Background: an optimization exercise with open tools, aiming at small area and a short achievable clock period. Do not read the settings as production practice. Only simulation tests tie the RTL to the original design; equivalence was not proved. Some runs may be left out. An edit can pass the tests and still lose a function that they never use.

<file path="flow/run.sh">
#!/bin/bash
# synth_recipe.tcl (not shown) runs the flow's synth.tcl, then flattens the netlist and writes it again
# the make line also repeats each setting of config.mk as NAME=value (left out here)
make -C /OpenROAD-flow-scripts/flow DESIGN_CONFIG=/design/flow/config.mk WORK_HOME=/design/flow/orfs CLKGATE_MAP_FILE= SYNTH_SCRIPT=/design/flow/synth_recipe.tcl finish
</file>
<file path="flow/constraint.sdc">
create_clock -name core_clock -period 12.5 [get_ports {clk_i}]
set_input_delay 2.5000 -clock core_clock [delete_from_list [all_inputs] [get_ports {clk_i}]]
set_output_delay 2.5000 -clock core_clock [all_outputs]
set_load 0.01 [all_outputs]
</file>
<file path="flow/config.mk">
export PLATFORM = sky130hd
export DESIGN_NAME = akkanat
export DESIGN_NICKNAME = akkanat
export VERILOG_FILES = /design/flow/design.v
export SDC_FILE = /design/flow/constraint.sdc
export NUM_CORES = 8
export LEC_CHECK = 0
export CAP_MARGIN = 20
export CORE_MARGIN = 2
export CORE_UTILIZATION = 25
export PLACE_DENSITY = 0.3
export SETUP_SLACK_MARGIN = 0.6
export SLEW_MARGIN = 20
</file>
<file path="flow/design.v">
module akkanat (
    input  wire clk_i,             
    input  wire rst_i,              
    input  wire [31:0]  inst_i,           
    input  wire [31:0]  data_mem_rdata_i,  
    output reg  [31:0]  pc_o,            
    output reg  [31:0]  data_mem_addr_o,    
    output reg  [31:0]  data_mem_wdata_o,   
    output reg data_mem_we_o,     
    output wire [1023:0] regs_o,          
    output reg  [1:0]  cur_stage_o        
);
    reg [2:0] state_q, state_next;
    reg [31:0] pc_next;
    reg [31:0] alu_out;   
    reg [31:0] mem_wdata_reg;   
    reg [31:0] temp_val_a;      
    reg [31:0] temp_val_b;     
    reg [31:0] cycle_cnt;      
    reg  found;         
    integer idx;           
    reg [1:0]  step;         
    reg [31:0] registers [0:31];
    integer i;
    genvar k;
    localparam S_FETCH = 3'b000;
    localparam S_DECODE= 3'b001;
    localparam S_EXECUTE = 3'b010;
    localparam S_WRITE = 3'b011;
    localparam OPC_LUI= 7'b0110111;
    localparam OPC_AUIPC = 7'b0010111;
    localparam OPC_JAL  = 7'b1101111;
    localparam OPC_JALR  = 7'b1100111;
    localparam OPC_BRANCH    = 7'b1100011;
    localparam OPC_LOAD = 7'b0000011;
    localparam OPC_STORE  = 7'b0100011;
    localparam OPC_OP_IMM    = 7'b0010011;  
    localparam OPC_OP = 7'b0110011;  
    localparam OPC_CUSTOM_1  = 7'b1110111;  
    localparam OPC_CUSTOM_2  = 7'b1111111;  
    wire [6:0] opcode = inst_i[6:0];
    wire [4:0] rd  = inst_i[11:7];
    wire [2:0] funct3 = inst_i[14:12];
    wire [4:0] rs1 = inst_i[19:15];
    wire [4:0] rs2 = inst_i[24:20];
    wire [6:0] funct7 = inst_i[31:25];
    wire [1:0] select_s2 = inst_i[26:25];
    wire [31:0] imm_I={{20{inst_i[31]}}, inst_i[31:20]};
    wire [31:0] imm_S={{20{inst_i[31]}}, inst_i[31:25], inst_i[11:7]};
    wire [31:0] imm_B={{19{inst_i[31]}}, inst_i[31], inst_i[7], inst_i[30:25], inst_i[11:8], 1'b0};
    wire [31:0] imm_U = {inst_i[31:12], 12'b0};
    wire [31:0] imm_J = {{11{inst_i[31]}}, inst_i[31], inst_i[19:12], inst_i[20], inst_i[30:21], 1'b0};
    wire [31:0] rdata1 = (rs1 == 0)?0:registers[rs1];
    wire [31:0] rdata2 = (rs2 == 0)?0:registers[rs2];
    generate
        for (k = 0; k < 32; k = k + 1) begin : reg_dump
            assign regs_o[k*32 +: 32] = registers[k];
        end
    endgenerate
    always @(posedge clk_i or posedge rst_i) begin
        if (rst_i) begin
            pc_next  <= 0;
            pc_o   <= 0;
            state_q  <= S_FETCH;
            cur_stage_o   <= S_FETCH[1:0];
            alu_out  <= 0;
            mem_wdata_reg  <= 0;
            cycle_cnt  <= 0;
            temp_val_a  <= 0;
            temp_val_b <= 0;
            step  <= 0;
            found  <= 0;
            for (i = 0; i < 32; i = i + 1) begin
                registers[i] <= 0;
            end
        end else begin
            state_q      <= state_next;
            cur_stage_o  <= state_next[1:0];
            if (state_q == S_DECODE) begin
                cycle_cnt <= 0;
            end
            if (state_q == S_EXECUTE) begin
                cycle_cnt <= cycle_cnt + 1;
                pc_next <= pc_o + 4;  
                case (opcode)
                    OPC_LUI:   alu_out <= imm_U;
                    OPC_AUIPC: alu_out <= pc_o+imm_U;
                    OPC_JAL: begin
                        alu_out <= pc_o + 4;
                        pc_next <= pc_o + imm_J;
                    end
                    OPC_JALR: begin
                        alu_out <= pc_o + 4;
                        pc_next <= rdata1 + imm_I;
                    end
                    OPC_BRANCH: begin
                        case (funct3)
                            3'b000: if (rdata1 == rdata2) pc_next<=pc_o+imm_B;  
                            3'b101: if ($signed(rdata1) >= $signed(rdata2)) pc_next <= pc_o + imm_B;  
                        endcase
                    end
                    OPC_LOAD:  alu_out <= rdata1 + imm_I;
                    OPC_STORE: begin
                        alu_out       <= rdata1 + imm_S;
                        mem_wdata_reg <= rdata2;
                    end
                    OPC_OP_IMM: begin
                        case (funct3)
                            3'b000: alu_out <= rdata1 + imm_I;      
                            3'b001: alu_out <= rdata1 << imm_I[4:0];          
                            3'b010: alu_out <= ($signed(rdata1) < $signed(imm_I)) ? 1 : 0;    
                            3'b011: alu_out <= (rdata1 < imm_I) ? 1 : 0;        
                            3'b100: alu_out <= rdata1 ^ imm_I;    
                            3'b110: alu_out <= rdata1 | imm_I;     
                            3'b111: alu_out <= rdata1 & imm_I;   
                        endcase
                    end
                    OPC_OP: begin
                        case (funct3)
                            3'b000: if (funct7[5]) alu_out <= rdata1 - rdata2;     
                                    else  alu_out <= rdata1 + rdata2;      
                            3'b001: alu_out <= rdata1 << rdata2[4:0];    
                            3'b010: alu_out <= ($signed(rdata1) < $signed(rdata2)) ? 1 : 0;   
                            3'b011: alu_out <= (rdata1 < rdata2) ? 1 : 0;     
                            3'b100: alu_out <= rdata1 ^ rdata2;          
                            3'b101: if (funct7[5]) alu_out <= $signed(rdata1) >>> rdata2[4:0];  
                                    else  
                                        alu_out <= rdata1 >> rdata2[4:0];    
                            3'b110: alu_out <= rdata1 | rdata2;   
                            3'b111: alu_out <= rdata1 & rdata2;      
                        endcase
                    end
                    OPC_CUSTOM_1: begin
                        case (funct3)
                            3'b000: alu_out <= (rdata1 > rdata2) ? (rdata1 - rdata2) : (rdata2 - rdata1); 
                            3'b010: begin 
                                if (inst_i[20] == 1'b1) alu_out <= {16'b0, rdata1[31:16]};
                                else                    alu_out <= {16'b0, rdata1[15:0]};
                            end
                            3'b100: alu_out <= ($signed(rdata1) + $signed(imm_I)) >>> 1; 
                            3'b101: alu_out <= {20'b0, inst_i[31:20]}; 
                            3'b111: begin
                                found = 0;
                                for (idx = 0; idx <= 24; idx = idx + 1) begin
                                    if (rdata1[idx +: 8] == rdata2[7:0]) found = 1;
                                end
                                alu_out <= found;
                            end
                            3'b001: begin 
                                if (cycle_cnt == 0) begin
                                    alu_out  <= ($signed(rdata1) < $signed(rdata2)) ? rdata1 : rdata2;  
                                    temp_val_a  <= ($signed(rdata1) < $signed(rdata2)) ? rdata2 : rdata1;  
                                end else begin
                                    alu_out  <= registers[rd] + 4;
                                    mem_wdata_reg <= temp_val_a; 
                                end
                            end
                            3'b110: begin 
                                if (cycle_cnt == 0) temp_val_a <= data_mem_rdata_i;  
                                if (cycle_cnt == 1) temp_val_b<=data_mem_rdata_i;  
                                if (cycle_cnt == 2) begin
                                    if (temp_val_a >= temp_val_b && temp_val_a>=data_mem_rdata_i)
                                        alu_out <= temp_val_a;
                                    else if (temp_val_b >= temp_val_a && temp_val_b>=data_mem_rdata_i)
                                        alu_out <= temp_val_b;
                                    else
                                        alu_out<=data_mem_rdata_i;
                                end
                            end
                        endcase
                    end
                    OPC_CUSTOM_2: begin
                        case (funct3)
                            3'b000: begin 
                                case (select_s2)
                                    2'b00: if ($signed(rdata1) == $signed(rdata2)) pc_next <= pc_o + imm_B;
                                    2'b01: if ($signed(rdata1) >= $signed(rdata2)) pc_next <= pc_o + imm_B;
                                    2'b10: if ($signed(rdata1) <  $signed(rdata2)) pc_next <= pc_o + imm_B;
                                    2'b11: pc_next <= pc_o + 4;  
                                endcase
                            end
                            3'b111: begin
                                step = cycle_cnt[1:0];  
                                if (step == 0) temp_val_a <= data_mem_rdata_i;  
                                if (step == 1) temp_val_b <= temp_val_a * data_mem_rdata_i;  
                            end
                        endcase
                    end
                endcase
            end
            if (state_q ==S_WRITE) begin
                if (opcode == OPC_JAL || opcode == OPC_JALR || opcode == OPC_BRANCH || (opcode == OPC_CUSTOM_2 && funct3 == 3'b000)) begin
                    pc_o <= pc_next;
                end else begin
                    pc_o <= pc_o + 4;
                end
                if (opcode != OPC_STORE && opcode != OPC_BRANCH && opcode != OPC_CUSTOM_2 &&
                    !(opcode == OPC_CUSTOM_1 && funct3 == 3'b001)) begin  
                    if (opcode == OPC_LOAD) begin if (rd != 0) registers[rd] <= data_mem_rdata_i; end  
                    else if (rd != 0)   registers[rd] <= alu_out;
                end
            end
        end
    end
    always @(*) begin
        state_next = state_q;
        data_mem_we_o = 0;
        data_mem_addr_o  = 0;
        data_mem_wdata_o = 0;
        case (state_q)
            S_FETCH:  state_next = S_DECODE;
            S_DECODE: state_next = S_EXECUTE;
            S_EXECUTE: begin
                state_next = S_WRITE; 
                if (opcode == OPC_LOAD) begin
                    data_mem_addr_o = alu_out;
                end
                if (opcode == OPC_CUSTOM_1) begin
                    if (funct3 ==3'b001) begin 
                        if (cycle_cnt == 0) begin
                            state_next= S_EXECUTE;
                            data_mem_we_o = 1;
                            data_mem_addr_o= registers[rd]; 
                            data_mem_wdata_o = ($signed(rdata1) < $signed(rdata2)) ? rdata1 : rdata2;  
                        end else begin
                            data_mem_we_o = 1;
                            data_mem_addr_o  = registers[rd] + 4; 
                            data_mem_wdata_o = temp_val_a;  
                        end
                    end
                    else if (funct3 == 3'b110) begin 
                        if (cycle_cnt == 0) begin state_next = S_EXECUTE; data_mem_addr_o = registers[rd]; end
                        if (cycle_cnt == 1) begin state_next = S_EXECUTE; data_mem_addr_o = registers[rs1]; end
                        if (cycle_cnt == 2) begin state_next = S_WRITE; data_mem_addr_o = registers[rs2]; end
                    end
                end
                if (opcode == OPC_CUSTOM_2 && funct3 == 3'b111) begin 
                    if (cycle_cnt < ((select_s2 + 1) * 4) - 1) begin
                        state_next = S_EXECUTE;
                    end
                    if (cycle_cnt[1:0] == 0) data_mem_addr_o = registers[rs1] + (cycle_cnt[31:2] << 2);
                    else if (cycle_cnt[1:0] == 1) data_mem_addr_o = registers[rs2] + (cycle_cnt[31:2] << 2);
                    else if (cycle_cnt[1:0] == 2) data_mem_addr_o = imm_S; 
                    else if (cycle_cnt[1:0] == 3) begin
                        data_mem_addr_o  = imm_S;
                        data_mem_we_o    = 1;
                        data_mem_wdata_o = data_mem_rdata_i + temp_val_b; 
                    end
                end
            end
            S_WRITE: begin
                state_next = S_FETCH;
                if (opcode==OPC_LOAD || opcode==OPC_STORE) begin
                     data_mem_addr_o = alu_out;
                     if (opcode==OPC_STORE) begin
                         data_mem_we_o =1;
                         data_mem_wdata_o = mem_wdata_reg;
                     end
                end
            end
        endcase
    end
endmodule
</file>
==> summary.md, run 1 <==
| Metric | Value |
|---|---|
| Result of the run | `timing/DRC/antenna clean` |
| First-pass GRT wire length | `between 1500 and 2000 mm` |
| Reg-to-reg startpoint | `temp_val_a[3]$_DFFE_PP0P_` |
| Asr flop ratio synth | `100%` |
| Synth area leader | `dfrtp_1` |
| Yosys warnings | `2` |
| 1st-iter DRT viols | `roughly 26,000` |
| Final nets | `18,500` |
| Area growth, synth to finish | `26.4%` |
| Relative slew slack | `~7.9%` |
| Worst Path Buf+Inv | `4` |
| Post-layout util | `a little under a third` |
| Starting Density | `25.1%` |
| Final cell count without fillers | `24,100` |
| Post-Syn Area | `124,000 um2` |
| Worst reg2reg path depth | `30` |
| Clock Latency Late Sink | `0.99 ns` |
| Die height | `707 um` |
| Post-synth cell types | `107` |
| Worst path cell trace | `buf_2 -> and3b_4 -> and2_2 -> buf_4 -> buf_4 -> a22oi_1 -> nand3_1 -> or4_1 -> nand2_1 -> nor3_1 -> nand4_1 -> nor2_1 -> xnor2_1 -> a2111oi_0 -> a21oi_1 -> or3b_1 -> clkdlybuf4s50_1` |
| Setup TNS | `0 ns` |
| Remaining DRCs | `0` |
| Fill count | `between 50,000 and 60,000` |
| CP Class | `input port to output pin` |
| Fin crit share | `97.7%` |
| DR vias | `around 160k` |
| Die W | `707 um` |
| CTS Hold Bufs | `0` |
| Multi-input gate area | `86,700 um2` |
| Post-synthesis xor/xnor area fraction | `4.31%` |
| Main synth FF type | `dfrtp_1` |
| Vias/cell | `6.52` |
| CTS buffer count | `167` |
| CP max stage delay | `0.76 ns` |
| WHS | `0.478 ns` |
| Ports | `1,189` |
| HP Class | `flip-flop to flip-flop` |
| Overflow after GRT | `0` |
| Core Box Area | `493,000 um2` |
| Clock root buffer | `clkbuf_16` |
| Synth cell count leaders | `a21oi_1, nor2_1, nand2_1` |
| Minimum clock period | `12.21 ns` |
| # setup viols final | `0` |
| Max reg flops | `992` |
| Yosys reg bits | `1,218` |
| Worst-Margin Slew | `1.38 ns` |
| Mux contribution to synthesized area | `2.18%` |
| Combinational family with the most area after synthesis | `compound AO/OA/AOI/OAI gates` |
-- run 1: worst min path at each step --
| stage | startpoint | end | cells past startpoint | slack (ns) |
|---|---|---|---|---|
| after global placement | temp_val_a[18]$_DFFE_PP0P_ | temp_val_a[18]$_DFFE_PP0P_ | 2 | 0.46 |
| after detailed placement | pc_next[1]$_DFFE_PP0P_ | pc_next[1]$_DFFE_PP0P_ | 1 | 0.47 |
| final | pc_next[1]$_DFFE_PP0P_ | pc_next[1]$_DFFE_PP0P_ | 1 | 0.48 |
| after global routing | pc_next[1]$_DFFE_PP0P_ | pc_next[1]$_DFFE_PP0P_ | 1 | 0.50 |
| after floorplan | pc_next[2]$_DFFE_PP0P_ | pc_o[2]$_DFFE_PP0P_ | 2 | 0.44 |
| after CTS | pc_next[1]$_DFFE_PP0P_ | pc_next[1]$_DFFE_PP0P_ | 1 | 0.48 |
-- run 1: routing by layer --
metal  vias to the layer above  track usage, %  part of all wire [%]
met5                         -           0.682                  0.10
met4                       112            39.8                    10
met3                      4094            18.0                    11
met2                     12800            68.3                    41
met1                     79500            56.3                    37
li1                      60800               -                     -
-- run 1: cells by family after synthesis --
family	after synthesis
flops	1218
other cells	2
buf+inv	2317
compound gates	5130
fa+ha+maj	1097
mux	237
xor+xnor	609
simple gates	5593
-- run 1: cells in the final DEF (no fill, tap or decap), types with 133 or more instances in the layout --
cell	Yosys	final
ha_1	678	674
and3_1	658	654
a21oi_1	1919	1853
fa_1	419	418
buf_4	39	1151
xor2_1	133	133
clkdlybuf4s50_1	0	1130
a2111oi_0	195	175
diode_2	0	137
nand2_1	1372	1359
xnor2_1	476	474
a221oi_1	147	144
inv_1	843	834
nand4_1	269	269
nor2_1	1790	1711
o21ai_0	844	822
nor3_1	190	166
mux2i_1	178	175
nand3_1	639	637
a22oi_1	703	703
o211ai_1	134	134
dfrtp_1	1218	1218
clkbuf_16	0	168
-- run 1: through the flow --
| stage | worst slack (ns) | cell area (um2) |
|---|---|---|
| floorplan | -6.83 | 124000 |
| global placement | -0.427 | 149000 |
| detailed placement | -0.365 | 149000 |
| CTS | 0.591 | 155000 |
| global route | 0.602 | 156000 |
| finish | 0.285 | 156000 |
-- run 1: final cells by class --
| type | instances | area share, % |
|---|---|---|
| diodes | 137 | 0.219 |
| multi-input cells | 12700 | 55.5 |
| well taps | 6500 | 5.20 |
| inverters | 866 | 2.08 |
| clock buffers | 236 | 3.02 |
| repair buffers | 2388 | 13.9 |
| clock inverters | 61 | 0.576 |
| flip-flops and latches | 1218 | 19.5 |
-- run 1: timing repair --
item	CTS	global route
pin swaps	13	23
endpoints found under the setup margin	43	42
gates cloned	0	1
gates resized for setup	58	80
endpoints found under the hold margin	0	0
buffers inserted	20	34
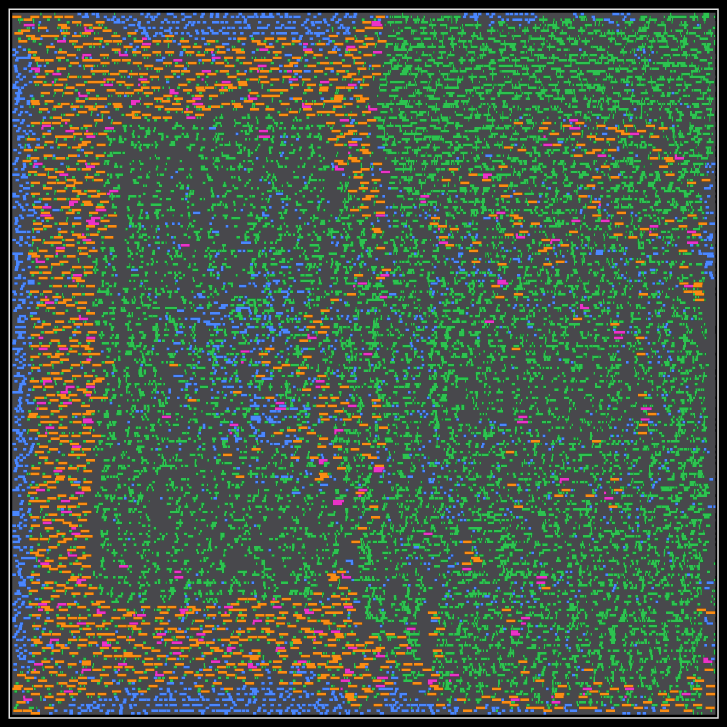
run_1/placement_by_type.png
Drawn at 1 px/um. Fill, decap, tap and diode cells in gray.
Blue is remaining buffers and delay cells, cells 2,388. Magenta is clock drivers and dummy loads, cells 297. Green is combinational and other logic, cells 13,591. Orange is sequential cells, cells 1,218.

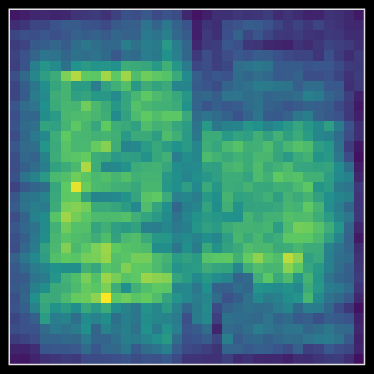
run_1/metal_density.png
Drawn at 0.5 px/um. 35 x 35 tiles, from dark purple (low) to yellow (high), scaled to the fullest tile. Values are wire area over tile area, all layers added.
The mean over all tiles is 0.45. 41% of the tiles are over half the peak. The fullest tile reaches 1.0. The emptiest ninth of the die: upper right.

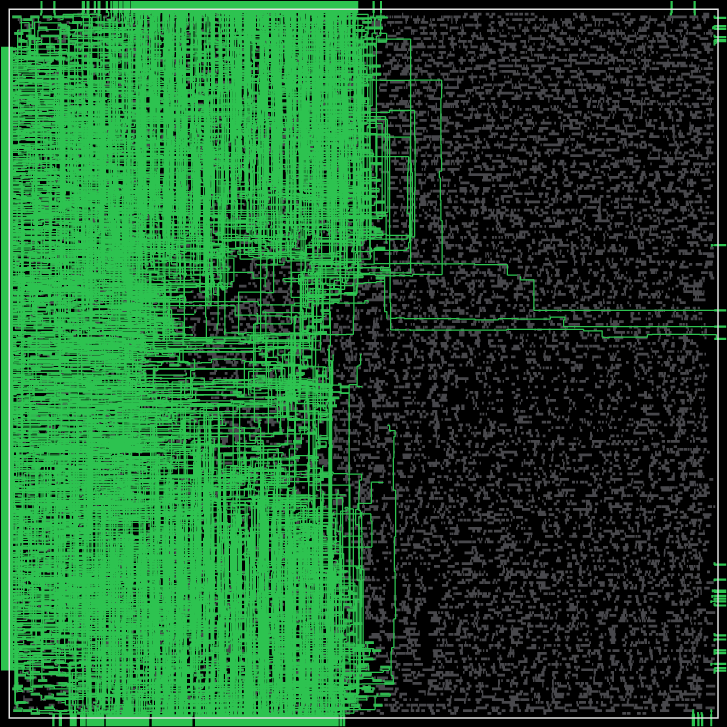
run_1/io_fan.png
Drawn at 1 px/um.
Green is regs_o, direction output, edge 458 left, 271 bottom, 270 top, 25 right, end cells 1,024, buffers 1,079, wire 313 mm.

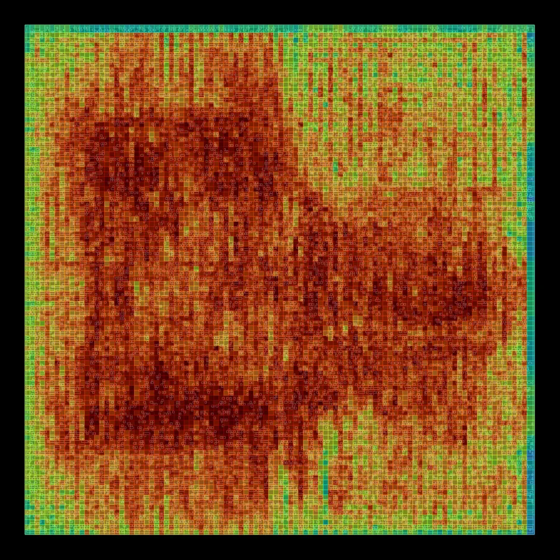
run_1/congestion.png
WL/cell: 51.5 um
busiest grt layer: met2

## Run 2: files that changed since run 1, shown whole
removed: flow/run.sh
==> flow/design.v <==
module akkanat (
    input  wire          clk_i,
    input  wire          rst_i,
    input  wire [31:0]   inst_i,
    input  wire [31:0]   data_mem_rdata_i,
    output wire [31:0]   pc_o,
    output wire [31:0]   data_mem_addr_o,
    output wire [31:0]   data_mem_wdata_o,
    output wire          data_mem_we_o,
    output wire [1023:0] regs_o,
    output wire [1:0]    cur_stage_o
);
    localparam S_F = 2'd0, S_D = 2'd1, S_E = 2'd2, S_W = 2'd3;
    reg  [1:0]  st;
    reg  [3:0]  cnt;
    reg  [31:0] pc;
    reg  [31:0] ir;        
    reg  [31:0] ra;        
    reg  [31:0] rb;        
    reg  [31:0] xq, yq;    
    reg  [31:0] res;       
    reg  [31:0] addr_q;
    reg  [31:0] wd_q;
    reg         we_q;
    reg  [31:0] rf [1:31];
    assign pc_o             = pc;
    assign cur_stage_o      = st;
    assign data_mem_addr_o  = addr_q;
    assign data_mem_wdata_o = wd_q;
    assign data_mem_we_o    = we_q;
    genvar g;
    assign regs_o[31:0] = 32'b0;
    generate
        for (g = 1; g < 32; g = g + 1) begin : dump
            assign regs_o[32*g +: 32] = rf[g];
        end
    endgenerate
    wire is_f = (st == S_F);
    wire is_d = (st == S_D);
    wire is_e = (st == S_E);
    wire is_w = (st == S_W);
    wire [4:0] idx1 = is_f ? inst_i[19:15] : ir[11:7];
    wire [4:0] idx2 = inst_i[24:20];
    reg  [31:0] p1, p2;
    integer k;
    always @(*) begin
        p1 = 32'b0;
        p2 = 32'b0;
        for (k = 1; k < 32; k = k + 1) begin
            p1 = p1 | ({32{idx1 == k}} & rf[k]);
            p2 = p2 | ({32{idx2 == k}} & rf[k]);
        end
    end
    wire [4:0] op = ir[6:2];
    wire [2:0] f3 = ir[14:12];
    wire [4:0] rd = ir[11:7];
    wire o_c    = (op[4:2] == 3'b111);                
    wire o_c2   = o_c & op[1];
    wire o_c1   = o_c & ~op[1];
    wire o_j    = op[4] & op[3] & ~op[2];             
    wire o_jal  = o_j & op[1];
    wire o_jalr = o_j & ~op[1] & op[0];
    wire o_br   = o_j & ~op[1] & ~op[0];
    wire o_lo   = ~op[4];                             
    wire o_u    = o_lo & op[0];                       
    wire o_lui  = o_u & op[3];
    wire o_auipc= o_u & ~op[3];
    wire o_mem  = o_lo & ~op[0] & ~op[2];             
    wire o_ld   = o_mem & ~op[3];
    wire o_st   = o_mem & op[3];
    wire o_alu  = o_lo & ~op[0] & op[2];              
    wire o_opr  = o_alu & op[3];
    wire o_opi  = o_alu & ~op[3];
    wire c_abs  = o_c1 & (f3 == 3'b000);
    wire c_srt  = o_c1 & (f3 == 3'b001);
    wire c_selp = o_c1 & (f3 == 3'b010);
    wire c_avg  = o_c1 & (f3 == 3'b100);
    wire c_movu = o_c1 & (f3 == 3'b101);
    wire c_ldm  = o_c1 & (f3 == 3'b110);
    wire c_srch = o_c1 & (f3 == 3'b111);
    wire c_mac  = o_c2 & f3[0];
    wire c_selc = o_c2 & ~f3[0];
    wire [1:0] s2 = ir[26:25];
    wire [31:0] imm_i = {{20{ir[31]}}, ir[31:20]};
    wire [31:0] imm_s = {{20{ir[31]}}, ir[31:25], ir[11:7]};
    wire [31:0] imm_b = {{19{ir[31]}}, ir[31], ir[7], ir[30:25], ir[11:8], 1'b0};
    wire [31:0] imm_u = {ir[31:12], 12'b0};
    wire [31:0] imm_j = {{11{ir[31]}}, ir[31], ir[19:12], ir[20], ir[30:21], 1'b0};
    wire [31:0] imm_s_in = {{20{inst_i[31]}}, inst_i[31:25], inst_i[11:7]};
    wire use_b = o_opr | o_br | o_c2 | (o_c1 & ~c_avg);
    wire [31:0] op2 = use_b ? rb : (o_st ? imm_s : imm_i);
    wire sub = (o_opr & (f3 == 3'b000) & ir[30]) | ((o_opr | o_opi) & (f3[2:1] == 2'b01))
             | o_br | (o_c & ~c_avg);
    wire [32:0] sum33 = {1'b0, ra} + {1'b0, op2 ^ {32{sub}}} + {32'b0, sub};
    wire [31:0] sum = sum33[31:0];
    wire cout = sum33[32];
    wire ltu = ~cout;
    wire lt  = (ra[31] ^ op2[31]) ? ra[31] : sum[31];
    wire [31:0] xr = ra ^ op2;
    wire eq  = ~|xr;
    wire [4:0] sh = op2[4:0];
    wire [31:0] shl = ra << sh;
    wire [31:0] shr = ($signed({ir[30] & ra[31], ra}) >>> sh);
    reg found;
    integer i;
    always @(*) begin
        found = 1'b0;
        for (i = 0; i <= 24; i = i + 1)
            if (ra[i +: 8] == rb[7:0]) found = 1'b1;
    end
    wire [31:0] absd = cout ? sum : (rb - ra);
    wire [31:0] pc4 = pc + 32'd4;
    wire [31:0] pcadd = pc + (o_jal ? imm_j : (o_u ? imm_u : imm_b));
    reg [31:0] alu;
    always @(*) begin
        alu = sum;
        if (o_alu) begin
            case (f3)
                3'b000: alu = sum;
                3'b001: alu = shl;
                3'b010: alu = {31'b0, lt};
                3'b011: alu = {31'b0, ltu};
                3'b100: alu = xr;
                3'b101: alu = shr;
                3'b110: alu = ra | op2;
                3'b111: alu = ra & op2;
            endcase
        end else if (o_lui) alu = imm_u;
        else if (o_auipc) alu = pcadd;
        else if (o_j) alu = pc4;
        else if (o_c1) begin
            case (f3)
                3'b000: alu = absd;
                3'b010: alu = {16'b0, ir[20] ? ra[31:16] : ra[15:0]};
                3'b100: alu = {sum[31], sum[31:1]};
                3'b101: alu = {20'b0, ir[31:20]};
                3'b111: alu = {31'b0, found};
                default: alu = sum;
            endcase
        end
    end
    reg taken;
    always @(*) begin
        if (o_br) taken = f3[2] ? ~lt : eq;
        else case (s2)
            2'b00: taken = eq;
            2'b01: taken = ~lt;
            2'b10: taken = lt;
            default: taken = 1'b0;
        endcase
    end
    wire [31:0] npc = o_jalr ? sum : ((o_jal | ((o_br | c_selc) & taken)) ? pcadd : pc4);
    wire x_ge_y = (xq >= yq);
    wire [31:0] mxy = x_ge_y ? xq : yq;
    wire [31:0] minab = lt ? ra : rb;
    wire [31:0] maxab = lt ? rb : ra;
    wire [1:0] jj = cnt[3:2];
    wire [1:0] kk = (cnt[1:0] == 2'b11) ? jj + 2'd1 : jj;
    wire [31:0] madd = ((cnt[1:0] == 2'b00) ? rb : ra) + {26'b0, kk, 2'b00};
    wire e_last = c_srt ? (cnt[0]) :
                  c_ldm ? (cnt[1]) :
                  c_mac ? ((cnt[1:0] == 2'b11) & (cnt[3:2] == s2)) : 1'b1;
    wire wr_en = ~(o_st | o_br | o_c2 | c_srt) & (rd != 5'd0);
    wire [31:0] wdata_rf = c_ldm ? mxy : res;
    always @(posedge clk_i or posedge rst_i) begin
        if (rst_i) begin
            st   <= S_F;
            pc   <= 32'b0;
            we_q <= 1'b0;
        end else begin
            case (st)
                S_F: begin st <= S_D; we_q <= 1'b0; end
                S_D: begin
                    st <= S_E;
                    we_q <= c_srt;
                end
                S_E: begin
                    if (e_last) st <= S_W;
                    we_q <= o_st | (c_srt & ~cnt[0]) | (c_mac & (cnt[1:0] == 2'b10));
                end
                default: begin
                    st <= S_F;
                    we_q <= 1'b0;
                    pc <= npc;
                end
            endcase
        end
    end
    integer r;
    always @(posedge clk_i or posedge rst_i) begin
        if (rst_i) begin
            for (r = 1; r < 32; r = r + 1) rf[r] <= 32'b0;
        end else if (is_w & wr_en) begin
            rf[rd] <= wdata_rf;
        end
    end
    always @(posedge clk_i) begin
        ir <= inst_i;
        rb <= p2;
        if (is_f) ra <= p1;
        cnt <= is_e ? cnt + 4'd1 : 4'd0;
        if (is_f) addr_q <= imm_s_in;
        else if (is_d) begin
            if (c_srt) addr_q <= p1;
            else if (o_mem) addr_q <= sum;
            else addr_q <= ra;                 
        end else if (is_e) begin
            if (o_st) addr_q <= sum;
            else if (c_srt) addr_q <= addr_q + 32'd4;
            else if (c_ldm) addr_q <= cnt[0] ? p1 : rb;
            else if (c_mac) begin
                if (cnt[1:0] == 2'b01) addr_q <= imm_s;
                else if (cnt[1:0] != 2'b10) addr_q <= madd;
            end
        end
        if (is_d) begin
            if (c_srt) wd_q <= minab;
            else wd_q <= data_mem_rdata_i;     
        end else if (is_e) begin
            if (o_st) wd_q <= rb;
            else if (c_srt) wd_q <= maxab;
            else if (c_mac & (cnt[1:0] == 2'b10)) wd_q <= wd_q + xq * yq;
        end
        if (is_e) begin
            if (c_mac) begin
                if (cnt[1:0] == 2'b00) xq <= data_mem_rdata_i;
                if (cnt[1:0] == 2'b01) yq <= data_mem_rdata_i;
            end else begin
                case (cnt[1:0])
                    2'b00: xq <= data_mem_rdata_i;
                    2'b01: yq <= data_mem_rdata_i;
                    default: begin xq <= mxy; yq <= data_mem_rdata_i; end
                endcase
            end
        end
        if (is_e) res <= o_ld ? data_mem_rdata_i : alu;
    end
endmodule
==> flow/flow/run.sh <==
#!/bin/bash
# Standard ORFS layout (standard.sh) with two changes:
#  - setup repair aims for a larger slack margin, so that the resizer works on paths
#    well below the clock period (the clock period and constraints are unchanged);
#  - port buffers use buf_1 instead of the default choice.
set -uo pipefail
MARGIN=$(cat flow/margin.txt 2>/dev/null || echo 6)
bash standard.sh SETUP_SLACK_MARGIN=$MARGIN \
  "BUFFER_PORTS_ARGS=-buffer_cell sky130_fd_sc_hd__buf_1" finish > standard.log 2>&1
==> flow/flow/margin.txt <==
7
==> flow/standard.sh <==
#!/bin/bash
# synth_recipe.tcl (not shown) runs the flow's synth.tcl, then flattens the netlist and writes it again
# the make line also repeats each setting of config.mk as NAME=value (left out here)
make -C /OpenROAD-flow-scripts/flow DESIGN_CONFIG=/design/flow/config.mk WORK_HOME=/design/flow/orfs CLKGATE_MAP_FILE= SYNTH_SCRIPT=/design/flow/synth_recipe.tcl "${@:-finish}"
==> flow/config.mk <==
export PLATFORM = sky130hd
export DESIGN_NAME = akkanat
export DESIGN_NICKNAME = akkanat
export VERILOG_FILES = /design/flow/design.v
export SDC_FILE = /design/flow/constraint.sdc
export NUM_CORES = 8
export LEC_CHECK = 0
export CAP_MARGIN = 20
export CORE_MARGIN = 2
export CORE_UTILIZATION = 25
export PLACE_DENSITY = 0.3
export SLEW_MARGIN = 20
==> summary.md, run 2 <==
| Metric | Value |
|---|---|
| Worst Path Buf+Inv | `6` |
| Largest net degree at the start of global routing | `150` |
| Largest Register | `rf` |
| Post-synth cell types | `100` |
| Post-Syn Instances | `11,200` |
| Most common cell after layout, fill and taps aside | `nand2_1` |
| Met3 usage | `13.0%` |
| CP max stage delay | `~0.57 ns` |
| Synth cell count leaders | `nand2_1, o21ai_0, dfrtp_1` |
| Post-layout util | `32.3%` |
| Synth area leader | `dfrtp_1` |
| Result of the run | `timing/DRC/antenna clean` |
| Relative slew slack | `10.4%` |
| Placed Cells | `16,900` |
| Most frequent cell after synthesis | `nand2_1` |
| Minimum clock period | `between 7 and 8 ns` |
| Post-synth top area share | `26.7%` |
| Remaining DRCs | `0` |
| CTS H-tree lvls | `4` |
| Met1 Use GR | `50.0%` |
| FP Rows | `227` |
| TritonCTS clock tree | `done` |
| Max-cap check violation count | `0` |
| # setup viols final | `0` |
| Slew Viols, Final | `0` |
| Overflow after GRT | `0` |
| Number of port buffers | `1,154` |
| Core Box Area | `about 380,000 um2` |
| Total GRT Usage | `about two fifths` |
| Multi-input gate area | `62,100 um2` |
| Max reg flops | `992` |
| Clock root buffer | `clkbuf_16` |
| DR vias | `108,000` |
| Die height | `625 um` |
| Clock Latency Late Sink | `0.97 ns` |
| Fill count | `40,400` |
| Fin crit share | `59.8%` |
| CTS buffer count | `178` |
| Longest Clk Path Bufs | `4` |
| Yosys warnings | `2` |
| Layout cells sized above 1 | `15.2%` |
| Vias in the first global route | `102,000` |
| Main synth FF type | `dfrtp_1` |
| Cell mode on critical path | `fa_1` |
| Mean post-synth cell area | `8.57 um2` |
| Die W | `625 um` |
| Die footprint | `390,000 um2` |
| Final wirelength | `845 mm` |
| Seq/Total Area, Yosys | `34.1%` |
| WL/cell | `47.6 um` |
| Num Clock Sinks | `1,285` |
| Asr flop ratio synth | `79.9%` |
| Yosys reg bits | `1,285` |
| Vias/cell | `6.08` |
| Slowest-stage cell, CP | `fa_2` |
| Initial antenna violation count | `90` |
| Post-Syn Area | `just under 100,000 um2` |
| Startpoint Class | `flip-flop` |
| Pre-antenna DRT Iters | `9` |
| Post-synth EDFFs | `192` |
| Busiest grt layer | `met2` |
| Area growth, synth to finish | `28.3%` |
| WP data required | `approximately 13 ns` |
| CTS Hold Bufs | `0` |
| Ports | `1,189` |
| Critical path capture point type | `flip-flop` |
| Final cell count without fillers | `about 18,000` |
| Final RePlAce weighted congestion | `1.00` |
| Starting Density | `25.1%` |
| CP Class | `flip-flop to flip-flop` |
| Fin. Hold Viols | `0` |
| WP data arrival | `8.01 ns` |
| First-pass GRT wire length | `1080 mm` |
| HP Class | `flip-flop to flip-flop` |
| RSZ-0062 raised after global routing | `yes` |
| Worst-Margin Slew | `1.32 ns` |
| Final ANT Viol Nets | `0` |
| Clk_skew | `0.138 ns` |
| WHS | `0.540 ns` |
| FMAX | `134 MHz` |
| Most frequent cells in the layout | `nand2_1, o21ai_0, buf_1` |
| CP top delay family | `adder cells` |
| Final nets | `approximately 13,000` |
| Reg area | `32,800 um2` |
| Grt met2 use | `62.7%` |
| Crit Path Max Fanout | `15` |
| 1st-iter DRT viols | `around 15,000` |
run 2: changes by cell type after synthesis, moves of 183 or more:
cell | before | now
a2111oi_0 | 195 | 12
a21oi_1 | 1919 | 460
and3_1 | 658 | 38
clkbuf_1 | 1120 | 792
dfrtp_1 | 1218 | 1027
edfxtp_1 | 0 | 192
ha_1 | 678 | 341
inv_1 | 843 | 626
nand2_1 | 1372 | 1856
nand3_1 | 639 | 273
nor2_1 | 1790 | 479
o21ai_0 | 844 | 1406
run 2: cells by family after synthesis:
kind of cell,after synthesis,share of synthesized area (%)
compound gates,3616,24.4
xor+xnor,481,4.38
fa+ha+maj,783,13.6
buf+inv,1621,6.61
flops,1285,34.1
mux,206,2.20
other cells,1,0.00390
simple gates,3241,14.7
run 2: timing repair:
action,4_1_cts,5_1_grt
endpoints found under the setup margin,1160,253
resized for setup,731,283
pin swaps,240,177
cloned,31,7
setup buffers,315,99
run 2: metal layers:
metal | wire length [um] | share of wire (%)
met5 | 289 | 0.034
met3 | 84400 | 10
met2 | 361000 | 43
met4 | 79000 | 9.3
met1 | 321000 | 38
run 2: final timing paths:
kind,end,cells after the start,from,slack [ns]
worst max-delay path,wd_q[27]$_DFFE_PP_,25,yq[4]$_DFFE_PP_,5.03
worst min-delay path,rf[2][3]$_DFFE_PP0P_,2,rf[2][3]$_DFFE_PP0P_,0.54
worst max register to register,wd_q[27]$_DFFE_PP_,25,yq[4]$_DFFE_PP_,5.03
worst min register to register,rf[2][3]$_DFFE_PP0P_,2,rf[2][3]$_DFFE_PP0P_,0.54
max in group asynchronous,rf[27][7]$_DFFE_PP0P_,5,rst_i,8.07
min in group asynchronous,rf[11][20]$_DFFE_PP0P_,3,rst_i,1.79
run 2: per-stage QoR:
stage | setup WS [ns] | instance area, um2 | setup TNS, ns
2_1_floorplan | -4.16 | 96700 | -4268.11
3_3_place_gp | 3.50 | 108000 | 0
3_5_place_dp | 3.50 | 108000 | 0
4_1_cts | 5.00 | 121000 | 0
5_1_grt | 4.84 | 123000 | 0
6_report | 5.03 | 124000 | 0
run 2: layout make-up:
| type | count | share of cell area, % |
|---|---|---|
| diodes | 46 | 0.0932 |
| inverters | 635 | 1.96 |
| clock inverters | 70 | 0.740 |
| repair inverters | 1 | 0.00709 |
| repair buffers | 2058 | 11.1 |
| flip-flops and latches | 1285 | 26.6 |
| well taps | 5038 | 5.10 |
| multi-input cells | 8364 | 50.2 |
| clock buffers | 256 | 4.18 |
run 2: worst reg2reg max path, cell delays in order (launching register included):
cell	delay (ns)
edfxtp_1	0.39
buf_4	0.18
bufbuf_16	0.31
nand2_2	0.11
fa_2	0.45
fa_1	0.56
inv_1	0.06
fa_1	0.49
fa_2	0.57
ha_4	0.20
ha_1	0.26
inv_1	0.05
fa_1	0.48
inv_1	0.05
fa_1	0.54
ha_4	0.23
a21oi_4	0.13
nor2b_2	0.05
a311oi_2	0.18
buf_4	0.18
a21oi_4	0.07
o41a_1	0.52
a211o_4	0.40
xor2_4	0.21
a222oi_1	0.29
o221ai_1	0.20
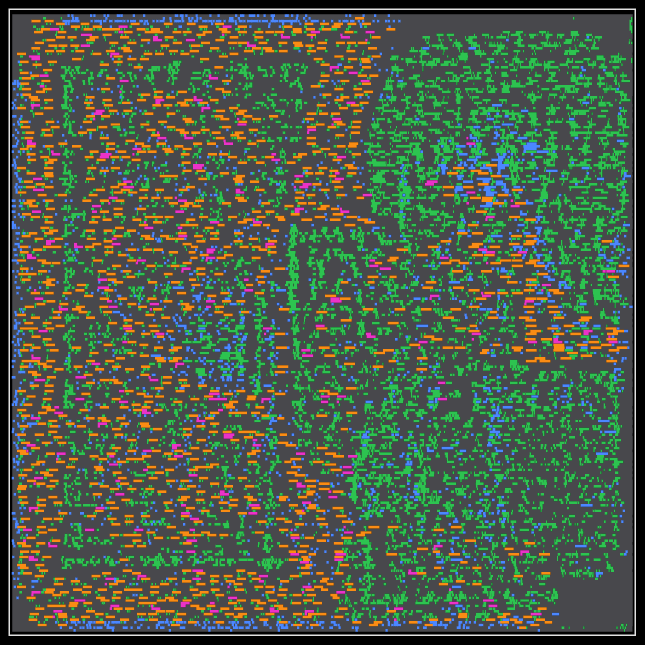
run_2/placement_by_type.png
Drawn at 1 px/um. Fill, decap, tap and diode cells in gray.
Magenta is clock drivers and dummy loads, cells 326. Orange is sequential cells, cells 1,285. Blue is remaining buffers and delay cells, cells 2,058. Green is combinational and other logic, cells 9,000.

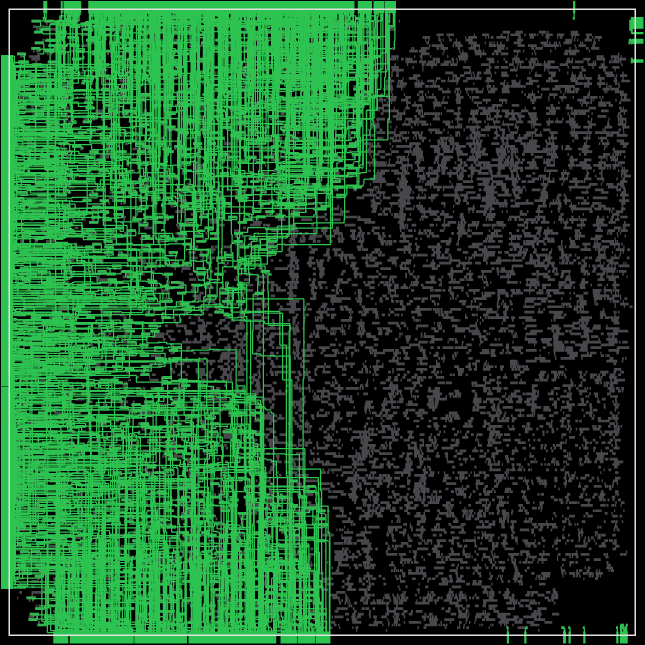
run_2/io_fan.png
Drawn at 1 px/um.
Green is regs_o, direction output, edge 391 left, 338 top, 281 bottom, 14 right, end cells 1,024, buffers 992, wire 171 mm.

==> run 3, diff against run 2 <==
==> flow/run.sh (new file) <==
#!/bin/bash
# synth_recipe.tcl (not shown) runs the flow's synth.tcl, then flattens the netlist and writes it again
# the make line also repeats each setting of config.mk as NAME=value (left out here)
make -C /OpenROAD-flow-scripts/flow DESIGN_CONFIG=/design/flow/config.mk WORK_HOME=/design/flow/orfs CLKGATE_MAP_FILE= SYNTH_SCRIPT=/design/flow/synth_recipe.tcl finish
--- a/flow/config.mk
+++ b/flow/config.mk
@@ -11,2 +11,3 @@
 export PLACE_DENSITY = 0.3
+export SETUP_SLACK_MARGIN = 0.6
 export SLEW_MARGIN = 20
removed: flow/flow/run.sh
removed: flow/flow/margin.txt
removed: flow/standard.sh
==> summary.md, run 3 <==
| Metric | Value |
|---|---|
| Most frequent cell after synthesis | `nand2_1` |
| CTS Hold Bufs | `0` |
| DR vias | `106,000` |
| Starting Density | `25.1%` |
| CP max stage delay | `0.83 ns` |
| Num Clock Sinks | `1,285` |
| Clk_skew | `0.0951 ns` |
| Hold_sp | `rf[26][29]$_DFFE_PP0P_` |
| Final ANT Viol Nets | `0` |
| Yosys reg bits | `1,285` |
| Seq/Total Area, Yosys | `between 30% and 40%` |
| First-pass GRT wire length | `1070 mm` |
| HP Class | `flip-flop to flip-flop` |
| Minimum clock period | `slightly above 9 ns` |
| Reg-to-reg startpoint | `ir[14]$_DFF_P_` |
| Finished Cell Area | `roughly 120,000 um2` |
| Startpoint Class | `flip-flop` |
| Critical path capture point type | `flip-flop` |
| Slowest-stage cell, CP | `o221ai_1` |
| CTS resizes | `0` |
| Max-cap check violation count | `0` |
| FP Rows | `227` |
| Remaining DRCs | `0` |
| # setup viols final | `0` |
| Initial antenna violation count | `112` |
| Largest Register | `rf` |
| Post-synth cell types | `100` |
| Worst path cell trace | `buf_4 -> or3b_1 -> o221ai_2 -> nand3_1 -> o21a_1 -> inv_2 -> buf_4 -> xnor2_1 -> ha_1 -> nor2b_1 -> o31a_1 -> o41ai_1 -> o211ai_1 -> a31oi_1 -> o211ai_1 -> buf_4 -> o221ai_1 -> a211oi_1 -> nor4_1 -> a221o_1` |
| Max reg flops | `992` |
| Worst Hold Endpoint | `rf[26][29]$_DFFE_PP0P_` |
| Fin crit share | `72.9%` |
| Clock Latency Late Sink | `0.94 ns` |
| Vias in the first global route | `100,000` |
| WP data arrival | `9.65 ns` |
| Post-Syn Instances | `about 11,000` |
| Mean post-synth cell area | `8.57 um2` |
| Final RePlAce weighted congestion | `0.989` |
| Asr flop ratio synth | `79.9%` |
| Synth cell count leaders | `nand2_1, o21ai_0, dfrtp_1` |
| WP data required | `13.03 ns` |
| Most frequent cells in the layout | `nand2_1, o21ai_0, clkdlybuf4s50_1` |
| Relative slew slack | `11.3%` |
| Most common cell after layout, fill and taps aside | `nand2_1` |
| Worst-Margin Slew | `1.33 ns` |
| Fin. Hold Viols | `0` |
| Result of the run | `timing/DRC/antenna clean` |
run 3: worst max-delay path by stage:
stage	startpoint	to	cells after the start
after floorplan	rst_i	pc[0]$_DFFE_PP0P_	1
after global placement	xq[8]$_DFFE_PP_	wd_q[29]$_DFFE_PP_	25
after detailed placement	xq[8]$_DFFE_PP_	wd_q[29]$_DFFE_PP_	25
after CTS	xq[8]$_DFFE_PP_	wd_q[29]$_DFFE_PP_	25
after global routing	xq[8]$_DFFE_PP_	wd_q[29]$_DFFE_PP_	25
final	ir[14]$_DFF_P_	res[6]$_DFFE_PP_	20
run 3: cell families (layout without fill, tap and decap cells):
group	count (synthesis)	count (layout)	share of synthesized area (%)
AOI/OAI and AO/OA	3616	3616	24.4
xor gates and xnor gates	481	481	4.38
adders and majority gates	783	783	13.6
buffers and inverters	1621	2562	6.61
DFF	1285	1285	34.1
muxes	206	206	2.20
other	1	115	0.00390
and+or+nand+nor	3241	3241	14.7
run 3: layout make-up:
class,count,area (um2)
timing repair buffer,1610,15000
multi-input combinational,8359,58500
clock buffer,254,5040
clock inverter,63,688
fill,40100,262000
sequential,1285,32800
inverter,635,2390
antenna,83,208
tap,5038,6300
run 3: worst min-delay path: stages (launching register included):
cell	delay, ns
dfrtp_1	0.39
nand2_1	0.06
o21ai_0	0.06
run 3: routing by layer:
| layer | global-route usage (%) | routed length, um | up-vias |
|---|---|---|---|
| met1 | 49.3 | 317000 | 54600 |
| li1 | - | - | 41700 |
| met3 | 12.1 | 79200 | 2342 |
| met2 | 62.9 | 361000 | 7524 |
| met5 | 0.0864 | 271 | - |
| met4 | 30.5 | 75400 | 40 |
run 3: stage by stage:
step	hold slack, ns	utilization, %	TNS, ns	instances
5_1_grt	0.573	31.6	0	17300
3_5_place_dp	0.530	30.0	0	16900
3_3_place_gp	0.515	30.0	0	16900
4_1_cts	0.547	31.5	0	17200
6_report	0.550	31.6	0	17300
2_1_floorplan	0.545	-	-4268.11	11300
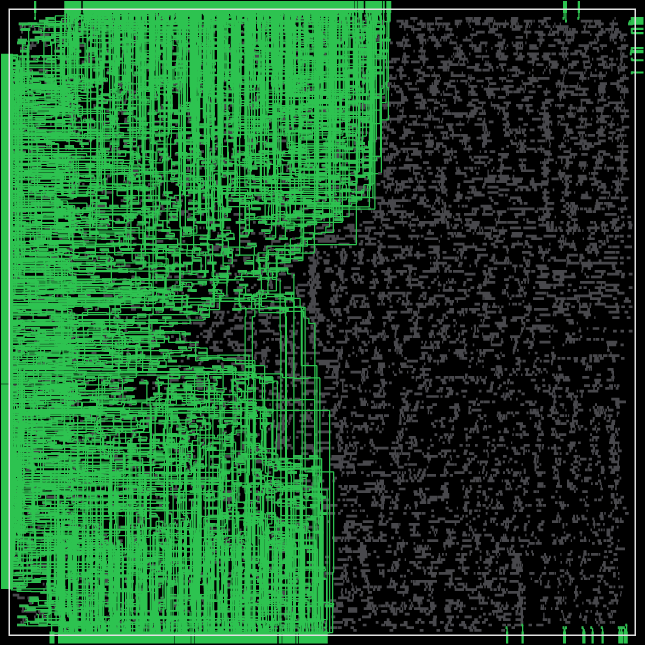
run_3/io_fan.png
Drawn at 1 px/um.
Green is regs_o, direction output, edge 392 left, 339 top, 281 bottom, 12 right, end cells 1,024, buffers 993, wire 186 mm.

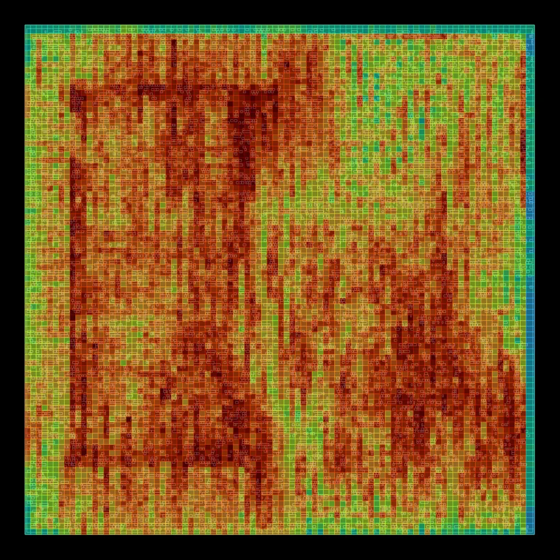
run_3/congestion.png
met3 usage: 12.1%
grt met2 use: 62.9%
WL/cell: 48.0 um
Total GRT Usage: 41.3%

==> run 4: too many edits to list; what changed since run 3 <==
flow/design.v: 238 -> 897 lines; modules unchanged: 0
  akkanat: edited, 238 -> 261 lines
  mac_s1: new, 411 lines
  mac_s2: new, 225 lines
==> module akkanat as of run 4 <==
module akkanat (
    input  wire          clk_i,
    input  wire          rst_i,
    input  wire [31:0]   inst_i,
    input  wire [31:0]   data_mem_rdata_i,
    output wire [31:0]   pc_o,
    output wire [31:0]   data_mem_addr_o,
    output wire [31:0]   data_mem_wdata_o,
    output wire          data_mem_we_o,
    output wire [1023:0] regs_o,
    output wire [1:0]    cur_stage_o
);
    localparam S_F = 2'd0, S_D = 2'd1, S_E = 2'd2, S_W = 2'd3;
    reg  [1:0]  st;
    reg  [3:0]  cnt;       
    reg  [31:0] pc;
    reg  [31:0] ir;        
    reg  [31:0] ra;        
    reg  [31:0] rb;        
    reg  [31:0] xq;        
    reg  [31:0] res;       
    reg  [31:0] addr_q;
    reg  [31:0] wd_q;
    reg         we_q;
    reg         taken_q;
    reg         fnd_q;
    reg         gt_q;
    reg  [31:0] rf [1:31];
    assign pc_o             = pc;
    assign cur_stage_o      = st;
    assign data_mem_addr_o  = addr_q;
    assign data_mem_wdata_o = wd_q;
    assign data_mem_we_o    = we_q;
    genvar g;
    assign regs_o[31:0] = 32'b0;
    generate
        for (g = 1; g < 32; g = g + 1) begin : dump
            assign regs_o[32*g +: 32] = rf[g];
        end
    endgenerate
    wire is_f = (st == S_F);
    wire is_d = (st == S_D);
    wire is_e = (st == S_E);
    wire is_w = (st == S_W);
    wire [4:0] idx1 = is_f ? inst_i[19:15] : ir[11:7];
    wire [4:0] idx2 = inst_i[24:20];
    reg  [31:0] p1, p2;
    integer k;
    always @(*) begin
        p1 = 32'b0;
        p2 = 32'b0;
        for (k = 1; k < 32; k = k + 1) begin
            p1 = p1 | ({32{idx1 == k}} & rf[k]);
            p2 = p2 | ({32{idx2 == k}} & rf[k]);
        end
    end
    wire [4:0] iop = inst_i[6:2];
    wire [2:0] if3 = inst_i[14:12];
    wire i_c    = (iop[4:2] == 3'b111);               
    wire i_c2   = i_c & iop[1];
    wire i_c1   = i_c & ~iop[1];
    wire i_j    = iop[4] & iop[3] & ~iop[2];          
    wire i_jal  = i_j & iop[1];
    wire i_jalr = i_j & ~iop[1] & iop[0];
    wire i_br   = i_j & ~iop[1] & ~iop[0];
    wire i_lo   = ~iop[4];                            
    wire i_u    = i_lo & iop[0];                      
    wire i_lui  = i_u & iop[3];
    wire i_auipc= i_u & ~iop[3];
    wire i_mem  = i_lo & ~iop[0] & ~iop[2];           
    wire i_ld   = i_mem & ~iop[3];
    wire i_st   = i_mem & iop[3];
    wire i_alu  = i_lo & ~iop[0] & iop[2];            
    wire i_opr  = i_alu & iop[3];
    wire i_abs  = i_c1 & (if3 == 3'b000);
    wire i_srt  = i_c1 & (if3 == 3'b001);
    wire i_avg  = i_c1 & (if3 == 3'b100);
    wire i_ldm  = i_c1 & (if3 == 3'b110);
    wire i_mac  = i_c2 & if3[0];
    wire i_selc = i_c2 & ~if3[0];
    wire i_bra  = i_br | i_selc;
    reg d_jal, d_jalr, d_bra, d_br, d_st, d_ld, d_mem, d_abs, d_srt, d_ldm, d_mac;
    reg d_useb, d_sub, d_wr, d_auipc;
    reg r_sum, r_sh, r_slt, r_sltu, r_log, r_imu, r_pc, r_absd, r_selp, r_avg, r_movu, r_srch;
    always @(posedge clk_i) begin
        d_jal  <= i_jal;
        d_jalr <= i_jalr;
        d_bra  <= i_bra;
        d_br   <= i_br;
        d_st   <= i_st;
        d_ld   <= i_ld;
        d_mem  <= i_mem;
        d_abs  <= i_abs;
        d_srt  <= i_srt;
        d_ldm  <= i_ldm;
        d_mac  <= i_mac;
        d_auipc<= i_auipc;
        d_useb <= i_opr | i_bra | (i_c1 & ~i_avg);
        d_sub  <= (i_opr & (if3 == 3'b000) & inst_i[30]) | (i_alu & (if3[2:1] == 2'b01))
                | i_bra | (i_c1 & ~i_avg);
        d_wr   <= ~(i_st | i_br | i_c2 | i_srt) & (inst_i[11:7] != 5'd0);
        r_sum  <= (i_alu & (if3 == 3'b000));
        r_sh   <= (i_alu & (if3[1:0] == 2'b01));
        r_slt  <= (i_alu & (if3 == 3'b010));
        r_sltu <= (i_alu & (if3 == 3'b011));
        r_log  <= (i_alu & if3[2] & (if3 != 3'b101));
        r_imu  <= i_lui;
        r_pc   <= i_u & ~iop[3] | i_j | i_selc;
        r_absd <= i_abs;
        r_selp <= i_c1 & (if3 == 3'b010);
        r_avg  <= i_avg;
        r_movu <= i_c1 & (if3 == 3'b101);
        r_srch <= i_c1 & (if3 == 3'b111);
    end
    wire [2:0] f3 = ir[14:12];
    wire [4:0] rd = ir[11:7];
    wire [1:0] s2 = ir[26:25];
    wire [31:0] imm_i = {{20{ir[31]}}, ir[31:20]};
    wire [31:0] imm_s = {{20{ir[31]}}, ir[31:25], ir[11:7]};
    wire [31:0] imm_b = {{19{ir[31]}}, ir[31], ir[7], ir[30:25], ir[11:8], 1'b0};
    wire [31:0] imm_u = {ir[31:12], 12'b0};
    wire [31:0] imm_j = {{11{ir[31]}}, ir[31], ir[19:12], ir[20], ir[30:21], 1'b0};
    wire [31:0] imm_s_in = {{20{inst_i[31]}}, inst_i[31:25], inst_i[11:7]};
    wire [31:0] op2 = d_useb ? rb : (d_st ? imm_s : imm_i);
    wire cin = d_sub & ~(d_abs & is_d);
    wire [32:0] sum33 = {1'b0, ra} + {1'b0, op2 ^ {32{d_sub}}} + {32'b0, cin};
    wire [31:0] sum = sum33[31:0];
    wire cout = sum33[32];                            
    wire lt  = (ra[31] ^ op2[31]) ? ra[31] : sum[31];
    wire [31:0] xr = ra ^ op2;
    wire eq  = ~|xr;
    function [31:0] rev32(input [31:0] v);
        integer n;
        for (n = 0; n < 32; n = n + 1) rev32[n] = v[31 - n];
    endfunction
    wire sh_left = ~f3[2];
    wire [31:0] sh_in = sh_left ? rev32(ra) : ra;
    wire [31:0] sh_r = $signed({ir[30] & ra[31] & ~sh_left, sh_in}) >>> op2[4:0];
    wire [31:0] sh_out = sh_left ? rev32(sh_r) : sh_r;
    wire [19:0] win = is_d ? ra[19:0] : ra[31:12];
    reg fnd;
    integer i;
    always @(*) begin
        fnd = 1'b0;
        for (i = 0; i <= 12; i = i + 1)
            if (win[i +: 8] == rb[7:0]) fnd = 1'b1;
    end
    wire [31:0] pcimm = is_w ? (d_jal ? imm_j : 32'd4)
                             : (d_auipc ? imm_u : (d_bra ? imm_b : 32'd4));
    wire [31:0] pcadd = pc + pcimm;
    wire [31:0] logic_out = (f3[1:0] == 2'b00) ? xr : ((f3[1:0] == 2'b10) ? (ra | op2) : (ra & op2));
    wire [31:0] alu =
          ({32{r_sum}}  & sum)
        | ({32{r_sh}}   & sh_out)
        | ({32{r_slt}}  & {31'b0, lt})
        | ({32{r_sltu}} & {31'b0, ~cout})
        | ({32{r_log}}  & logic_out)
        | ({32{r_imu}}  & imm_u)
        | ({32{r_pc}}   & pcadd)
        | ({32{r_absd}} & (gt_q ? sum : res))
        | ({32{r_selp}} & {16'b0, ir[20] ? ra[31:16] : ra[15:0]})
        | ({32{r_avg}}  & {sum[31], sum[31:1]})
        | ({32{r_movu}} & {20'b0, ir[31:20]})
        | ({32{r_srch}} & {31'b0, fnd | fnd_q});
    reg taken;
    always @(*) begin
        if (d_br) taken = f3[2] ? ~lt : eq;
        else case (s2)
            2'b00: taken = eq;
            2'b01: taken = ~lt;
            2'b10: taken = lt;
            default: taken = 1'b0;
        endcase
    end
    wire [31:0] npc = d_jalr ? sum : ((d_bra & taken_q) ? res : pcadd);
    wire [31:0] mx = (res >= xq) ? res : xq;          
    wire [31:0] wd_srt = (lt ^ is_e) ? ra : rb;       
    wire [1:0] jj = cnt[3:2];
    reg  [31:0] mbase;
    reg  [1:0]  mk;
    always @(*) begin
        mbase = ra; mk = 2'd0;
        if (is_e) begin
            if (d_srt) begin mbase = addr_q; mk = 2'd1; end
            else if (cnt[1:0] == 2'b00) begin mbase = rb; mk = jj; end
            else mk = jj + 2'd1;
        end
    end
    wire [31:0] madd = mbase + {26'b0, mk, 2'b00};
    wire e_last = d_srt ? cnt[0] :
                  d_ldm ? cnt[1] :
                  d_mac ? ((cnt[1:0] == 2'b11) & (cnt[3:2] == s2)) : 1'b1;
    wire [165:0] cs_d;
    reg  [165:0] cs_q;
    wire [31:0]  mac_out;
    mac_s1 u_mac1 (.x(xq), .y(data_mem_rdata_i), .acc(wd_q), .cs(cs_d));
    mac_s2 u_mac2 (.cs(cs_q), .out(mac_out));
    always @(posedge clk_i or posedge rst_i) begin
        if (rst_i) begin
            st   <= S_F;
            pc   <= 32'b0;
            we_q <= 1'b0;
        end else begin
            case (st)
                S_F: begin st <= S_D; we_q <= 1'b0; end
                S_D: begin st <= S_E; we_q <= d_srt; end
                S_E: begin
                    if (e_last) st <= S_W;
                    we_q <= d_st | (d_srt & ~cnt[0]) | (d_mac & (cnt[1:0] == 2'b10));
                end
                default: begin
                    st <= S_F;
                    we_q <= 1'b0;
                    pc <= npc;
                end
            endcase
        end
    end
    integer r;
    always @(posedge clk_i or posedge rst_i) begin
        if (rst_i) begin
            for (r = 1; r < 32; r = r + 1) rf[r] <= 32'b0;
        end else if (is_w & d_wr) begin
            rf[rd] <= res;
        end
    end
    always @(posedge clk_i) begin
        ir <= inst_i;
        rb <= p2;
        if (is_f) ra <= p1;
        cnt <= is_e ? cnt + 4'd1 : 4'd0;
        cs_q <= cs_d;
        xq <= data_mem_rdata_i;
        taken_q <= taken;
        fnd_q <= fnd;
        gt_q <= cout;
        if (is_d) res <= d_ldm ? data_mem_rdata_i : ~sum;
        else if (d_ld) res <= data_mem_rdata_i;
        else if (d_ldm) res <= mx;
        else res <= alu;
        if (is_f) addr_q <= (i_ldm ? p1 : imm_s_in);
        else if (is_d) begin
            if (d_srt | d_ldm) addr_q <= p1;
            else if (d_mem) addr_q <= sum;
            else addr_q <= madd;
        end else if (is_e) begin
            if (d_st) addr_q <= sum;
            else if (d_ldm) addr_q <= rb;
            else if (d_mac & (cnt[1:0] == 2'b01)) addr_q <= imm_s;
            else if (~(d_mac & (cnt[1:0] == 2'b10))) addr_q <= madd;
        end
        if (is_d) begin
            if (d_srt) wd_q <= wd_srt;
            else wd_q <= data_mem_rdata_i;     
        end else if (is_e) begin
            if (d_st) wd_q <= rb;
            else if (d_srt) wd_q <= wd_srt;
            else if (d_mac & (cnt[1:0] == 2'b10)) wd_q <= mac_out;
        end
    end
endmodule
==> flow/flow/run.sh (new file) <==
#!/bin/bash
# Standard ORFS layout (standard.sh) with two changes:
#  - setup repair aims for a larger slack margin, so that the resizer works on paths
#    well below the clock period (the clock period and constraints are unchanged);
#  - port buffers use buf_1 instead of the default choice.
set -uo pipefail
MARGIN=$(cat flow/margin.txt 2>/dev/null || echo 6)
bash standard.sh SETUP_SLACK_MARGIN=$MARGIN \
  "BUFFER_PORTS_ARGS=-buffer_cell sky130_fd_sc_hd__buf_1" finish > standard.log 2>&1
==> flow/flow/margin.txt (new file) <==
8
==> flow/standard.sh (new file) <==
#!/bin/bash
# synth_recipe.tcl (not shown) runs the flow's synth.tcl, then flattens the netlist and writes it again
# the make line also repeats each setting of config.mk as NAME=value (left out here)
make -C /OpenROAD-flow-scripts/flow DESIGN_CONFIG=/design/flow/config.mk WORK_HOME=/design/flow/orfs CLKGATE_MAP_FILE= SYNTH_SCRIPT=/design/flow/synth_recipe.tcl "${@:-finish}"
--- a/flow/config.mk
+++ b/flow/config.mk
@@ -10,4 +10,3 @@
 export CORE_UTILIZATION = 25
 export PLACE_DENSITY = 0.3
-export SETUP_SLACK_MARGIN = 0.6
 export SLEW_MARGIN = 20
removed: flow/run.sh
==> summary.md, run 4 <==
| Metric | Value |
|---|---|
| Starting Density | `25.1%` |
| CTS H-tree lvls | `4` |
| Post-synthesis xor/xnor area fraction | `4.51%` |
| Relative slew slack | `approximately 16%` |
| WP data required | `13.27 ns` |
| Fin. Hold Viols | `0` |
| Ports | `1,189` |
| Mean post-synth cell area | `9.95 um2` |
| Main synth FF type | `dfrtp_1` |
| Core Box Area | `372,000 um2` |
| Area growth, synth to finish | `31.3%` |
| Final RePlAce weighted congestion | `0.971` |
| Post-Syn Instances | `9,387` |
| Most frequent cell after synthesis | `mux2_2` |
| Reg area | `35,400 um2` |
| Yosys reg bits | `roughly 1,400` |
| Seq/Total Area, Yosys | `a little under two fifths` |
| Worst reg2reg path depth | `17` |
| Clock root buffer | `clkbuf_16` |
| Largest net degree at the start of global routing | `138` |
| Synth cell count leaders | `mux2_2, dfrtp_1, nand2_1` |
| Synthesized-area fraction occupied by adder cells | `6.71%` |
| Startpoint Class | `input port` |
| CTS buffer count | `roughly 200` |
| Reg-to-reg startpoint | `st[0]$_DFFE_PP0P_` |
| Final wirelength | `between 800 and 900 mm` |
| CP top delay family | `simple AND/OR/NAND/NOR gates` |
| Post-synth top area share | `27.5%` |
| Vias/cell | `6.25` |
| Worst Hold Endpoint | `cs_q[61]$_DFF_P_` |
| Hold_sp | `wd_q[14]$_DFFE_PP_` |
| Mux contribution to synthesized area | `15.1%` |
| WHS | `0.396 ns` |
| # setup viols final | `0` |
| Max-cap check violation count | `0` |
| Pre-antenna DRT Iters | `12` |
| Largest Register | `rf` |
| Setup TNS | `0 ns` |
| Critical path capture point type | `flip-flop` |
| Dpl ws | `roughly 4.8 ns` |
| Result of the run | `timing/DRC/antenna clean` |
[run 4: kinds of logic (layout without fill, tap and decap cells)]
logic type,Yosys count,in the layout
other,1,121
muxes,1264,1266
adders and majority gates,411,411
xor gates and xnor gates,478,478
and+or+nand+nor,1769,1769
buffers and inverters,1267,2811
DFF,1442,1442
AOI/OAI and AO/OA,2755,2755
[run 4: worst max-delay path by stage]
stage	cells past startpoint	slack, ns	endpoint
3_3_place_gp	14	4.82	addr_q[11]$_DFFE_PP_
3_5_place_dp	14	4.85	addr_q[11]$_DFFE_PP_
5_1_grt	16	7.38	addr_q[11]$_DFFE_PP_
6_report	14	7.34	addr_q[11]$_DFFE_PP_
2_1_floorplan	1	-4.16	pc[0]$_DFFE_PP0P_
4_1_cts	18	7.55	wd_q[31]$_DFFE_PP_
[run 4: final cells by class]
| class | count | share of cell area (%) |
|---|---|---|
| Antenna cell | 89 | 0.182 |
| Clock buffer | 297 | 4.77 |
| Clock inverter | 58 | 0.639 |
| Inverter | 377 | 1.20 |
| Multi-Input combinational cell | 6711 | 47.4 |
| Sequential cell | 1442 | 28.9 |
| Tap cell | 4972 | 5.08 |
| Timing Repair Buffer | 2077 | 11.8 |
| Timing Repair inverter | 2 | 0.0122 |
[run 4: worst register-to-register path, delay by kind of cell (launching register included)]
kind / cells / cell delay (ns)
flops: 1 / 0.44
buf+inv: 6 / 1.74
compound gates: 5 / 0.67
fa+ha+maj: 1 / 0.16
simple gates: 5 / 1.89
[run 4: per-stage QoR]
| stage | cell area [um2] | util (%) |
|---|---|---|
| 3_3_place_gp | 105000 | 28.3 |
| 5_1_grt | 122000 | 32.9 |
| 6_report | 123000 | 33.0 |
| 2_1_floorplan | 93800 | - |
| 4_1_cts | 120000 | 32.2 |
| 3_5_place_dp | 105000 | 28.3 |
[run 4: routing by layer]
| metal | global-route usage (%) | wire length, um | vias up |
|---|---|---|---|
| li1 | - | - | 38300 |
| met5 | 0 | 567 | - |
| met1 | 47.5 | 298000 | 52200 |
| met2 | 62.5 | 350000 | 7386 |
| met3 | 13.1 | 80600 | 2228 |
| met4 | 30.1 | 72800 | 24 |
[run 4: timing repair]
action,4_1_cts,5_1_grt
resized for setup,914,398
cloned,30,0
setup endpoints to repair,283,188
hold buffers,0,0
pin swaps,279,259
setup buffers,331,84
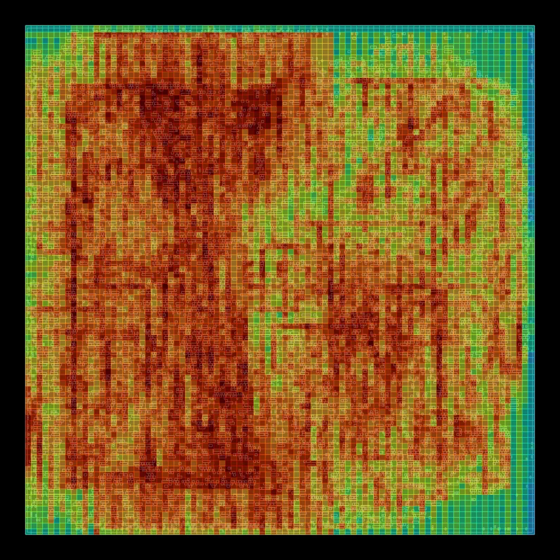
run_4/congestion.png
WL/cell: 50.1 um
met3 usage: 13.1%
grt met2 use: 62.5%
post-layout util: 33.0%
Total GRT Usage: 40.7%

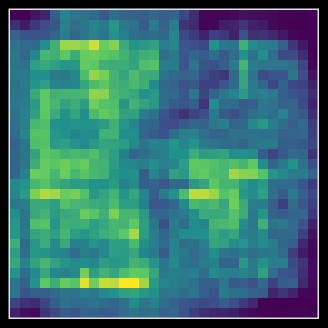
run_4/metal_density.png
Drawn at 0.5 px/um. 31 x 31 tiles, from dark purple (low) to yellow (high), scaled to the fullest tile. Values are wire area over tile area, all layers added.
35% of the tiles are over half the peak. 3.6% of the tiles are nearly empty. The mean over all tiles is 0.37. The densest ninth of the die: middle left. The emptiest ninth of the die: upper right.

--- run 5: outline of the changes from run 4 ---
flow/design.v: 897 -> 750 lines; modules unchanged: 0
  akkanat: edited, 261 -> 261 lines
  m_mux2i: new, 3 lines
  m_shift: new, 16 lines
  mac_s1: edited, 411 -> 289 lines
  mac_s2: edited, 225 -> 115 lines
  m_fa: new, 4 lines
  m_ha: new, 4 lines
  m_r8: new, 7 lines
  m_ppb: new, 3 lines
  m_add32: new, 3 lines
  dec5: new, 6 lines
  m_aoi22: new, 3 lines
  m_nand2: new, 3 lines
  m_nor2: new, 3 lines
  m_inv: new, 3 lines
  rdport: new, 27 lines
==> module m_shift as of run 5 <==
module m_shift(input [31:0] a, input [4:0] sh, input left, input arith, output [31:0] o, output [31:0] ol);
  wire [31:0] t0, t1, t2, t3, t4, t5;    
  wire f = arith & a[31] & ~left;
  wire fn = ~f;
  genvar i;
  generate for (i = 0; i < 32; i = i + 1) begin : g
    m_mux2i r0 (.a(a[i]), .b(a[31-i]), .s(left), .y(t0[i]));                           
    m_mux2i r1 (.a(t0[i]), .b(i+1  < 32 ? t0[i+1]  : fn), .s(sh[0]), .y(t1[i]));     
    m_mux2i r2 (.a(t1[i]), .b(i+2  < 32 ? t1[i+2]  : f),  .s(sh[1]), .y(t2[i]));
    m_mux2i r3 (.a(t2[i]), .b(i+4  < 32 ? t2[i+4]  : fn), .s(sh[2]), .y(t3[i]));
    m_mux2i r4 (.a(t3[i]), .b(i+8  < 32 ? t3[i+8]  : f),  .s(sh[3]), .y(t4[i]));
    m_mux2i r5 (.a(t4[i]), .b(i+16 < 32 ? t4[i+16] : fn), .s(sh[4]), .y(t5[i]));
    assign o[i] = t5[i];
    assign ol[i] = t5[31-i];
  end endgenerate
endmodule
==> module akkanat as of run 5 <==
module akkanat (
    input  wire          clk_i,
    input  wire          rst_i,
    input  wire [31:0]   inst_i,
    input  wire [31:0]   data_mem_rdata_i,
    output wire [31:0]   pc_o,
    output wire [31:0]   data_mem_addr_o,
    output wire [31:0]   data_mem_wdata_o,
    output wire          data_mem_we_o,
    output wire [1023:0] regs_o,
    output wire [1:0]    cur_stage_o
);
    localparam S_F = 2'd0, S_D = 2'd1, S_E = 2'd2, S_W = 2'd3;
    reg  [1:0]  st;
    reg  [3:0]  cnt;       
    reg  [31:0] pc;
    reg  [31:0] ir;        
    reg  [31:0] ra;        
    reg  [31:0] rb;        
    reg  [31:0] xq;        
    reg  [31:0] res;       
    reg  [31:0] addr_q;
    reg  [31:0] wd_q;
    reg         we_q;
    reg         taken_q;
    reg         fnd_q;
    reg         gt_q;
    reg  [31:0] x3q;       
    reg  [31:0] rf [1:31];
    assign pc_o             = pc;
    assign cur_stage_o      = st;
    assign data_mem_addr_o  = addr_q;
    assign data_mem_wdata_o = wd_q;
    assign data_mem_we_o    = we_q;
    genvar g;
    assign regs_o[31:0] = 32'b0;
    generate
        for (g = 1; g < 32; g = g + 1) begin : dump
            assign regs_o[32*g +: 32] = rf[g];
        end
    endgenerate
    wire is_f = (st == S_F);
    wire is_d = (st == S_D);
    wire is_e = (st == S_E);
    wire is_w = (st == S_W);
    wire [4:0] idx1 = is_f ? inst_i[19:15] : ir[11:7];
    wire [4:0] idx2 = inst_i[24:20];
    wire [31:0] sel1, sel2;
    dec5 u_dec1 (.a(idx1), .y(sel1));
    dec5 u_dec2 (.a(idx2), .y(sel2));
    wire [1023:0] rflat;
    assign rflat[31:0] = 32'b0;
    generate
        for (g = 1; g < 32; g = g + 1) begin : flat
            assign rflat[32*g +: 32] = rf[g];
        end
    endgenerate
    wire [31:0] p1, p2;
    rdport u_p1 (.sel(sel1), .rf(rflat), .p(p1));
    rdport u_p2 (.sel(sel2), .rf(rflat), .p(p2));
    wire [4:0] iop = inst_i[6:2];
    wire [2:0] if3 = inst_i[14:12];
    wire i_c    = (iop[4:2] == 3'b111);               
    wire i_c2   = i_c & iop[1];
    wire i_c1   = i_c & ~iop[1];
    wire i_j    = iop[4] & iop[3] & ~iop[2];          
    wire i_jal  = i_j & iop[1];
    wire i_jalr = i_j & ~iop[1] & iop[0];
    wire i_br   = i_j & ~iop[1] & ~iop[0];
    wire i_lo   = ~iop[4];                            
    wire i_u    = i_lo & iop[0];                      
    wire i_lui  = i_u & iop[3];
    wire i_auipc= i_u & ~iop[3];
    wire i_mem  = i_lo & ~iop[0] & ~iop[2];           
    wire i_ld   = i_mem & ~iop[3];
    wire i_st   = i_mem & iop[3];
    wire i_alu  = i_lo & ~iop[0] & iop[2];            
    wire i_opr  = i_alu & iop[3];
    wire i_abs  = i_c1 & (if3 == 3'b000);
    wire i_srt  = i_c1 & (if3 == 3'b001);
    wire i_avg  = i_c1 & (if3 == 3'b100);
    wire i_ldm  = i_c1 & (if3 == 3'b110);
    wire i_mac  = i_c2 & if3[0];
    wire i_selc = i_c2 & ~if3[0];
    wire i_bra  = i_br | i_selc;
    reg d_jal, d_jalr, d_bra, d_br, d_st, d_ld, d_mem, d_abs, d_srt, d_ldm, d_mac;
    reg d_useb, d_sub, d_wr, d_auipc;
    reg r_sum, r_sh, r_slt, r_sltu, r_log, r_imu, r_pc, r_absd, r_selp, r_avg, r_movu, r_srch;
    always @(posedge clk_i) begin
        d_jal  <= i_jal;
        d_jalr <= i_jalr;
        d_bra  <= i_bra;
        d_br   <= i_br;
        d_st   <= i_st;
        d_ld   <= i_ld;
        d_mem  <= i_mem;
        d_abs  <= i_abs;
        d_srt  <= i_srt;
        d_ldm  <= i_ldm;
        d_mac  <= i_mac;
        d_auipc<= i_auipc;
        d_useb <= i_opr | i_bra | (i_c1 & ~i_avg);
        d_sub  <= (i_opr & (if3 == 3'b000) & inst_i[30]) | (i_alu & (if3[2:1] == 2'b01))
                | i_bra | (i_c1 & ~i_avg);
        d_wr   <= ~(i_st | i_br | i_c2 | i_srt) & (inst_i[11:7] != 5'd0);
        r_sum  <= (i_alu & (if3 == 3'b000));
        r_sh   <= (i_alu & (if3[1:0] == 2'b01));
        r_slt  <= (i_alu & (if3 == 3'b010));
        r_sltu <= (i_alu & (if3 == 3'b011));
        r_log  <= (i_alu & if3[2] & (if3 != 3'b101));
        r_imu  <= i_lui;
        r_pc   <= i_u & ~iop[3] | i_j | i_selc;
        r_absd <= i_abs;
        r_selp <= i_c1 & (if3 == 3'b010);
        r_avg  <= i_avg;
        r_movu <= i_c1 & (if3 == 3'b101);
        r_srch <= i_c1 & (if3 == 3'b111);
    end
    wire [2:0] f3 = ir[14:12];
    wire [4:0] rd = ir[11:7];
    wire [1:0] s2 = ir[26:25];
    wire [31:0] imm_i = {{20{ir[31]}}, ir[31:20]};
    wire [31:0] imm_s = {{20{ir[31]}}, ir[31:25], ir[11:7]};
    wire [31:0] imm_b = {{19{ir[31]}}, ir[31], ir[7], ir[30:25], ir[11:8], 1'b0};
    wire [31:0] imm_u = {ir[31:12], 12'b0};
    wire [31:0] imm_j = {{11{ir[31]}}, ir[31], ir[19:12], ir[20], ir[30:21], 1'b0};
    wire [31:0] imm_s_in = {{20{inst_i[31]}}, inst_i[31:25], inst_i[11:7]};
    wire [31:0] op2 = d_useb ? rb : (d_st ? imm_s : imm_i);
    wire cin = d_sub & ~(d_abs & is_d);
    wire [32:0] sum33 = {1'b0, ra} + {1'b0, op2 ^ {32{d_sub}}} + {32'b0, cin};
    wire [31:0] sum = sum33[31:0];
    wire cout = sum33[32];                            
    wire lt  = (ra[31] ^ op2[31]) ? ra[31] : sum[31];
    wire [31:0] xr = ra ^ op2;
    wire eq  = ~|xr;
    wire [31:0] sh_r, sh_l;
    m_shift u_sh (.a(ra), .sh(op2[4:0]), .left(~f3[2]), .arith(ir[30]), .o(sh_r), .ol(sh_l));
    wire [31:0] sh_out = f3[2] ? sh_r : sh_l;
    wire [19:0] win = is_d ? ra[19:0] : ra[31:12];
    reg fnd;
    integer i;
    always @(*) begin
        fnd = 1'b0;
        for (i = 0; i <= 12; i = i + 1)
            if (win[i +: 8] == rb[7:0]) fnd = 1'b1;
    end
    wire [31:0] pcimm = is_w ? (d_jal ? imm_j : 32'd4)
                             : (d_auipc ? imm_u : (d_bra ? imm_b : 32'd4));
    wire [31:0] pcadd = pc + pcimm;
    wire [31:0] logic_out = (f3[1:0] == 2'b00) ? xr : ((f3[1:0] == 2'b10) ? (ra | op2) : (ra & op2));
    wire [31:0] alu =
          ({32{r_sum}}  & sum)
        | ({32{r_sh}}   & sh_out)
        | ({32{r_slt}}  & {31'b0, lt})
        | ({32{r_sltu}} & {31'b0, ~cout})
        | ({32{r_log}}  & logic_out)
        | ({32{r_imu}}  & imm_u)
        | ({32{r_pc}}   & pcadd)
        | ({32{r_absd}} & (gt_q ? sum : res))
        | ({32{r_selp}} & {16'b0, ir[20] ? ra[31:16] : ra[15:0]})
        | ({32{r_avg}}  & {sum[31], sum[31:1]})
        | ({32{r_movu}} & {20'b0, ir[31:20]})
        | ({32{r_srch}} & {31'b0, fnd | fnd_q});
    reg taken;
    always @(*) begin
        if (d_br) taken = f3[2] ? ~lt : eq;
        else case (s2)
            2'b00: taken = eq;
            2'b01: taken = ~lt;
            2'b10: taken = lt;
            default: taken = 1'b0;
        endcase
    end
    wire [31:0] npc = d_jalr ? sum : ((d_bra & taken_q) ? res : pcadd);
    wire [31:0] mx = (res >= xq) ? res : xq;          
    wire [31:0] wd_srt = (lt ^ is_e) ? ra : rb;       
    wire [1:0] jj = cnt[3:2];
    reg  [31:0] mbase;
    reg  [1:0]  mk;
    always @(*) begin
        mbase = ra; mk = 2'd0;
        if (is_e) begin
            if (d_srt) begin mbase = addr_q; mk = 2'd1; end
            else if (cnt[1:0] == 2'b00) begin mbase = rb; mk = jj; end
            else mk = jj + 2'd1;
        end
    end
    wire [31:0] madd = mbase + {26'b0, mk, 2'b00};
    wire e_last = d_srt ? cnt[0] :
                  d_ldm ? cnt[1] :
                  d_mac ? ((cnt[1:0] == 2'b11) & (cnt[3:2] == s2)) : 1'b1;
    wire [165:0] cs_d;
    reg  [165:0] cs_q;
    wire [31:0]  mac_out;
    mac_s1 u_mac1 (.x(xq), .x3(x3q), .y(data_mem_rdata_i), .acc(wd_q), .cs(cs_d));
    mac_s2 u_mac2 (.cs(cs_q), .out(mac_out));
    always @(posedge clk_i or posedge rst_i) begin
        if (rst_i) begin
            st   <= S_F;
            pc   <= 32'b0;
            we_q <= 1'b0;
        end else begin
            case (st)
                S_F: begin st <= S_D; we_q <= 1'b0; end
                S_D: begin st <= S_E; we_q <= d_srt; end
                S_E: begin
                    if (e_last) st <= S_W;
                    we_q <= d_st | (d_srt & ~cnt[0]) | (d_mac & (cnt[1:0] == 2'b10));
                end
                default: begin
                    st <= S_F;
                    we_q <= 1'b0;
                    pc <= npc;
                end
            endcase
        end
    end
    integer r;
    always @(posedge clk_i or posedge rst_i) begin
        if (rst_i) begin
            for (r = 1; r < 32; r = r + 1) rf[r] <= 32'b0;
        end else if (is_w & d_wr) begin
            rf[rd] <= d_ldm ? mx : res;
        end
    end
    always @(posedge clk_i) begin
        ir <= inst_i;
        rb <= p2;
        if (is_f) ra <= p1;
        cnt <= is_e ? cnt + 4'd1 : 4'd0;
        cs_q <= cs_d;
        xq <= data_mem_rdata_i;
        x3q <= data_mem_rdata_i + {data_mem_rdata_i[30:0], 1'b0};
        taken_q <= taken;
        fnd_q <= fnd;
        gt_q <= cout;
        if (is_d) res <= ~sum;
        else if (d_ld | (d_ldm & (cnt[1:0] == 2'b00))) res <= data_mem_rdata_i;
        else if (d_ldm) res <= mx;
        else res <= alu;
        if (is_f) addr_q <= imm_s_in;
        else if (is_d) begin
            if (d_srt) addr_q <= p1;
            else if (d_mem) addr_q <= sum;
            else addr_q <= madd;
        end else if (is_e) begin
            if (d_st) addr_q <= sum;
            else if (d_ldm) addr_q <= cnt[0] ? p1 : rb;
            else if (d_mac & (cnt[1:0] == 2'b01)) addr_q <= imm_s;
            else if (~(d_mac & (cnt[1:0] == 2'b10))) addr_q <= madd;
        end
        if (is_d) begin
            if (d_srt) wd_q <= wd_srt;
            else wd_q <= data_mem_rdata_i;     
        end else if (is_e) begin
            if (d_st) wd_q <= rb;
            else if (d_srt) wd_q <= wd_srt;
            else if (d_mac & (cnt[1:0] == 2'b10)) wd_q <= mac_out;
        end
    end
endmodule
==> module m_r8 as of run 5 <==
module m_r8(input [3:0] q, output neg, output m1, output m2, output m3, output m4);
  assign neg = q[3] & ~(q[2] & q[1] & q[0]);
  assign m1 = (q == 4'b0001) | (q == 4'b0010) | (q == 4'b1101) | (q == 4'b1110);
  assign m2 = (q == 4'b0011) | (q == 4'b0100) | (q == 4'b1011) | (q == 4'b1100);
  assign m3 = (q == 4'b0101) | (q == 4'b0110) | (q == 4'b1001) | (q == 4'b1010);
  assign m4 = (q == 4'b0111) | (q == 4'b1000);
endmodule
==> module rdport as of run 5 <==
module rdport(input [31:0] sel, input [1023:0] rf, output [31:0] p);
  genvar b, j;
  generate for (b = 0; b < 32; b = b + 1) begin : bt
    wire [15:0] t;    
    wire [7:0]  u;    
    wire [3:0]  v;    
    wire [1:0]  w;    
    wire        x;    
    for (j = 0; j < 16; j = j + 1) begin : pr
      if (j == 0)
        m_nand2 a (.a(sel[1]), .b(rf[32+b]), .y(t[0]));
      else
        m_aoi22 a (.a1(sel[2*j]), .a2(rf[32*(2*j)+b]), .b1(sel[2*j+1]), .b2(rf[32*(2*j+1)+b]), .y(t[j]));
    end
    for (j = 0; j < 8; j = j + 1) begin : l1
      m_nand2 n (.a(t[2*j]), .b(t[2*j+1]), .y(u[j]));
    end
    for (j = 0; j < 4; j = j + 1) begin : l2
      m_nor2 n (.a(u[2*j]), .b(u[2*j+1]), .y(v[j]));
    end
    for (j = 0; j < 2; j = j + 1) begin : l3
      m_nand2 n (.a(v[2*j]), .b(v[2*j+1]), .y(w[j]));
    end
    m_nor2 l4 (.a(w[0]), .b(w[1]), .y(x));
    m_inv l5 (.a(x), .y(p[b]));
  end endgenerate
endmodule
==> module m_aoi22 as of run 5 <==
module m_aoi22(input a1, input a2, input b1, input b2, output y);
  assign y = ~((a1 & a2) | (b1 & b2));
endmodule
==> module m_nand2 as of run 5 <==
module m_nand2(input a, input b, output y);
  assign y = ~(a & b);
endmodule
==> module m_ppb as of run 5 <==
module m_ppb(input m1, input m2, input m3, input m4, input neg, input x0, input x1, input x3, input x2, output p);
  assign p = ((m1 & x0) | (m2 & x1) | (m3 & x3) | (m4 & x2)) ^ neg;
endmodule
==> module dec5 as of run 5 <==
module dec5(input [4:0] a, output [31:0] y);
  genvar i;
  generate for (i = 0; i < 32; i = i + 1) begin : o
    assign y[i] = (a == i);
  end endgenerate
endmodule
==> module m_add32 as of run 5 <==
module m_add32(input [31:0] a, input [31:0] b, output [31:0] s);
  assign s = a + b;
endmodule
==> module m_mux2i as of run 5 <==
module m_mux2i(input a, input b, input s, output y);
  assign y = ~(s ? b : a);
endmodule
==> module m_fa as of run 5 <==
module m_fa(input a, input b, input c, output s, output co);
  assign s = a ^ b ^ c;
  assign co = (a & b) | (a & c) | (b & c);
endmodule
==> module m_nor2 as of run 5 <==
module m_nor2(input a, input b, output y);
  assign y = ~(a | b);
endmodule
==> module m_inv as of run 5 <==
module m_inv(input a, output y);
  assign y = ~a;
endmodule
==> module m_ha as of run 5 <==
module m_ha(input a, input b, output s, output co);
  assign s = a ^ b;
  assign co = a & b;
endmodule
==> flow/flow/run.sh (replaced) <==
#!/bin/bash
# The standard layout (standard.sh: ORFS with the standard flow's config and synthesis), with
# three repair settings changed; the clock period and constraints are untouched:
#  - setup repair aims for a slack margin of MARGIN ns (flow/margin.txt), so that the
#    resizer also works on paths well inside the clock period;
#  - the resizer may swap cells of different footprints (MATCH_CELL_FOOTPRINT=0);
#  - port buffers are buf_1 cells.
# Every tool's output goes to ORFS's own logs under orfs/logs; make's output to standard.log.
set -uo pipefail
MARGIN=$(cat flow/margin.txt 2>/dev/null || echo 8)
bash standard.sh SETUP_SLACK_MARGIN=$MARGIN MATCH_CELL_FOOTPRINT=0 \
  "BUFFER_PORTS_ARGS=-buffer_cell sky130_fd_sc_hd__buf_1" finish > standard.log 2>&1
--- a/flow/config.mk
+++ b/flow/config.mk
@@ -8,5 +8,7 @@
 export CAP_MARGIN = 20
 export CORE_MARGIN = 2
-export CORE_UTILIZATION = 25
-export PLACE_DENSITY = 0.3
+export CORE_UTILIZATION = 50
+export CTS_BUF_LIST = sky130_fd_sc_hd__clkbuf_4 sky130_fd_sc_hd__clkbuf_8
+export PLACE_DENSITY = 0.6
 export SLEW_MARGIN = 20
+export SYNTH_HIERARCHICAL = 1
==> summary.md, run 5 <==
| Metric | Value |
|---|---|
| Result of the run | `timing/DRC/antenna clean` |
| Biggest regs | `rf (992), cs_q (166)` |
| WHS | `~0.37 ns` |
| FF-to-FF setup slack | `7.94 ns` |
| Overflow after GRT | `0` |
| Worst Hold Endpoint | `cs_q[35]$_DFF_P_` |
| Placed Cells | `14,000` |
| Mean post-synth cell area | `around 9.3 um2` |
| Clock root buffer | `clkbuf_8` |
| Critical path capture point type | `flip-flop` |
| 1st-iter DRT viols | `16,300` |
| Num Clock Sinks | `around 1,500` |
| Core Box Area | `195,000 um2` |
| DR vias | `102,000` |
| Largest net degree at the start of global routing | `147` |
| Starting Density | `50.3%` |
| Worst setup path start | `inst_i[16]` |
| Max reg flops | `~990` |
| Post-Syn Area | `97,900 um2` |
| WP data required | `13.32 ns` |
| Reg area | `about 36,000 um2` |
| Vias in the first global route | `slightly above 90,000` |
| R2R Path End | `wd_q[14]$_DFFE_PP_` |
| Slew Viols, Final | `0` |
| CTS buffer count | `291` |
| Final ANT Viol Nets | `0` |
| Vias/cell | `around 6.9` |
| Reg-to-reg startpoint | `ir[31]$_DFF_P_` |
| WP data arrival | `around 5.4 ns` |
| CTS H-tree lvls | `5` |
| Relative slew slack | `roughly 11%` |
| Fin crit share | `around 37%` |
| Final RePlAce weighted congestion | `between 1 and 1.5` |
| Clock Latency Late Sink | `1.16 ns` |
| Worst-path clk slew | `0.06 ns` |
| WHS Path Cells | `0` |
| Yosys warnings | `8` |
| Multi-input gate area | `61,300 um2` |
| Longest Clk Path Bufs | `4` |
| Initial antenna violation count | `37` |
| Layout cells sized above 1 | `25.1%` |
| CP Class | `input port to flip-flop` |
| # setup viols final | `0` |
| Most common cell after layout, fill and taps aside | `nand2_1` |
| Number of port buffers | `1,154` |
| Fill count | `~17,000` |
| Pre-antenna DRT Iters | `9` |
| Die W | `447 um` |
| Final nets | `12,400` |
| TritonCTS clock tree | `done` |
| HP Class | `flip-flop to flip-flop` |
| Slowest-stage cell, CP | `mux2_4` |
| Worst reg2reg path depth | `16` |
| Setup TNS | `0 ns` |
| Worst-Margin Slew | `1.33 ns` |
| CP max stage delay | `between 0.3 and 0.4 ns` |
| Startpoint Class | `input port` |
| RSZ-0062 raised after global routing | `yes` |
| Clk_skew | `between 0.1 and 0.15 ns` |
| Largest Register | `rf` |
| Minimum clock period | `4.61 ns` |
| Placed wire-length estimate | `roughly 410 mm` |
| Final wirelength | `577 mm` |
| Post-Syn Instances | `10,500` |
| Crit Path Max Fanout | `17` |
| Die footprint | `199,000 um2` |
| Remaining DRCs | `0` |
| Ports | `1,189` |
| Max-cap check violation count | `0` |
| Area growth, synth to finish | `20.4%` |
| Most frequent cells in the layout | `nand2_1, nor2_1, buf_1` |
| FMAX | `217 MHz` |
| Die height | `between 400 and 500 um` |
| Hold_sp | `wd_q[9]$_DFFE_PP_` |
| Fin. Hold Viols | `0` |
| Final cell count without fillers | `14,800` |
| First-pass GRT wire length | `770 mm` |
| Worst path cell trace | `buf_12 -> mux2_4 -> or3b_4 -> buf_4 -> nor2_4 -> buf_6 -> a22oi_2 -> nand2_1 -> nor2_4 -> nand2_1 -> nor2_1 -> inv_2 -> mux2i_1 -> nor2_1 -> a21oi_1 -> o21ai_1 -> o21ai_2 -> o21ai_1` |
| FP Rows | `roughly 160` |
[run 5: worst max-delay path, delay by kind of cell]
family / cells / cell delay (ns)
and+or+nand+nor: 7 / 1.07
AOI/OAI and AO/OA: 5 / 0.78
buffers and inverters: 4 / 0.51
muxes: 2 / 0.48
[run 5: layer usage]
| layer | share of wire (%) | wire, um | track usage [%] | vias up |
|---|---|---|---|---|
| li1 | - | - | - | 40800 |
| met1 | 33 | 191000 | 64.4 | 49900 |
| met2 | 40 | 231000 | 77.0 | 8918 |
| met3 | 14 | 83600 | 21.4 | 2810 |
| met4 | 12 | 71900 | 53.3 | 26 |
| met5 | 0.047 | 273 | 0.391 | - |
[run 5: final cells by class]
class	instances	area share, %
sequential	1474	30.2
clock buffer	448	4.77
tap	2624	2.78
antenna	29	0.0615
multi-input combinational	8147	52.0
timing repair buffer	1776	9.08
inverter	231	0.754
clock inverter	44	0.292
[run 5: how the worst max path moves through the flow]
stage                                 to  slack, ns  depth (start not counted)
floorplan              pc[0]$_DFFE_PP0P_      -4.16                          1
global placement     addr_q[1]$_DFFE_PP_       5.36                         18
detailed placement   addr_q[1]$_DFFE_PP_       5.47                         17
CTS                  addr_q[2]$_DFFE_PP_       7.89                         19
global route        addr_q[23]$_DFFE_PP_       7.84                         17
finish               addr_q[4]$_DFFE_PP_       7.89                         18
[run 5: metrics by stage]
step | worst slack, ns | instance area, um2
4_1_cts | 7.89 | 115000
5_1_grt | 7.84 | 118000
2_1_floorplan | -4.16 | 98500
3_3_place_gp | 5.36 | 106000
6_report | 7.89 | 118000
3_5_place_dp | 5.47 | 106000
[run 5: repair_timing]
action	CTS	global route
resized for setup	478	351
setup endpoints to repair	1291	765
pin swaps	64	167
cloned	18	10
setup buffers	132	92
hold buffers	0	0
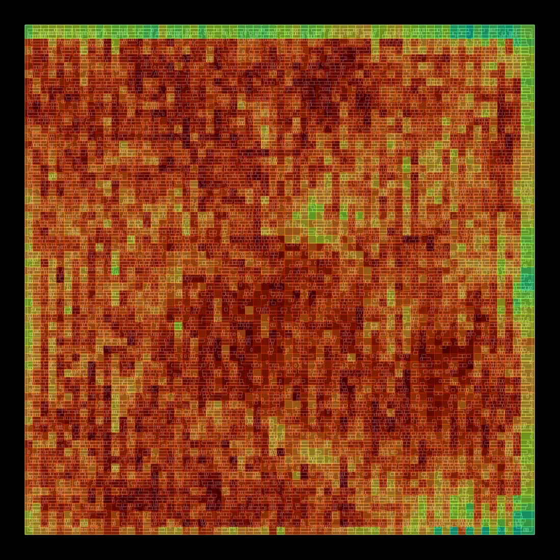
run_5/congestion.png
post-layout util: 60.5%
grt met2 use: 77.0%
WL/cell: 39.1 um
Total GRT Usage: 55.4%
met3 usage: 21.4%

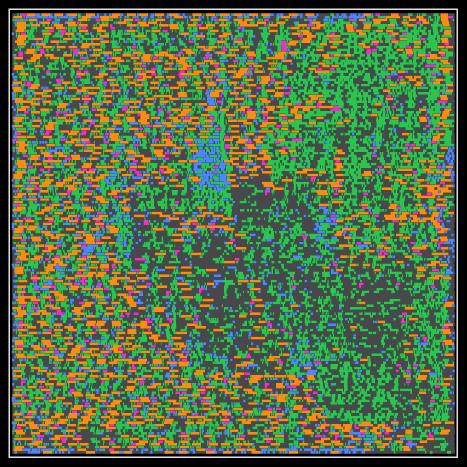
run_5/placement_by_type.png
Drawn at 1 px/um. Fill, decap, tap and diode cells in gray.
Green is combinational and other logic, cells 8,378. Orange is sequential cells, cells 1,474. Blue is remaining buffers and delay cells, cells 1,776. Magenta is clock drivers and dummy loads, cells 492.

==> run 6, diff against run 5 <==
--- a/flow/design.v
+++ b/flow/design.v
@@ -85,4 +85,10 @@
     wire i_bra  = i_br | i_selc;
+    wire i_useb = i_opr | i_bra | (i_c1 & ~i_avg);
+    wire i_sub  = (i_opr & (if3 == 3'b000) & inst_i[30]) | (i_alu & (if3[2:1] == 2'b01))
+                | i_bra | (i_c1 & ~i_avg);
+    wire [31:0] imm_i_in = {{20{inst_i[31]}}, inst_i[31:20]};
+    wire [31:0] imm_s_in = {{20{inst_i[31]}}, inst_i[31:25], inst_i[11:7]};
     reg d_jal, d_jalr, d_bra, d_br, d_st, d_ld, d_mem, d_abs, d_srt, d_ldm, d_mac;
-    reg d_useb, d_sub, d_wr, d_auipc;
+    reg d_sub, d_wr, d_auipc;
+    reg [31:0] opx;
     reg r_sum, r_sh, r_slt, r_sltu, r_log, r_imu, r_pc, r_absd, r_selp, r_avg, r_movu, r_srch;
@@ -101,5 +107,4 @@
         d_auipc<= i_auipc;
-        d_useb <= i_opr | i_bra | (i_c1 & ~i_avg);
-        d_sub  <= (i_opr & (if3 == 3'b000) & inst_i[30]) | (i_alu & (if3[2:1] == 2'b01))
-                | i_bra | (i_c1 & ~i_avg);
+        d_sub  <= i_sub;
+        opx    <= (i_useb ? p2 : (i_st ? imm_s_in : imm_i_in)) ^ {32{i_sub}};
         d_wr   <= ~(i_st | i_br | i_c2 | i_srt) & (inst_i[11:7] != 5'd0);
@@ -126,13 +131,11 @@
     wire [31:0] imm_j = {{11{ir[31]}}, ir[31], ir[19:12], ir[20], ir[30:21], 1'b0};
-    wire [31:0] imm_s_in = {{20{inst_i[31]}}, inst_i[31:25], inst_i[11:7]};
-    wire [31:0] op2 = d_useb ? rb : (d_st ? imm_s : imm_i);
     wire cin = d_sub & ~(d_abs & is_d);
-    wire [32:0] sum33 = {1'b0, ra} + {1'b0, op2 ^ {32{d_sub}}} + {32'b0, cin};
-    wire [31:0] sum = sum33[31:0];
-    wire cout = sum33[32];                            
-    wire lt  = (ra[31] ^ op2[31]) ? ra[31] : sum[31];
-    wire [31:0] xr = ra ^ op2;
-    wire eq  = ~|xr;
+    wire [31:0] sum;
+    wire cout;                                        
+    m_add33 u_add (.a(ra), .b(opx), .cin(cin), .s(sum), .co(cout));
+    wire lt  = (ra[31] == opx[31]) ? ra[31] : sum[31];    
+    wire [31:0] xr = ra ^ opx;
+    wire eq  = &xr;                                   
     wire [31:0] sh_r, sh_l;
-    m_shift u_sh (.a(ra), .sh(op2[4:0]), .left(~f3[2]), .arith(ir[30]), .o(sh_r), .ol(sh_l));
+    m_shift u_sh (.a(ra), .sh(opx[4:0]), .left(~f3[2]), .arith(ir[30]), .o(sh_r), .ol(sh_l));
     wire [31:0] sh_out = f3[2] ? sh_r : sh_l;
@@ -149,3 +152,3 @@
     wire [31:0] pcadd = pc + pcimm;
-    wire [31:0] logic_out = (f3[1:0] == 2'b00) ? xr : ((f3[1:0] == 2'b10) ? (ra | op2) : (ra & op2));
+    wire [31:0] logic_out = (f3[1:0] == 2'b00) ? xr : ((f3[1:0] == 2'b10) ? (ra | opx) : (ra & opx));
     wire [31:0] alu =
@@ -700,3 +703,11 @@
 module m_ppb(input m1, input m2, input m3, input m4, input neg, input x0, input x1, input x3, input x2, output p);
-  assign p = ((m1 & x0) | (m2 & x1) | (m3 & x3) | (m4 & x2)) ^ neg;
+  wire t;
+  m_ao4 u_s (.s0(m1), .d0(x0), .s1(m2), .d1(x1), .s2(m3), .d2(x3), .s3(m4), .d3(x2), .y(t));
+  m_xor2 u_x (.a(t), .b(neg), .y(p));
+endmodule
+module m_xor2(input a, input b, output y);
+  assign y = a ^ b;
+endmodule
+module m_add33(input [31:0] a, input [31:0] b, input cin, output [31:0] s, output co);
+  assign {co, s} = {1'b0, a} + {1'b0, b} + {32'b0, cin};
 endmodule
@@ -711,4 +722,4 @@
 endmodule
-module m_aoi22(input a1, input a2, input b1, input b2, output y);
-  assign y = ~((a1 & a2) | (b1 & b2));
+module m_ao4(input s0, input d0, input s1, input d1, input s2, input d2, input s3, input d3, output y);
+  assign y = (s0 & d0) | (s1 & d1) | (s2 & d2) | (s3 & d3);
 endmodule
@@ -726,15 +737,9 @@
   generate for (b = 0; b < 32; b = b + 1) begin : bt
-    wire [15:0] t;    
-    wire [7:0]  u;    
-    wire [3:0]  v;    
-    wire [1:0]  w;    
-    wire        x;    
-    for (j = 0; j < 16; j = j + 1) begin : pr
-      if (j == 0)
-        m_nand2 a (.a(sel[1]), .b(rf[32+b]), .y(t[0]));
-      else
-        m_aoi22 a (.a1(sel[2*j]), .a2(rf[32*(2*j)+b]), .b1(sel[2*j+1]), .b2(rf[32*(2*j+1)+b]), .y(t[j]));
-    end
-    for (j = 0; j < 8; j = j + 1) begin : l1
-      m_nand2 n (.a(t[2*j]), .b(t[2*j+1]), .y(u[j]));
+    wire [7:0] u;    
+    wire [3:0] v;    
+    wire [1:0] w;    
+    wire       x;    
+    for (j = 0; j < 8; j = j + 1) begin : q
+      m_ao4 a (.s0(sel[4*j]),   .d0(rf[32*(4*j)+b]),   .s1(sel[4*j+1]), .d1(rf[32*(4*j+1)+b]),
+               .s2(sel[4*j+2]), .d2(rf[32*(4*j+2)+b]), .s3(sel[4*j+3]), .d3(rf[32*(4*j+3)+b]), .y(u[j]));
     end
==> summary.md, run 6 <==
| Metric | Value |
|---|---|
| Placed wire-length estimate | `403 mm` |
| Post-Syn Instances | `10,800` |
| Worst-Margin Slew | `1.38 ns` |
| Mux contribution to synthesized area | `4.39%` |
| Mean post-synth cell area | `8.65 um2` |
| Clk_skew | `~0.12 ns` |
| WP data arrival | `about 5.6 ns` |
| Synthesized-area fraction occupied by adder cells | `6.72%` |
| Max layer used | `met5` |
| Yosys warnings | `8` |
| Slew Viols, Final | `0` |
| Fill count | `16,400` |
| RSZ-0062 raised after global routing | `yes` |
| CTS H-tree lvls | `5` |
| CP Class | `input port to flip-flop` |
| Metal3 WL | `96.3 mm` |
| Post-synth cell types | `113` |
| Vias/cell | `7.13` |
| Post-synth EDFFs | `96` |
| CTS buffer count | `290` |
| Number of port buffers | `approximately 1,200` |
| Post-synth top area share | `27.6%` |
| Largest Register | `rf` |
| Wl on met1 | `188 mm` |
| Final cell count without fillers | `14,900` |
| Seq/Total Area, Yosys | `38.9%` |
| Placed Cells | `14,100` |
| Biggest regs | `rf (992), cs_q (166)` |
| CP max stage delay | `0.31 ns` |
| FMAX | `209 MHz` |
| FP Rows | `about 160` |
| Synth area leader | `dfrtp_1` |
| WL/cell | `39.4 um` |
| Clock Latency Late Sink | `~1.2 ns` |
| Area growth, synth to finish | `21.9%` |
| Total GRT Usage | `58.6%` |
| Post-Syn Area | `93,100 um2` |
| Worst-path clk slew | `0.06 ns` |
| Max reg flops | `between 900 and 1,000` |
| Startpoint Class | `input port` |
| Clock root buffer | `clkbuf_8` |
| Post-synthesis xor/xnor area fraction | `4.72%` |
| Combinational family with the most area after synthesis | `compound AO/OA/AOI/OAI gates` |
| Reg area | `36,300 um2` |
| Post-synthesis simple-gate area fraction | `14.7%` |
| Result of the run | `timing/DRC/antenna clean` |
| Die W | `436 um` |
| Slowest-stage cell, CP | `or3b_4` |
| Core Box Area | `185,000 um2` |
| DR vias | `between 100k and 150k` |
| Yosys reg bits | `roughly 1,500` |
| Most frequent cells in the layout | `nand2_1, a22oi_1, nor2_1` |
| Minimum clock period | `4.79 ns` |
| Fin crit share | `between 30% and 40%` |
| CTS Hold Bufs | `0` |
| Largest net degree at the start of global routing | `168` |
| HP Class | `flip-flop to flip-flop` |
| Final nets | `12,700` |
| Longest Clk Path Bufs | `4` |
| Vias in the first global route | `96,500` |
| Die height | `436 um` |
| Met2 routed WL | `226 mm` |
| # setup viols final | `0` |
| Critical path capture point type | `flip-flop` |
| Crit Path Max Fanout | `6` |
| Synth Area in Compound Gates | `approximately a quarter` |
| Die footprint | `190,000 um2` |
| Final ANT Viol Nets | `0` |
| 1st-iter DRT viols | `20,200` |
| Remaining DRCs | `0` |
| Final wirelength | `587 mm` |
-- run 6: final timing paths --
| kind | start | slack (ns) | cells past startpoint | endpoint |
|---|---|---|---|---|
| max reg2reg | st[1]$_DFFE_PP0P_ | 7.71 | 22 | wd_q[12]$_DFFE_PP_ |
| min | wd_q[4]$_DFFE_PP_ | 0.39 | 0 | cs_q[13]$_DFF_P_ |
| min reg2reg | wd_q[4]$_DFFE_PP_ | 0.39 | 0 | cs_q[13]$_DFF_P_ |
| max | inst_i[15] | 7.71 | 19 | addr_q[28]$_DFFE_PP_ |
| max in group asynchronous | rst_i | 8.57 | 5 | rf[31][7]$_DFFE_PP0P_ |
| min in group asynchronous | rst_i | 1.55 | 3 | rf[17][25]$_DFFE_PP0P_ |
-- run 6: area by class of cell --
type                            count  share of cell area, %
Antenna cell                       52                  0.115
Timing Repair Buffer             1767                   9.76
Inverter                          233                  0.785
Clock inverter                     57                  0.583
Sequential cell                  1505                   32.0
Multi-Input combinational cell   8394                   49.4
Clock buffer                      422                   4.65
Tap cell                         2480                   2.73
-- run 6: per-stage QoR --
step,cell area [um2],setup slack (ns)
floorplan,93800,-4.16
global placement,101000,5.84
detailed placement,101000,5.78
CTS,110000,7.87
global route,113000,7.67
finish,114000,7.71
-- run 6: routing by layer --
metal,global-route usage (%),vias to the layer above
li1,-,41500
met1,66.4,50800
met2,79.4,10600
met3,28.5,3386
met4,56.7,28
met5,0.0252,-
-- run 6: Yosys stat by module, one instance, submodules excluded, a selection --
module	times used	flip-flops and latches	area, um2
m_add33	1	0	1810
m_fa	145	0	20.0
m_inv	64	0	3.75
m_nand2	128	0	3.75
m_r8	11	0	71.3
mac_s2	1	0	82.6
-- run 6: cell families after synthesis --
group           after synthesis
compound gates             3643
xor+xnor                    495
fa+ha+maj                   410
buf+inv                    1009
flops                      1505
mux                         401
other cells                   2
simple gates               3305
-- run 6: critical path, delay by kind of cell --
| kind | cells | cell delay [ns] |
|---|---|---|
| AO/OA/AOI/OAI | 4 | 0.73 |
| buffers and inverters | 7 | 0.99 |
| AND/OR/NAND/NOR | 6 | 0.94 |
| multiplexers | 2 | 0.44 |
-- run 6: repair_timing --
| item | CTS | global route |
|---|---|---|
| endpoints found under the setup margin | 938 | 208 |
| buffers inserted | 118 | 117 |
| cloned | 20 | 15 |
| pin swaps | 125 | 224 |
| resized for setup | 442 | 409 |
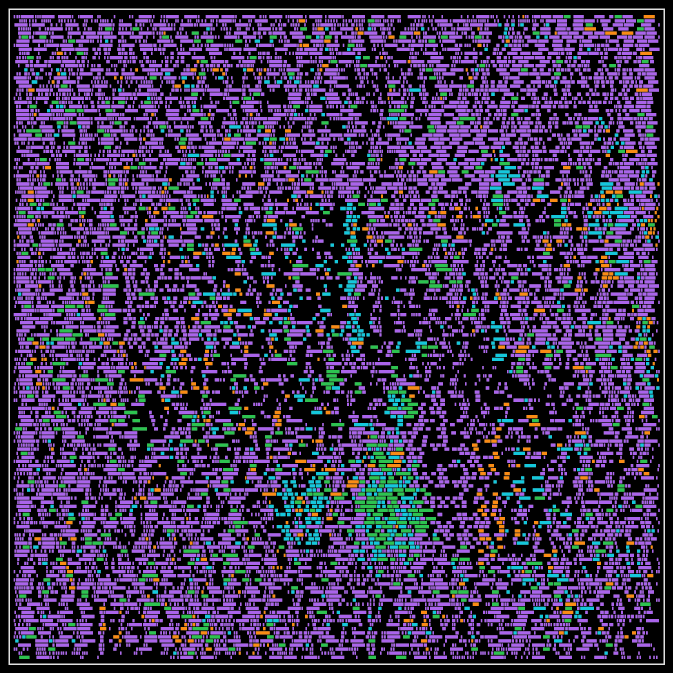
run_6/sizes.png
Drawn at 1.5 px/um.
Orange is _2 cells, cells 524. Green is _6 and larger, cells 551. Cyan is _3 and _4 cells, cells 777. Purple is _0 and _1 cells, cells 10,526.

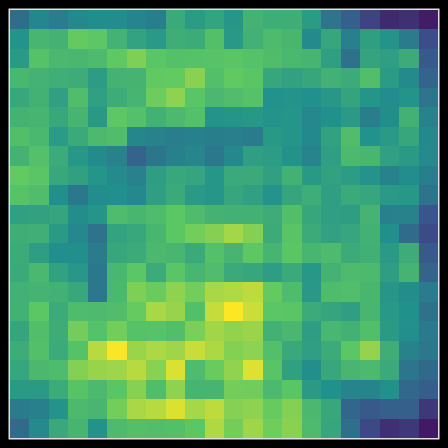
run_6/metal_density.png
22 x 22 tiles, from dark purple (low) to yellow (high), scaled to the fullest tile. Values are wire area over tile area, all layers added.
The mean over all tiles is 0.60. The fullest tile reaches 0.99. The densest ninth of the die: bottom center. 78% of the tiles are over half the peak.

==> run 7, diff against run 6 <==
--- a/flow/design.v
+++ b/flow/design.v
@@ -92,2 +92,3 @@
     reg d_sub, d_wr, d_auipc;
+    reg cin_q;            
     reg [31:0] opx;
@@ -108,2 +109,3 @@
         d_sub  <= i_sub;
+        cin_q  <= is_f ? (i_sub & ~i_abs) : d_sub;
         opx    <= (i_useb ? p2 : (i_st ? imm_s_in : imm_i_in)) ^ {32{i_sub}};
@@ -131,3 +133,3 @@
     wire [31:0] imm_j = {{11{ir[31]}}, ir[31], ir[19:12], ir[20], ir[30:21], 1'b0};
-    wire cin = d_sub & ~(d_abs & is_d);
+    wire cin = cin_q;
     wire [31:0] sum;
@@ -178,3 +180,2 @@
     wire [31:0] mx = (res >= xq) ? res : xq;          
-    wire [31:0] wd_srt = (lt ^ is_e) ? ra : rb;       
     wire [1:0] jj = cnt[3:2];
@@ -199,2 +200,24 @@
     mac_s2 u_mac2 (.cs(cs_q), .out(mac_out));
+    wire c0 = (cnt[1:0] == 2'b00), c1 = (cnt[1:0] == 2'b01), c2 = (cnt[1:0] == 2'b10);
+    wire rs_rd = ~is_d & (d_ld | (d_ldm & c0));
+    wire rs_mx = ~is_d & d_ldm & ~c0;
+    wire rs_al = ~is_d & ~d_ld & ~d_ldm;
+    wire [31:0] res_n = ({32{is_d}} & ~sum) | ({32{rs_rd}} & data_mem_rdata_i)
+                      | ({32{rs_mx}} & mx) | ({32{rs_al}} & alu);
+    wire as_imm_in = is_f;
+    wire as_p1   = (is_d & d_srt) | (is_e & d_ldm & cnt[0]);
+    wire as_sum  = (is_d & d_mem) | (is_e & d_st);
+    wire as_imms = is_e & d_mac & c1;
+    wire as_hold = (is_e & d_mac & c2) | is_w;
+    wire as_madd = ~(as_imm_in | as_p1 | as_sum | as_imms | as_hold);
+    wire [31:0] addr_n = ({32{as_imm_in}} & imm_s_in) | ({32{as_p1}} & p1) | ({32{as_sum}} & sum)
+                       | ({32{as_imms}} & imm_s) | ({32{as_hold}} & addr_q) | ({32{as_madd}} & madd);
+    wire ws_srt  = (is_d | is_e) & d_srt;
+    wire ws_ra   = ws_srt & (lt ^ is_e);              
+    wire ws_rb   = (ws_srt & ~(lt ^ is_e)) | (is_e & d_st);
+    wire ws_rd   = is_d & ~d_srt;                     
+    wire ws_mac  = is_e & d_mac & c2;
+    wire ws_hold = ~((is_d | is_e) & d_srt) & ~ws_rd & ~(is_e & d_st) & ~ws_mac;
+    wire [31:0] wd_n = ({32{ws_ra}} & ra) | ({32{ws_rb}} & rb) | ({32{ws_rd}} & data_mem_rdata_i)
+                     | ({32{ws_mac}} & mac_out) | ({32{ws_hold}} & wd_q);
     always @(posedge clk_i or posedge rst_i) begin
@@ -239,25 +262,5 @@
         gt_q <= cout;
-        if (is_d) res <= ~sum;
-        else if (d_ld | (d_ldm & (cnt[1:0] == 2'b00))) res <= data_mem_rdata_i;
-        else if (d_ldm) res <= mx;
-        else res <= alu;
-        if (is_f) addr_q <= imm_s_in;
-        else if (is_d) begin
-            if (d_srt) addr_q <= p1;
-            else if (d_mem) addr_q <= sum;
-            else addr_q <= madd;
-        end else if (is_e) begin
-            if (d_st) addr_q <= sum;
-            else if (d_ldm) addr_q <= cnt[0] ? p1 : rb;
-            else if (d_mac & (cnt[1:0] == 2'b01)) addr_q <= imm_s;
-            else if (~(d_mac & (cnt[1:0] == 2'b10))) addr_q <= madd;
-        end
-        if (is_d) begin
-            if (d_srt) wd_q <= wd_srt;
-            else wd_q <= data_mem_rdata_i;     
-        end else if (is_e) begin
-            if (d_st) wd_q <= rb;
-            else if (d_srt) wd_q <= wd_srt;
-            else if (d_mac & (cnt[1:0] == 2'b10)) wd_q <= mac_out;
-        end
+        res <= res_n;
+        addr_q <= addr_n;
+        wd_q <= wd_n;
     end
@@ -711,3 +714,21 @@
 module m_add33(input [31:0] a, input [31:0] b, input cin, output [31:0] s, output co);
-  assign {co, s} = {1'b0, a} + {1'b0, b} + {32'b0, cin};
+  wire [32:0] g0, p0;
+  assign g0 = {a & b, cin};
+  assign p0 = {a ^ b, 1'b0};
+  wire [32:0] g1, p1, g2, p2, g3, p3, g4, p4, g5, p5;
+  genvar i;
+  generate for (i = 0; i < 33; i = i + 1) begin : l
+    if (i >= 1)  begin assign g1[i] = g0[i] | (p0[i] & g0[i-1]);  assign p1[i] = p0[i] & p0[i-1];  end
+    else         begin assign g1[i] = g0[i]; assign p1[i] = p0[i]; end
+    if (i >= 2)  begin assign g2[i] = g1[i] | (p1[i] & g1[i-2]);  assign p2[i] = p1[i] & p1[i-2];  end
+    else         begin assign g2[i] = g1[i]; assign p2[i] = p1[i]; end
+    if (i >= 4)  begin assign g3[i] = g2[i] | (p2[i] & g2[i-4]);  assign p3[i] = p2[i] & p2[i-4];  end
+    else         begin assign g3[i] = g2[i]; assign p3[i] = p2[i]; end
+    if (i >= 8)  begin assign g4[i] = g3[i] | (p3[i] & g3[i-8]);  assign p4[i] = p3[i] & p3[i-8];  end
+    else         begin assign g4[i] = g3[i]; assign p4[i] = p3[i]; end
+    if (i >= 16) begin assign g5[i] = g4[i] | (p4[i] & g4[i-16]); assign p5[i] = p4[i] & p4[i-16]; end
+    else         begin assign g5[i] = g4[i]; assign p5[i] = p4[i]; end
+  end endgenerate
+  assign s = p0[32:1] ^ g5[31:0];
+  assign co = g5[32] | (p5[32] & g0[0]);
 endmodule
--- a/flow/config.mk
+++ b/flow/config.mk
@@ -10,3 +10,5 @@
 export CORE_UTILIZATION = 50
-export CTS_BUF_LIST = sky130_fd_sc_hd__clkbuf_4 sky130_fd_sc_hd__clkbuf_8
+export CTS_BUF_LIST = sky130_fd_sc_hd__clkbuf_8 sky130_fd_sc_hd__clkbuf_16
+export CTS_CLUSTER_DIAMETER = 60
+export CTS_CLUSTER_SIZE = 30
 export PLACE_DENSITY = 0.6
==> summary.md, run 7 <==
| Metric | Value |
|---|---|
| Result of the run | `timing/DRC/antenna clean` |
| DR vias | `97,000` |
| Clock root buffer | `clkbuf_16` |
| Post-synth top area share | `28.5%` |
| Post-synth cell types | `approximately 100` |
| FP Rows | `155` |
| Die footprint | `between 150,000 and 200,000 um2` |
| CTS H-tree lvls | `4` |
| Largest Register | `rf` |
| Fill count | `16,100` |
| Synth area leader | `dfrtp_1` |
| First-pass GRT wire length | `just over 700 mm` |
| Initial antenna violation count | `29` |
| Vias/cell | `6.95` |
| Final RePlAce weighted congestion | `1.10` |
| Main synth FF type | `dfrtp_1` |
| Reg area | `35,600 um2` |
| Max-cap check violation count | `0` |
| HP Class | `flip-flop to flip-flop` |
| Yosys warnings | `8` |
| Number of port buffers | `1,154` |
| TritonCTS clock tree | `done` |
| Max reg flops | `992` |
| Core Box Area | `179,000 um2` |
| Post-Syn Area | `between 90,000 and 100,000 um2` |
| Vias in the first global route | `approximately 87,000` |
| RSZ-0062 raised after global routing | `yes` |
| Most frequent cell after synthesis | `a22oi_1` |
| Worst reg2reg path depth | `17` |
| Clk_skew | `~0.055 ns` |
| Minimum clock period | `4.67 ns` |
| Die height | `429 um` |
| WP depth | `13` |
| Post-Syn Instances | `about 10,000` |
| Ports | `approximately 1,200` |
| Final wirelength | `522 mm` |
| WHS Path Cells | `2` |
| Most common cell after layout, fill and taps aside | `a22oi_1` |
| Final ANT Viol Nets | `0` |
| Num Clock Sinks | `between 1,500 and 2,000` |
| Pre-antenna DRT Iters | `13` |
| WL/cell | `around 37 um` |
| Layout cells sized above 1 | `9.51%` |
| WP data arrival | `between 5 and 6 ns` |
| Yosys reg bits | `~1,500` |
| Worst setup margin | `7.83 ns` |
| Largest net degree at the start of global routing | `180` |
| CTS buffer count | `136` |
| Synth cell count leaders | `a22oi_1, nor2_1, nand2_1` |
| Remaining DRCs | `0` |
| Fin crit share | `37.3%` |
| CP Class | `input port to flip-flop` |
| Starting Density | `between 50% and 60%` |
| # setup viols final | `0` |
| Slew Viols, Final | `0` |
==> run 7: cell types whose count changed after synthesis, moves of 23 or more <==
cell / change
a21oi_1: +55
o21ai_1: +85
o21ai_0: -334
dfxtp_1: +65
a221oi_1: -26
a222oi_1: +59
nand2_1: -138
edfxtp_1: -64
clkbuf_1: -100
and2_1: -23
a211oi_1: -55
mux2_2: -27
nor2_1: +103
buf_2: +72
==> run 7: final cells by class <==
type / instances / area share (%)
Inverter: 251 / 0.902
Clock inverter: 98 / 1.19
Clock buffer: 150 / 3.51
Tap cell: 2355 / 2.80
Multi-Input combinational cell: 8036 / 50.2
Timing Repair Buffer: 1546 / 7.55
Sequential cell: 1506 / 33.8
Antenna cell: 18 / 0.0428
==> run 7: stage by stage <==
step / std cells / setup TNS [ns] / hold slack [ns]
CTS: 13900 / 0 / 0.444
finish: 14000 / 0 / 0.455
global placement: 13600 / 0 / 0.434
floorplan: 10500 / -4268.11 / 0.415
global route: 13900 / 0 / 0.450
detailed placement: 13600 / 0 / 0.438
==> run 7: tightest hold or removal path, cell delays in order, from the launching register on <==
cell     delay, ns
dfxtp_1       0.31
inv_1         0.04
o21ai_0       0.06
==> run 7: layer usage <==
layer | track usage, % | wire length [um] | part of all wire (%)
met3 | 23.8 | 84400 | 16
met4 | 42.7 | 54400 | 10
met5 | 0.130 | 173 | 0.033
met1 | 65.6 | 177000 | 34
met2 | 75.1 | 206000 | 39
==> run 7: final timing paths <==
kind                                    from                    end  slack (ns)
min in group asynchronous              rst_i  rf[19][0]$_DFFE_PP0P_        1.70
max                               inst_i[16]      addr_q[7]$_DFF_P_        7.83
max reg2reg                st[0]$_DFFE_PP0P_        res[23]$_DFF_P_        7.97
min                            d_sub$_DFF_P_          cin_q$_DFF_P_        0.46
min reg2reg                    d_sub$_DFF_P_          cin_q$_DFF_P_        0.46
max in group asynchronous              rst_i  rf[5][24]$_DFFE_PP0P_        8.65
==> run 7: Yosys stat by module, one instance, submodules excluded, excerpt <==
module   cell area (um2)  copies in the design  flops+latches  cells
m_ao4               18.8                   699              0      3
m_xor2              8.76                   187              0      1
mac_s1              1380                     1              0    177
m_ha                12.5                    31              0      1
m_nand2             3.75                   128              0      1
m_inv               3.75                    64              0      1
m_r8                71.3                    11              0     11
mac_s2              82.6                     1              0      7
m_nor2              3.75                   320              0      1
dec5                 221                     2              0     47
m_fa                20.0                   145              0      1
m_add33             1850                     1              0    258
==> run 7: cells by family after synthesis <==
kind of cell / synth area share [%]
AOI/OAI and AO/OA: 24.6
and+or+nand+nor: 14.8
DFF: 39.4
buffers and inverters: 5.18
xor gates and xnor gates: 4.99
adders and majority gates: 6.93
muxes: 4.00
other: 0.00832
==> run 7: timing repair <==
item,CTS,global route
hold buffers,0,0
endpoints found under the hold margin,0,0
cloned,6,3
endpoints found under the setup margin,1013,932
setup buffers,37,56
gates resized for setup,152,208
pin swaps,22,22
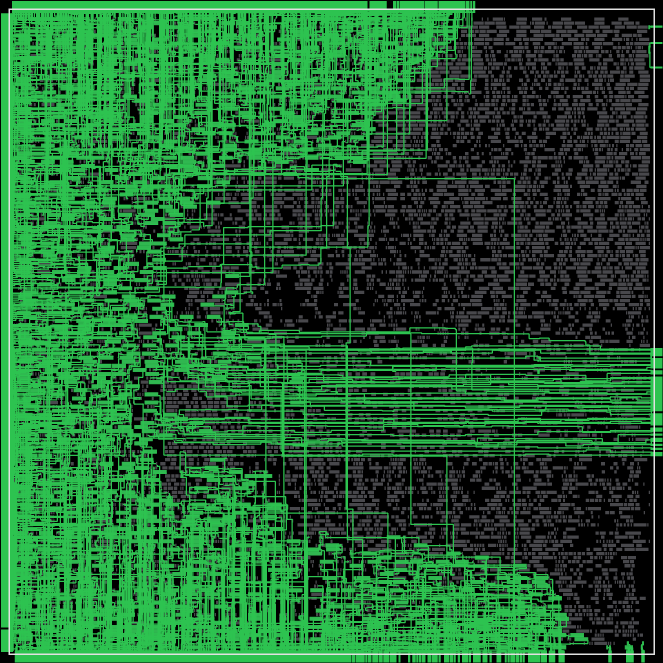
run_7/io_fan.png
Drawn at 1.5 px/um.
Green is regs_o, direction output, edge 345 bottom, 321 top, 312 left, 46 right, end cells 1,024, buffers 992, wire 115 mm.

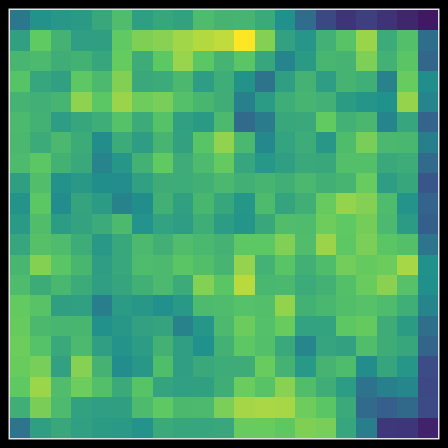
run_7/metal_density.png
21 x 21 tiles, from dark purple (low) to yellow (high), scaled to the fullest tile. Values are wire area over tile area, all layers added.
The fullest tile reaches 0.86. 87% of the tiles are over half the peak. The mean over all tiles is 0.54.

==> run 8, diff against run 7 <==
--- a/flow/design.v
+++ b/flow/design.v
@@ -758,19 +758,25 @@
   generate for (b = 0; b < 32; b = b + 1) begin : bt
-    wire [7:0] u;    
-    wire [3:0] v;    
-    wire [1:0] w;    
-    wire       x;    
-    for (j = 0; j < 8; j = j + 1) begin : q
-      m_ao4 a (.s0(sel[4*j]),   .d0(rf[32*(4*j)+b]),   .s1(sel[4*j+1]), .d1(rf[32*(4*j+1)+b]),
-               .s2(sel[4*j+2]), .d2(rf[32*(4*j+2)+b]), .s3(sel[4*j+3]), .d3(rf[32*(4*j+3)+b]), .y(u[j]));
+    wire [10:0] t;    
+    wire [5:0]  u;    
+    wire [2:0]  v;    
+    for (j = 0; j < 10; j = j + 1) begin : q
+      m_aoi222 a (.a1(sel[3*j+1]), .a2(rf[32*(3*j+1)+b]), .b1(sel[3*j+2]), .b2(rf[32*(3*j+2)+b]),
+                  .c1(sel[3*j+3]), .c2(rf[32*(3*j+3)+b]), .y(t[j]));
     end
-    for (j = 0; j < 4; j = j + 1) begin : l2
-      m_nor2 n (.a(u[2*j]), .b(u[2*j+1]), .y(v[j]));
+    m_nand2 a10 (.a(sel[31]), .b(rf[32*31+b]), .y(t[10]));
+    for (j = 0; j < 5; j = j + 1) begin : l1
+      m_nand2 n (.a(t[2*j]), .b(t[2*j+1]), .y(u[j]));
     end
-    for (j = 0; j < 2; j = j + 1) begin : l3
-      m_nand2 n (.a(v[2*j]), .b(v[2*j+1]), .y(w[j]));
+    m_inv l1x (.a(t[10]), .y(u[5]));
+    for (j = 0; j < 3; j = j + 1) begin : l2
+      m_nor2 n (.a(u[2*j]), .b(u[2*j+1]), .y(v[j]));
     end
-    m_nor2 l4 (.a(w[0]), .b(w[1]), .y(x));
-    m_inv l5 (.a(x), .y(p[b]));
+    m_nand3 l3 (.a(v[0]), .b(v[1]), .c(v[2]), .y(p[b]));
   end endgenerate
 endmodule
+module m_aoi222(input a1, input a2, input b1, input b2, input c1, input c2, output y);
+  assign y = ~((a1 & a2) | (b1 & b2) | (c1 & c2));
+endmodule
+module m_nand3(input a, input b, input c, output y);
+  assign y = ~(a & b & c);
+endmodule
==> summary.md, run 8 <==
| Metric | Value |
|---|---|
| Critical path capture point type | `flip-flop` |
| Final ANT Viol Nets | `0` |
| Largest Register | `rf` |
| Max layer used | `met5` |
| Area growth, synth to finish | `18.0%` |
| Post-Syn Area | `just under 90,000 um2` |
| Final cell count without fillers | `between 10,000 and 15,000` |
| Max-cap check violation count | `0` |
| RSZ-0062 raised after global routing | `yes` |
| Final nets | `11,300` |
| Most common cell after layout, fill and taps aside | `nor2_1` |
| Slew Viols, Final | `0` |
| Max reg flops | `just under 1,000` |
| Vias/cell | `between 7 and 8` |
| WP data required | `roughly 13 ns` |
| Biggest regs | `rf (992), cs_q (166)` |
| Die footprint | `about 180,000 um2` |
| DR vias | `slightly below 100k` |
| Pre-antenna DRT Iters | `19` |
| Result of the run | `timing/DRC/antenna clean` |
| Wl on met1 | `between 150 and 200 mm` |
| FMAX | `211 MHz` |
| WP data arrival | `5.44 ns` |
| Fill count | `15,600` |
| Minimum clock period | `between 4 and 5 ns` |
| Fin. Hold Viols | `0` |
| Remaining DRCs | `0` |
| Clock root buffer | `clkbuf_16` |
| Die height | `about 420 um` |
| Clock Latency Late Sink | `0.88 ns` |
| Placed wire-length estimate | `376 mm` |
| Crit Path Max Fanout | `32` |
| Core Box Area | `roughly 170,000 um2` |
| Met2 routed WL | `approximately 200 mm` |
| Ports | `1,189` |
| Worst-path clk slew | `0.08 ns` |
| Vias in the first global route | `87,100` |
| CP Class | `input port to flip-flop` |
| 1st-iter DRT viols | `~22,000` |
| CTS buffer count | `140` |
| # setup viols final | `0` |
| Largest net degree at the start of global routing | `about 150` |
| CTS H-tree lvls | `4` |
| Yosys warnings | `8` |
| Post-Syn Instances | `9,676` |
| Num Clock Sinks | `between 1,500 and 2,000` |
| Most frequent cells in the layout | `nor2_1, buf_1, nand2_1` |
| Total GRT Usage | `about 56%` |
| Relative slew slack | `7.98%` |
| Overflow after GRT | `0` |
| WL/cell | `39.3 um` |
| Startpoint Class | `input port` |
| HP Class | `flip-flop to flip-flop` |
| Clk_skew | `0.0529 ns` |
| Placed Cells | `between 10,000 and 15,000` |
| Layout cells sized above 1 | `a little under an eighth` |
| Final RePlAce weighted congestion | `1.10` |
| First-pass GRT wire length | `704 mm` |
run 8: timing repair:
item,in CTS,in global routing
cloned,10,1
setup endpoints to repair,1063,222
resized for setup,231,220
pin swaps,65,78
buffers inserted,96,63
hold buffers,0,0
run 8: routing by layer:
| metal | vias to the layer above | GRT usage (%) |
|---|---|---|
| li1 | 37900 | - |
| met1 | 46400 | 65.8 |
| met2 | 9453 | 74.9 |
| met3 | 2536 | 28.9 |
| met4 | 24 | 44.3 |
| met5 | - | 1.45 |
run 8: cell type report:
cell class / count / area, um2 / area share [%]
Multi-Input combinational cell: 7268 / 50600 / 48.8
Sequential cell: 1506 / 35600 / 34.3
Timing Repair Buffer: 1619 / 8520 / 8.21
Clock buffer: 153 / 3720 / 3.58
Tap cell: 2325 / 2910 / 2.80
Clock inverter: 109 / 1280 / 1.23
Inverter: 251 / 950 / 0.915
Antenna cell: 35 / 87.6 / 0.0844
run 8: path summary, 6_finish.rpt:
check | endpoint | start | slack (ns) | cells past startpoint
worst max-delay path | opx[31]$_DFF_P_ | inst_i[20] | 7.77 | 11
worst min-delay path | cin_q$_DFF_P_ | d_sub$_DFF_P_ | 0.46 | 2
worst max register to register | wd_q[15]$_DFF_P_ | cs_q[30]$_DFF_P_ | 7.86 | 13
worst min register to register | cin_q$_DFF_P_ | d_sub$_DFF_P_ | 0.46 | 2
max in group asynchronous | rf[1][28]$_DFFE_PP0P_ | rst_i | 8.39 | 5
min in group asynchronous | rf[18][30]$_DFFE_PP0P_ | rst_i | 1.79 | 2
run 8: metrics by stage:
| stage | setup slack [ns] | hold WS [ns] | instance area, um2 | utilization (%) | TNS [ns] |
|---|---|---|---|---|---|
| floorplan | -4.16 | 0.415 | 88500 | - | -4268.11 |
| global placement | 5.81 | 0.433 | 95500 | 54.8 | 0 |
| detailed placement | 5.80 | 0.436 | 95500 | 54.8 | 0 |
| CTS | 7.78 | 0.456 | 102000 | 58.7 | 0 |
| global route | 7.86 | 0.481 | 104000 | 59.5 | 0 |
| finish | 7.77 | 0.461 | 104000 | 59.5 | 0 |
run 8: worst max-delay path, cell delays in order:
cell and delay (ns):
clkbuf_2 0.30, nand3b_1 0.30, buf_4 0.18, nor2_4 0.03
buf_4 0.35, a222oi_1 0.41, nand2_1 0.37, nor2_1 0.48
nand3_1 0.19, a21oi_1 0.21, xnor2_1 0.08
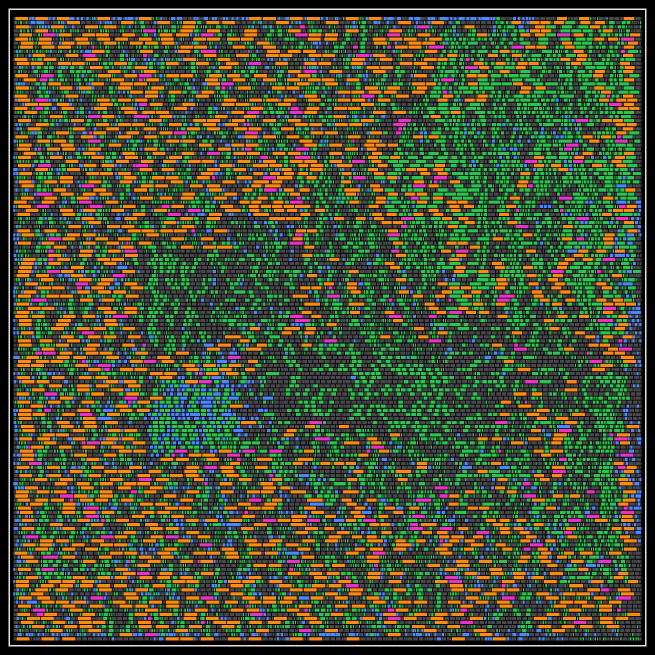
run_8/placement_by_type.png
Drawn at 1.5 px/um. Fill, decap, tap and diode cells in gray.
Blue is remaining buffers and delay cells, cells 1,619. Magenta is clock drivers and dummy loads, cells 262. Orange is sequential cells, cells 1,506. Green is combinational and other logic, cells 7,519.

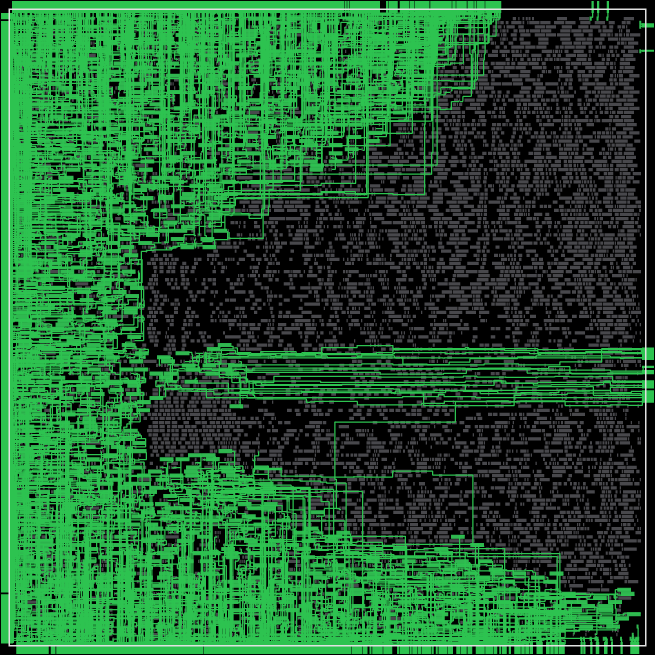
run_8/io_fan.png
Drawn at 1.5 px/um.
Green is regs_o, direction output, edge 358 bottom, 337 top, 307 left, 22 right, end cells 1,024, buffers 992, wire 110 mm.

-- static timing again, ports no longer ideal --
No port has a modelled driver above. Below, the same layouts with a new extraction and two added sets of constraints. Step 1 assumes that a clkbuf_16 drives the clock port and a buf_2 every other input. Step 2 also shifts input and output timing later by t, the mid clock arrival at the registers, as if the neighbouring blocks saw the same clock. Slacks: ideal / step 1 / step 2; pairs: ideal / step 1.
| run | shift t [ns] | setup slack, ns | worst register clock-pin slew, ns |
|---|---|---|---|
| run 1 | 1.079 | 0.285 / 0.054 / 0.054 | 0.07 / 0.07 |
| run 2 | 1.032 | 5.030 / 5.030 / 5.030 | 0.07 / 0.07 |
| run 3 | 1.028 | 3.384 / 3.384 / 3.384 | 0.07 / 0.07 |
| run 4 | 1.065 | 7.341 / 7.334 / 6.269 | 0.07 / 0.07 |
| run 5 | 1.201 | 7.887 / 7.835 / 6.736 | 0.08 / 0.08 |
| run 6 | 1.198 | 7.711 / 7.664 / 6.466 | 0.08 / 0.08 |
| run 7 | 0.946 | 7.835 / 7.830 / 6.940 | 0.10 / 0.10 |
| run 8 | 0.964 | 7.768 / 7.760 / 6.797 | 0.09 / 0.09 |
After both steps every run listed still meets setup and hold. The setup slack of run 6, which loses most, moves by -0.047 ns with the drivers and by -1.245 ns with both steps.
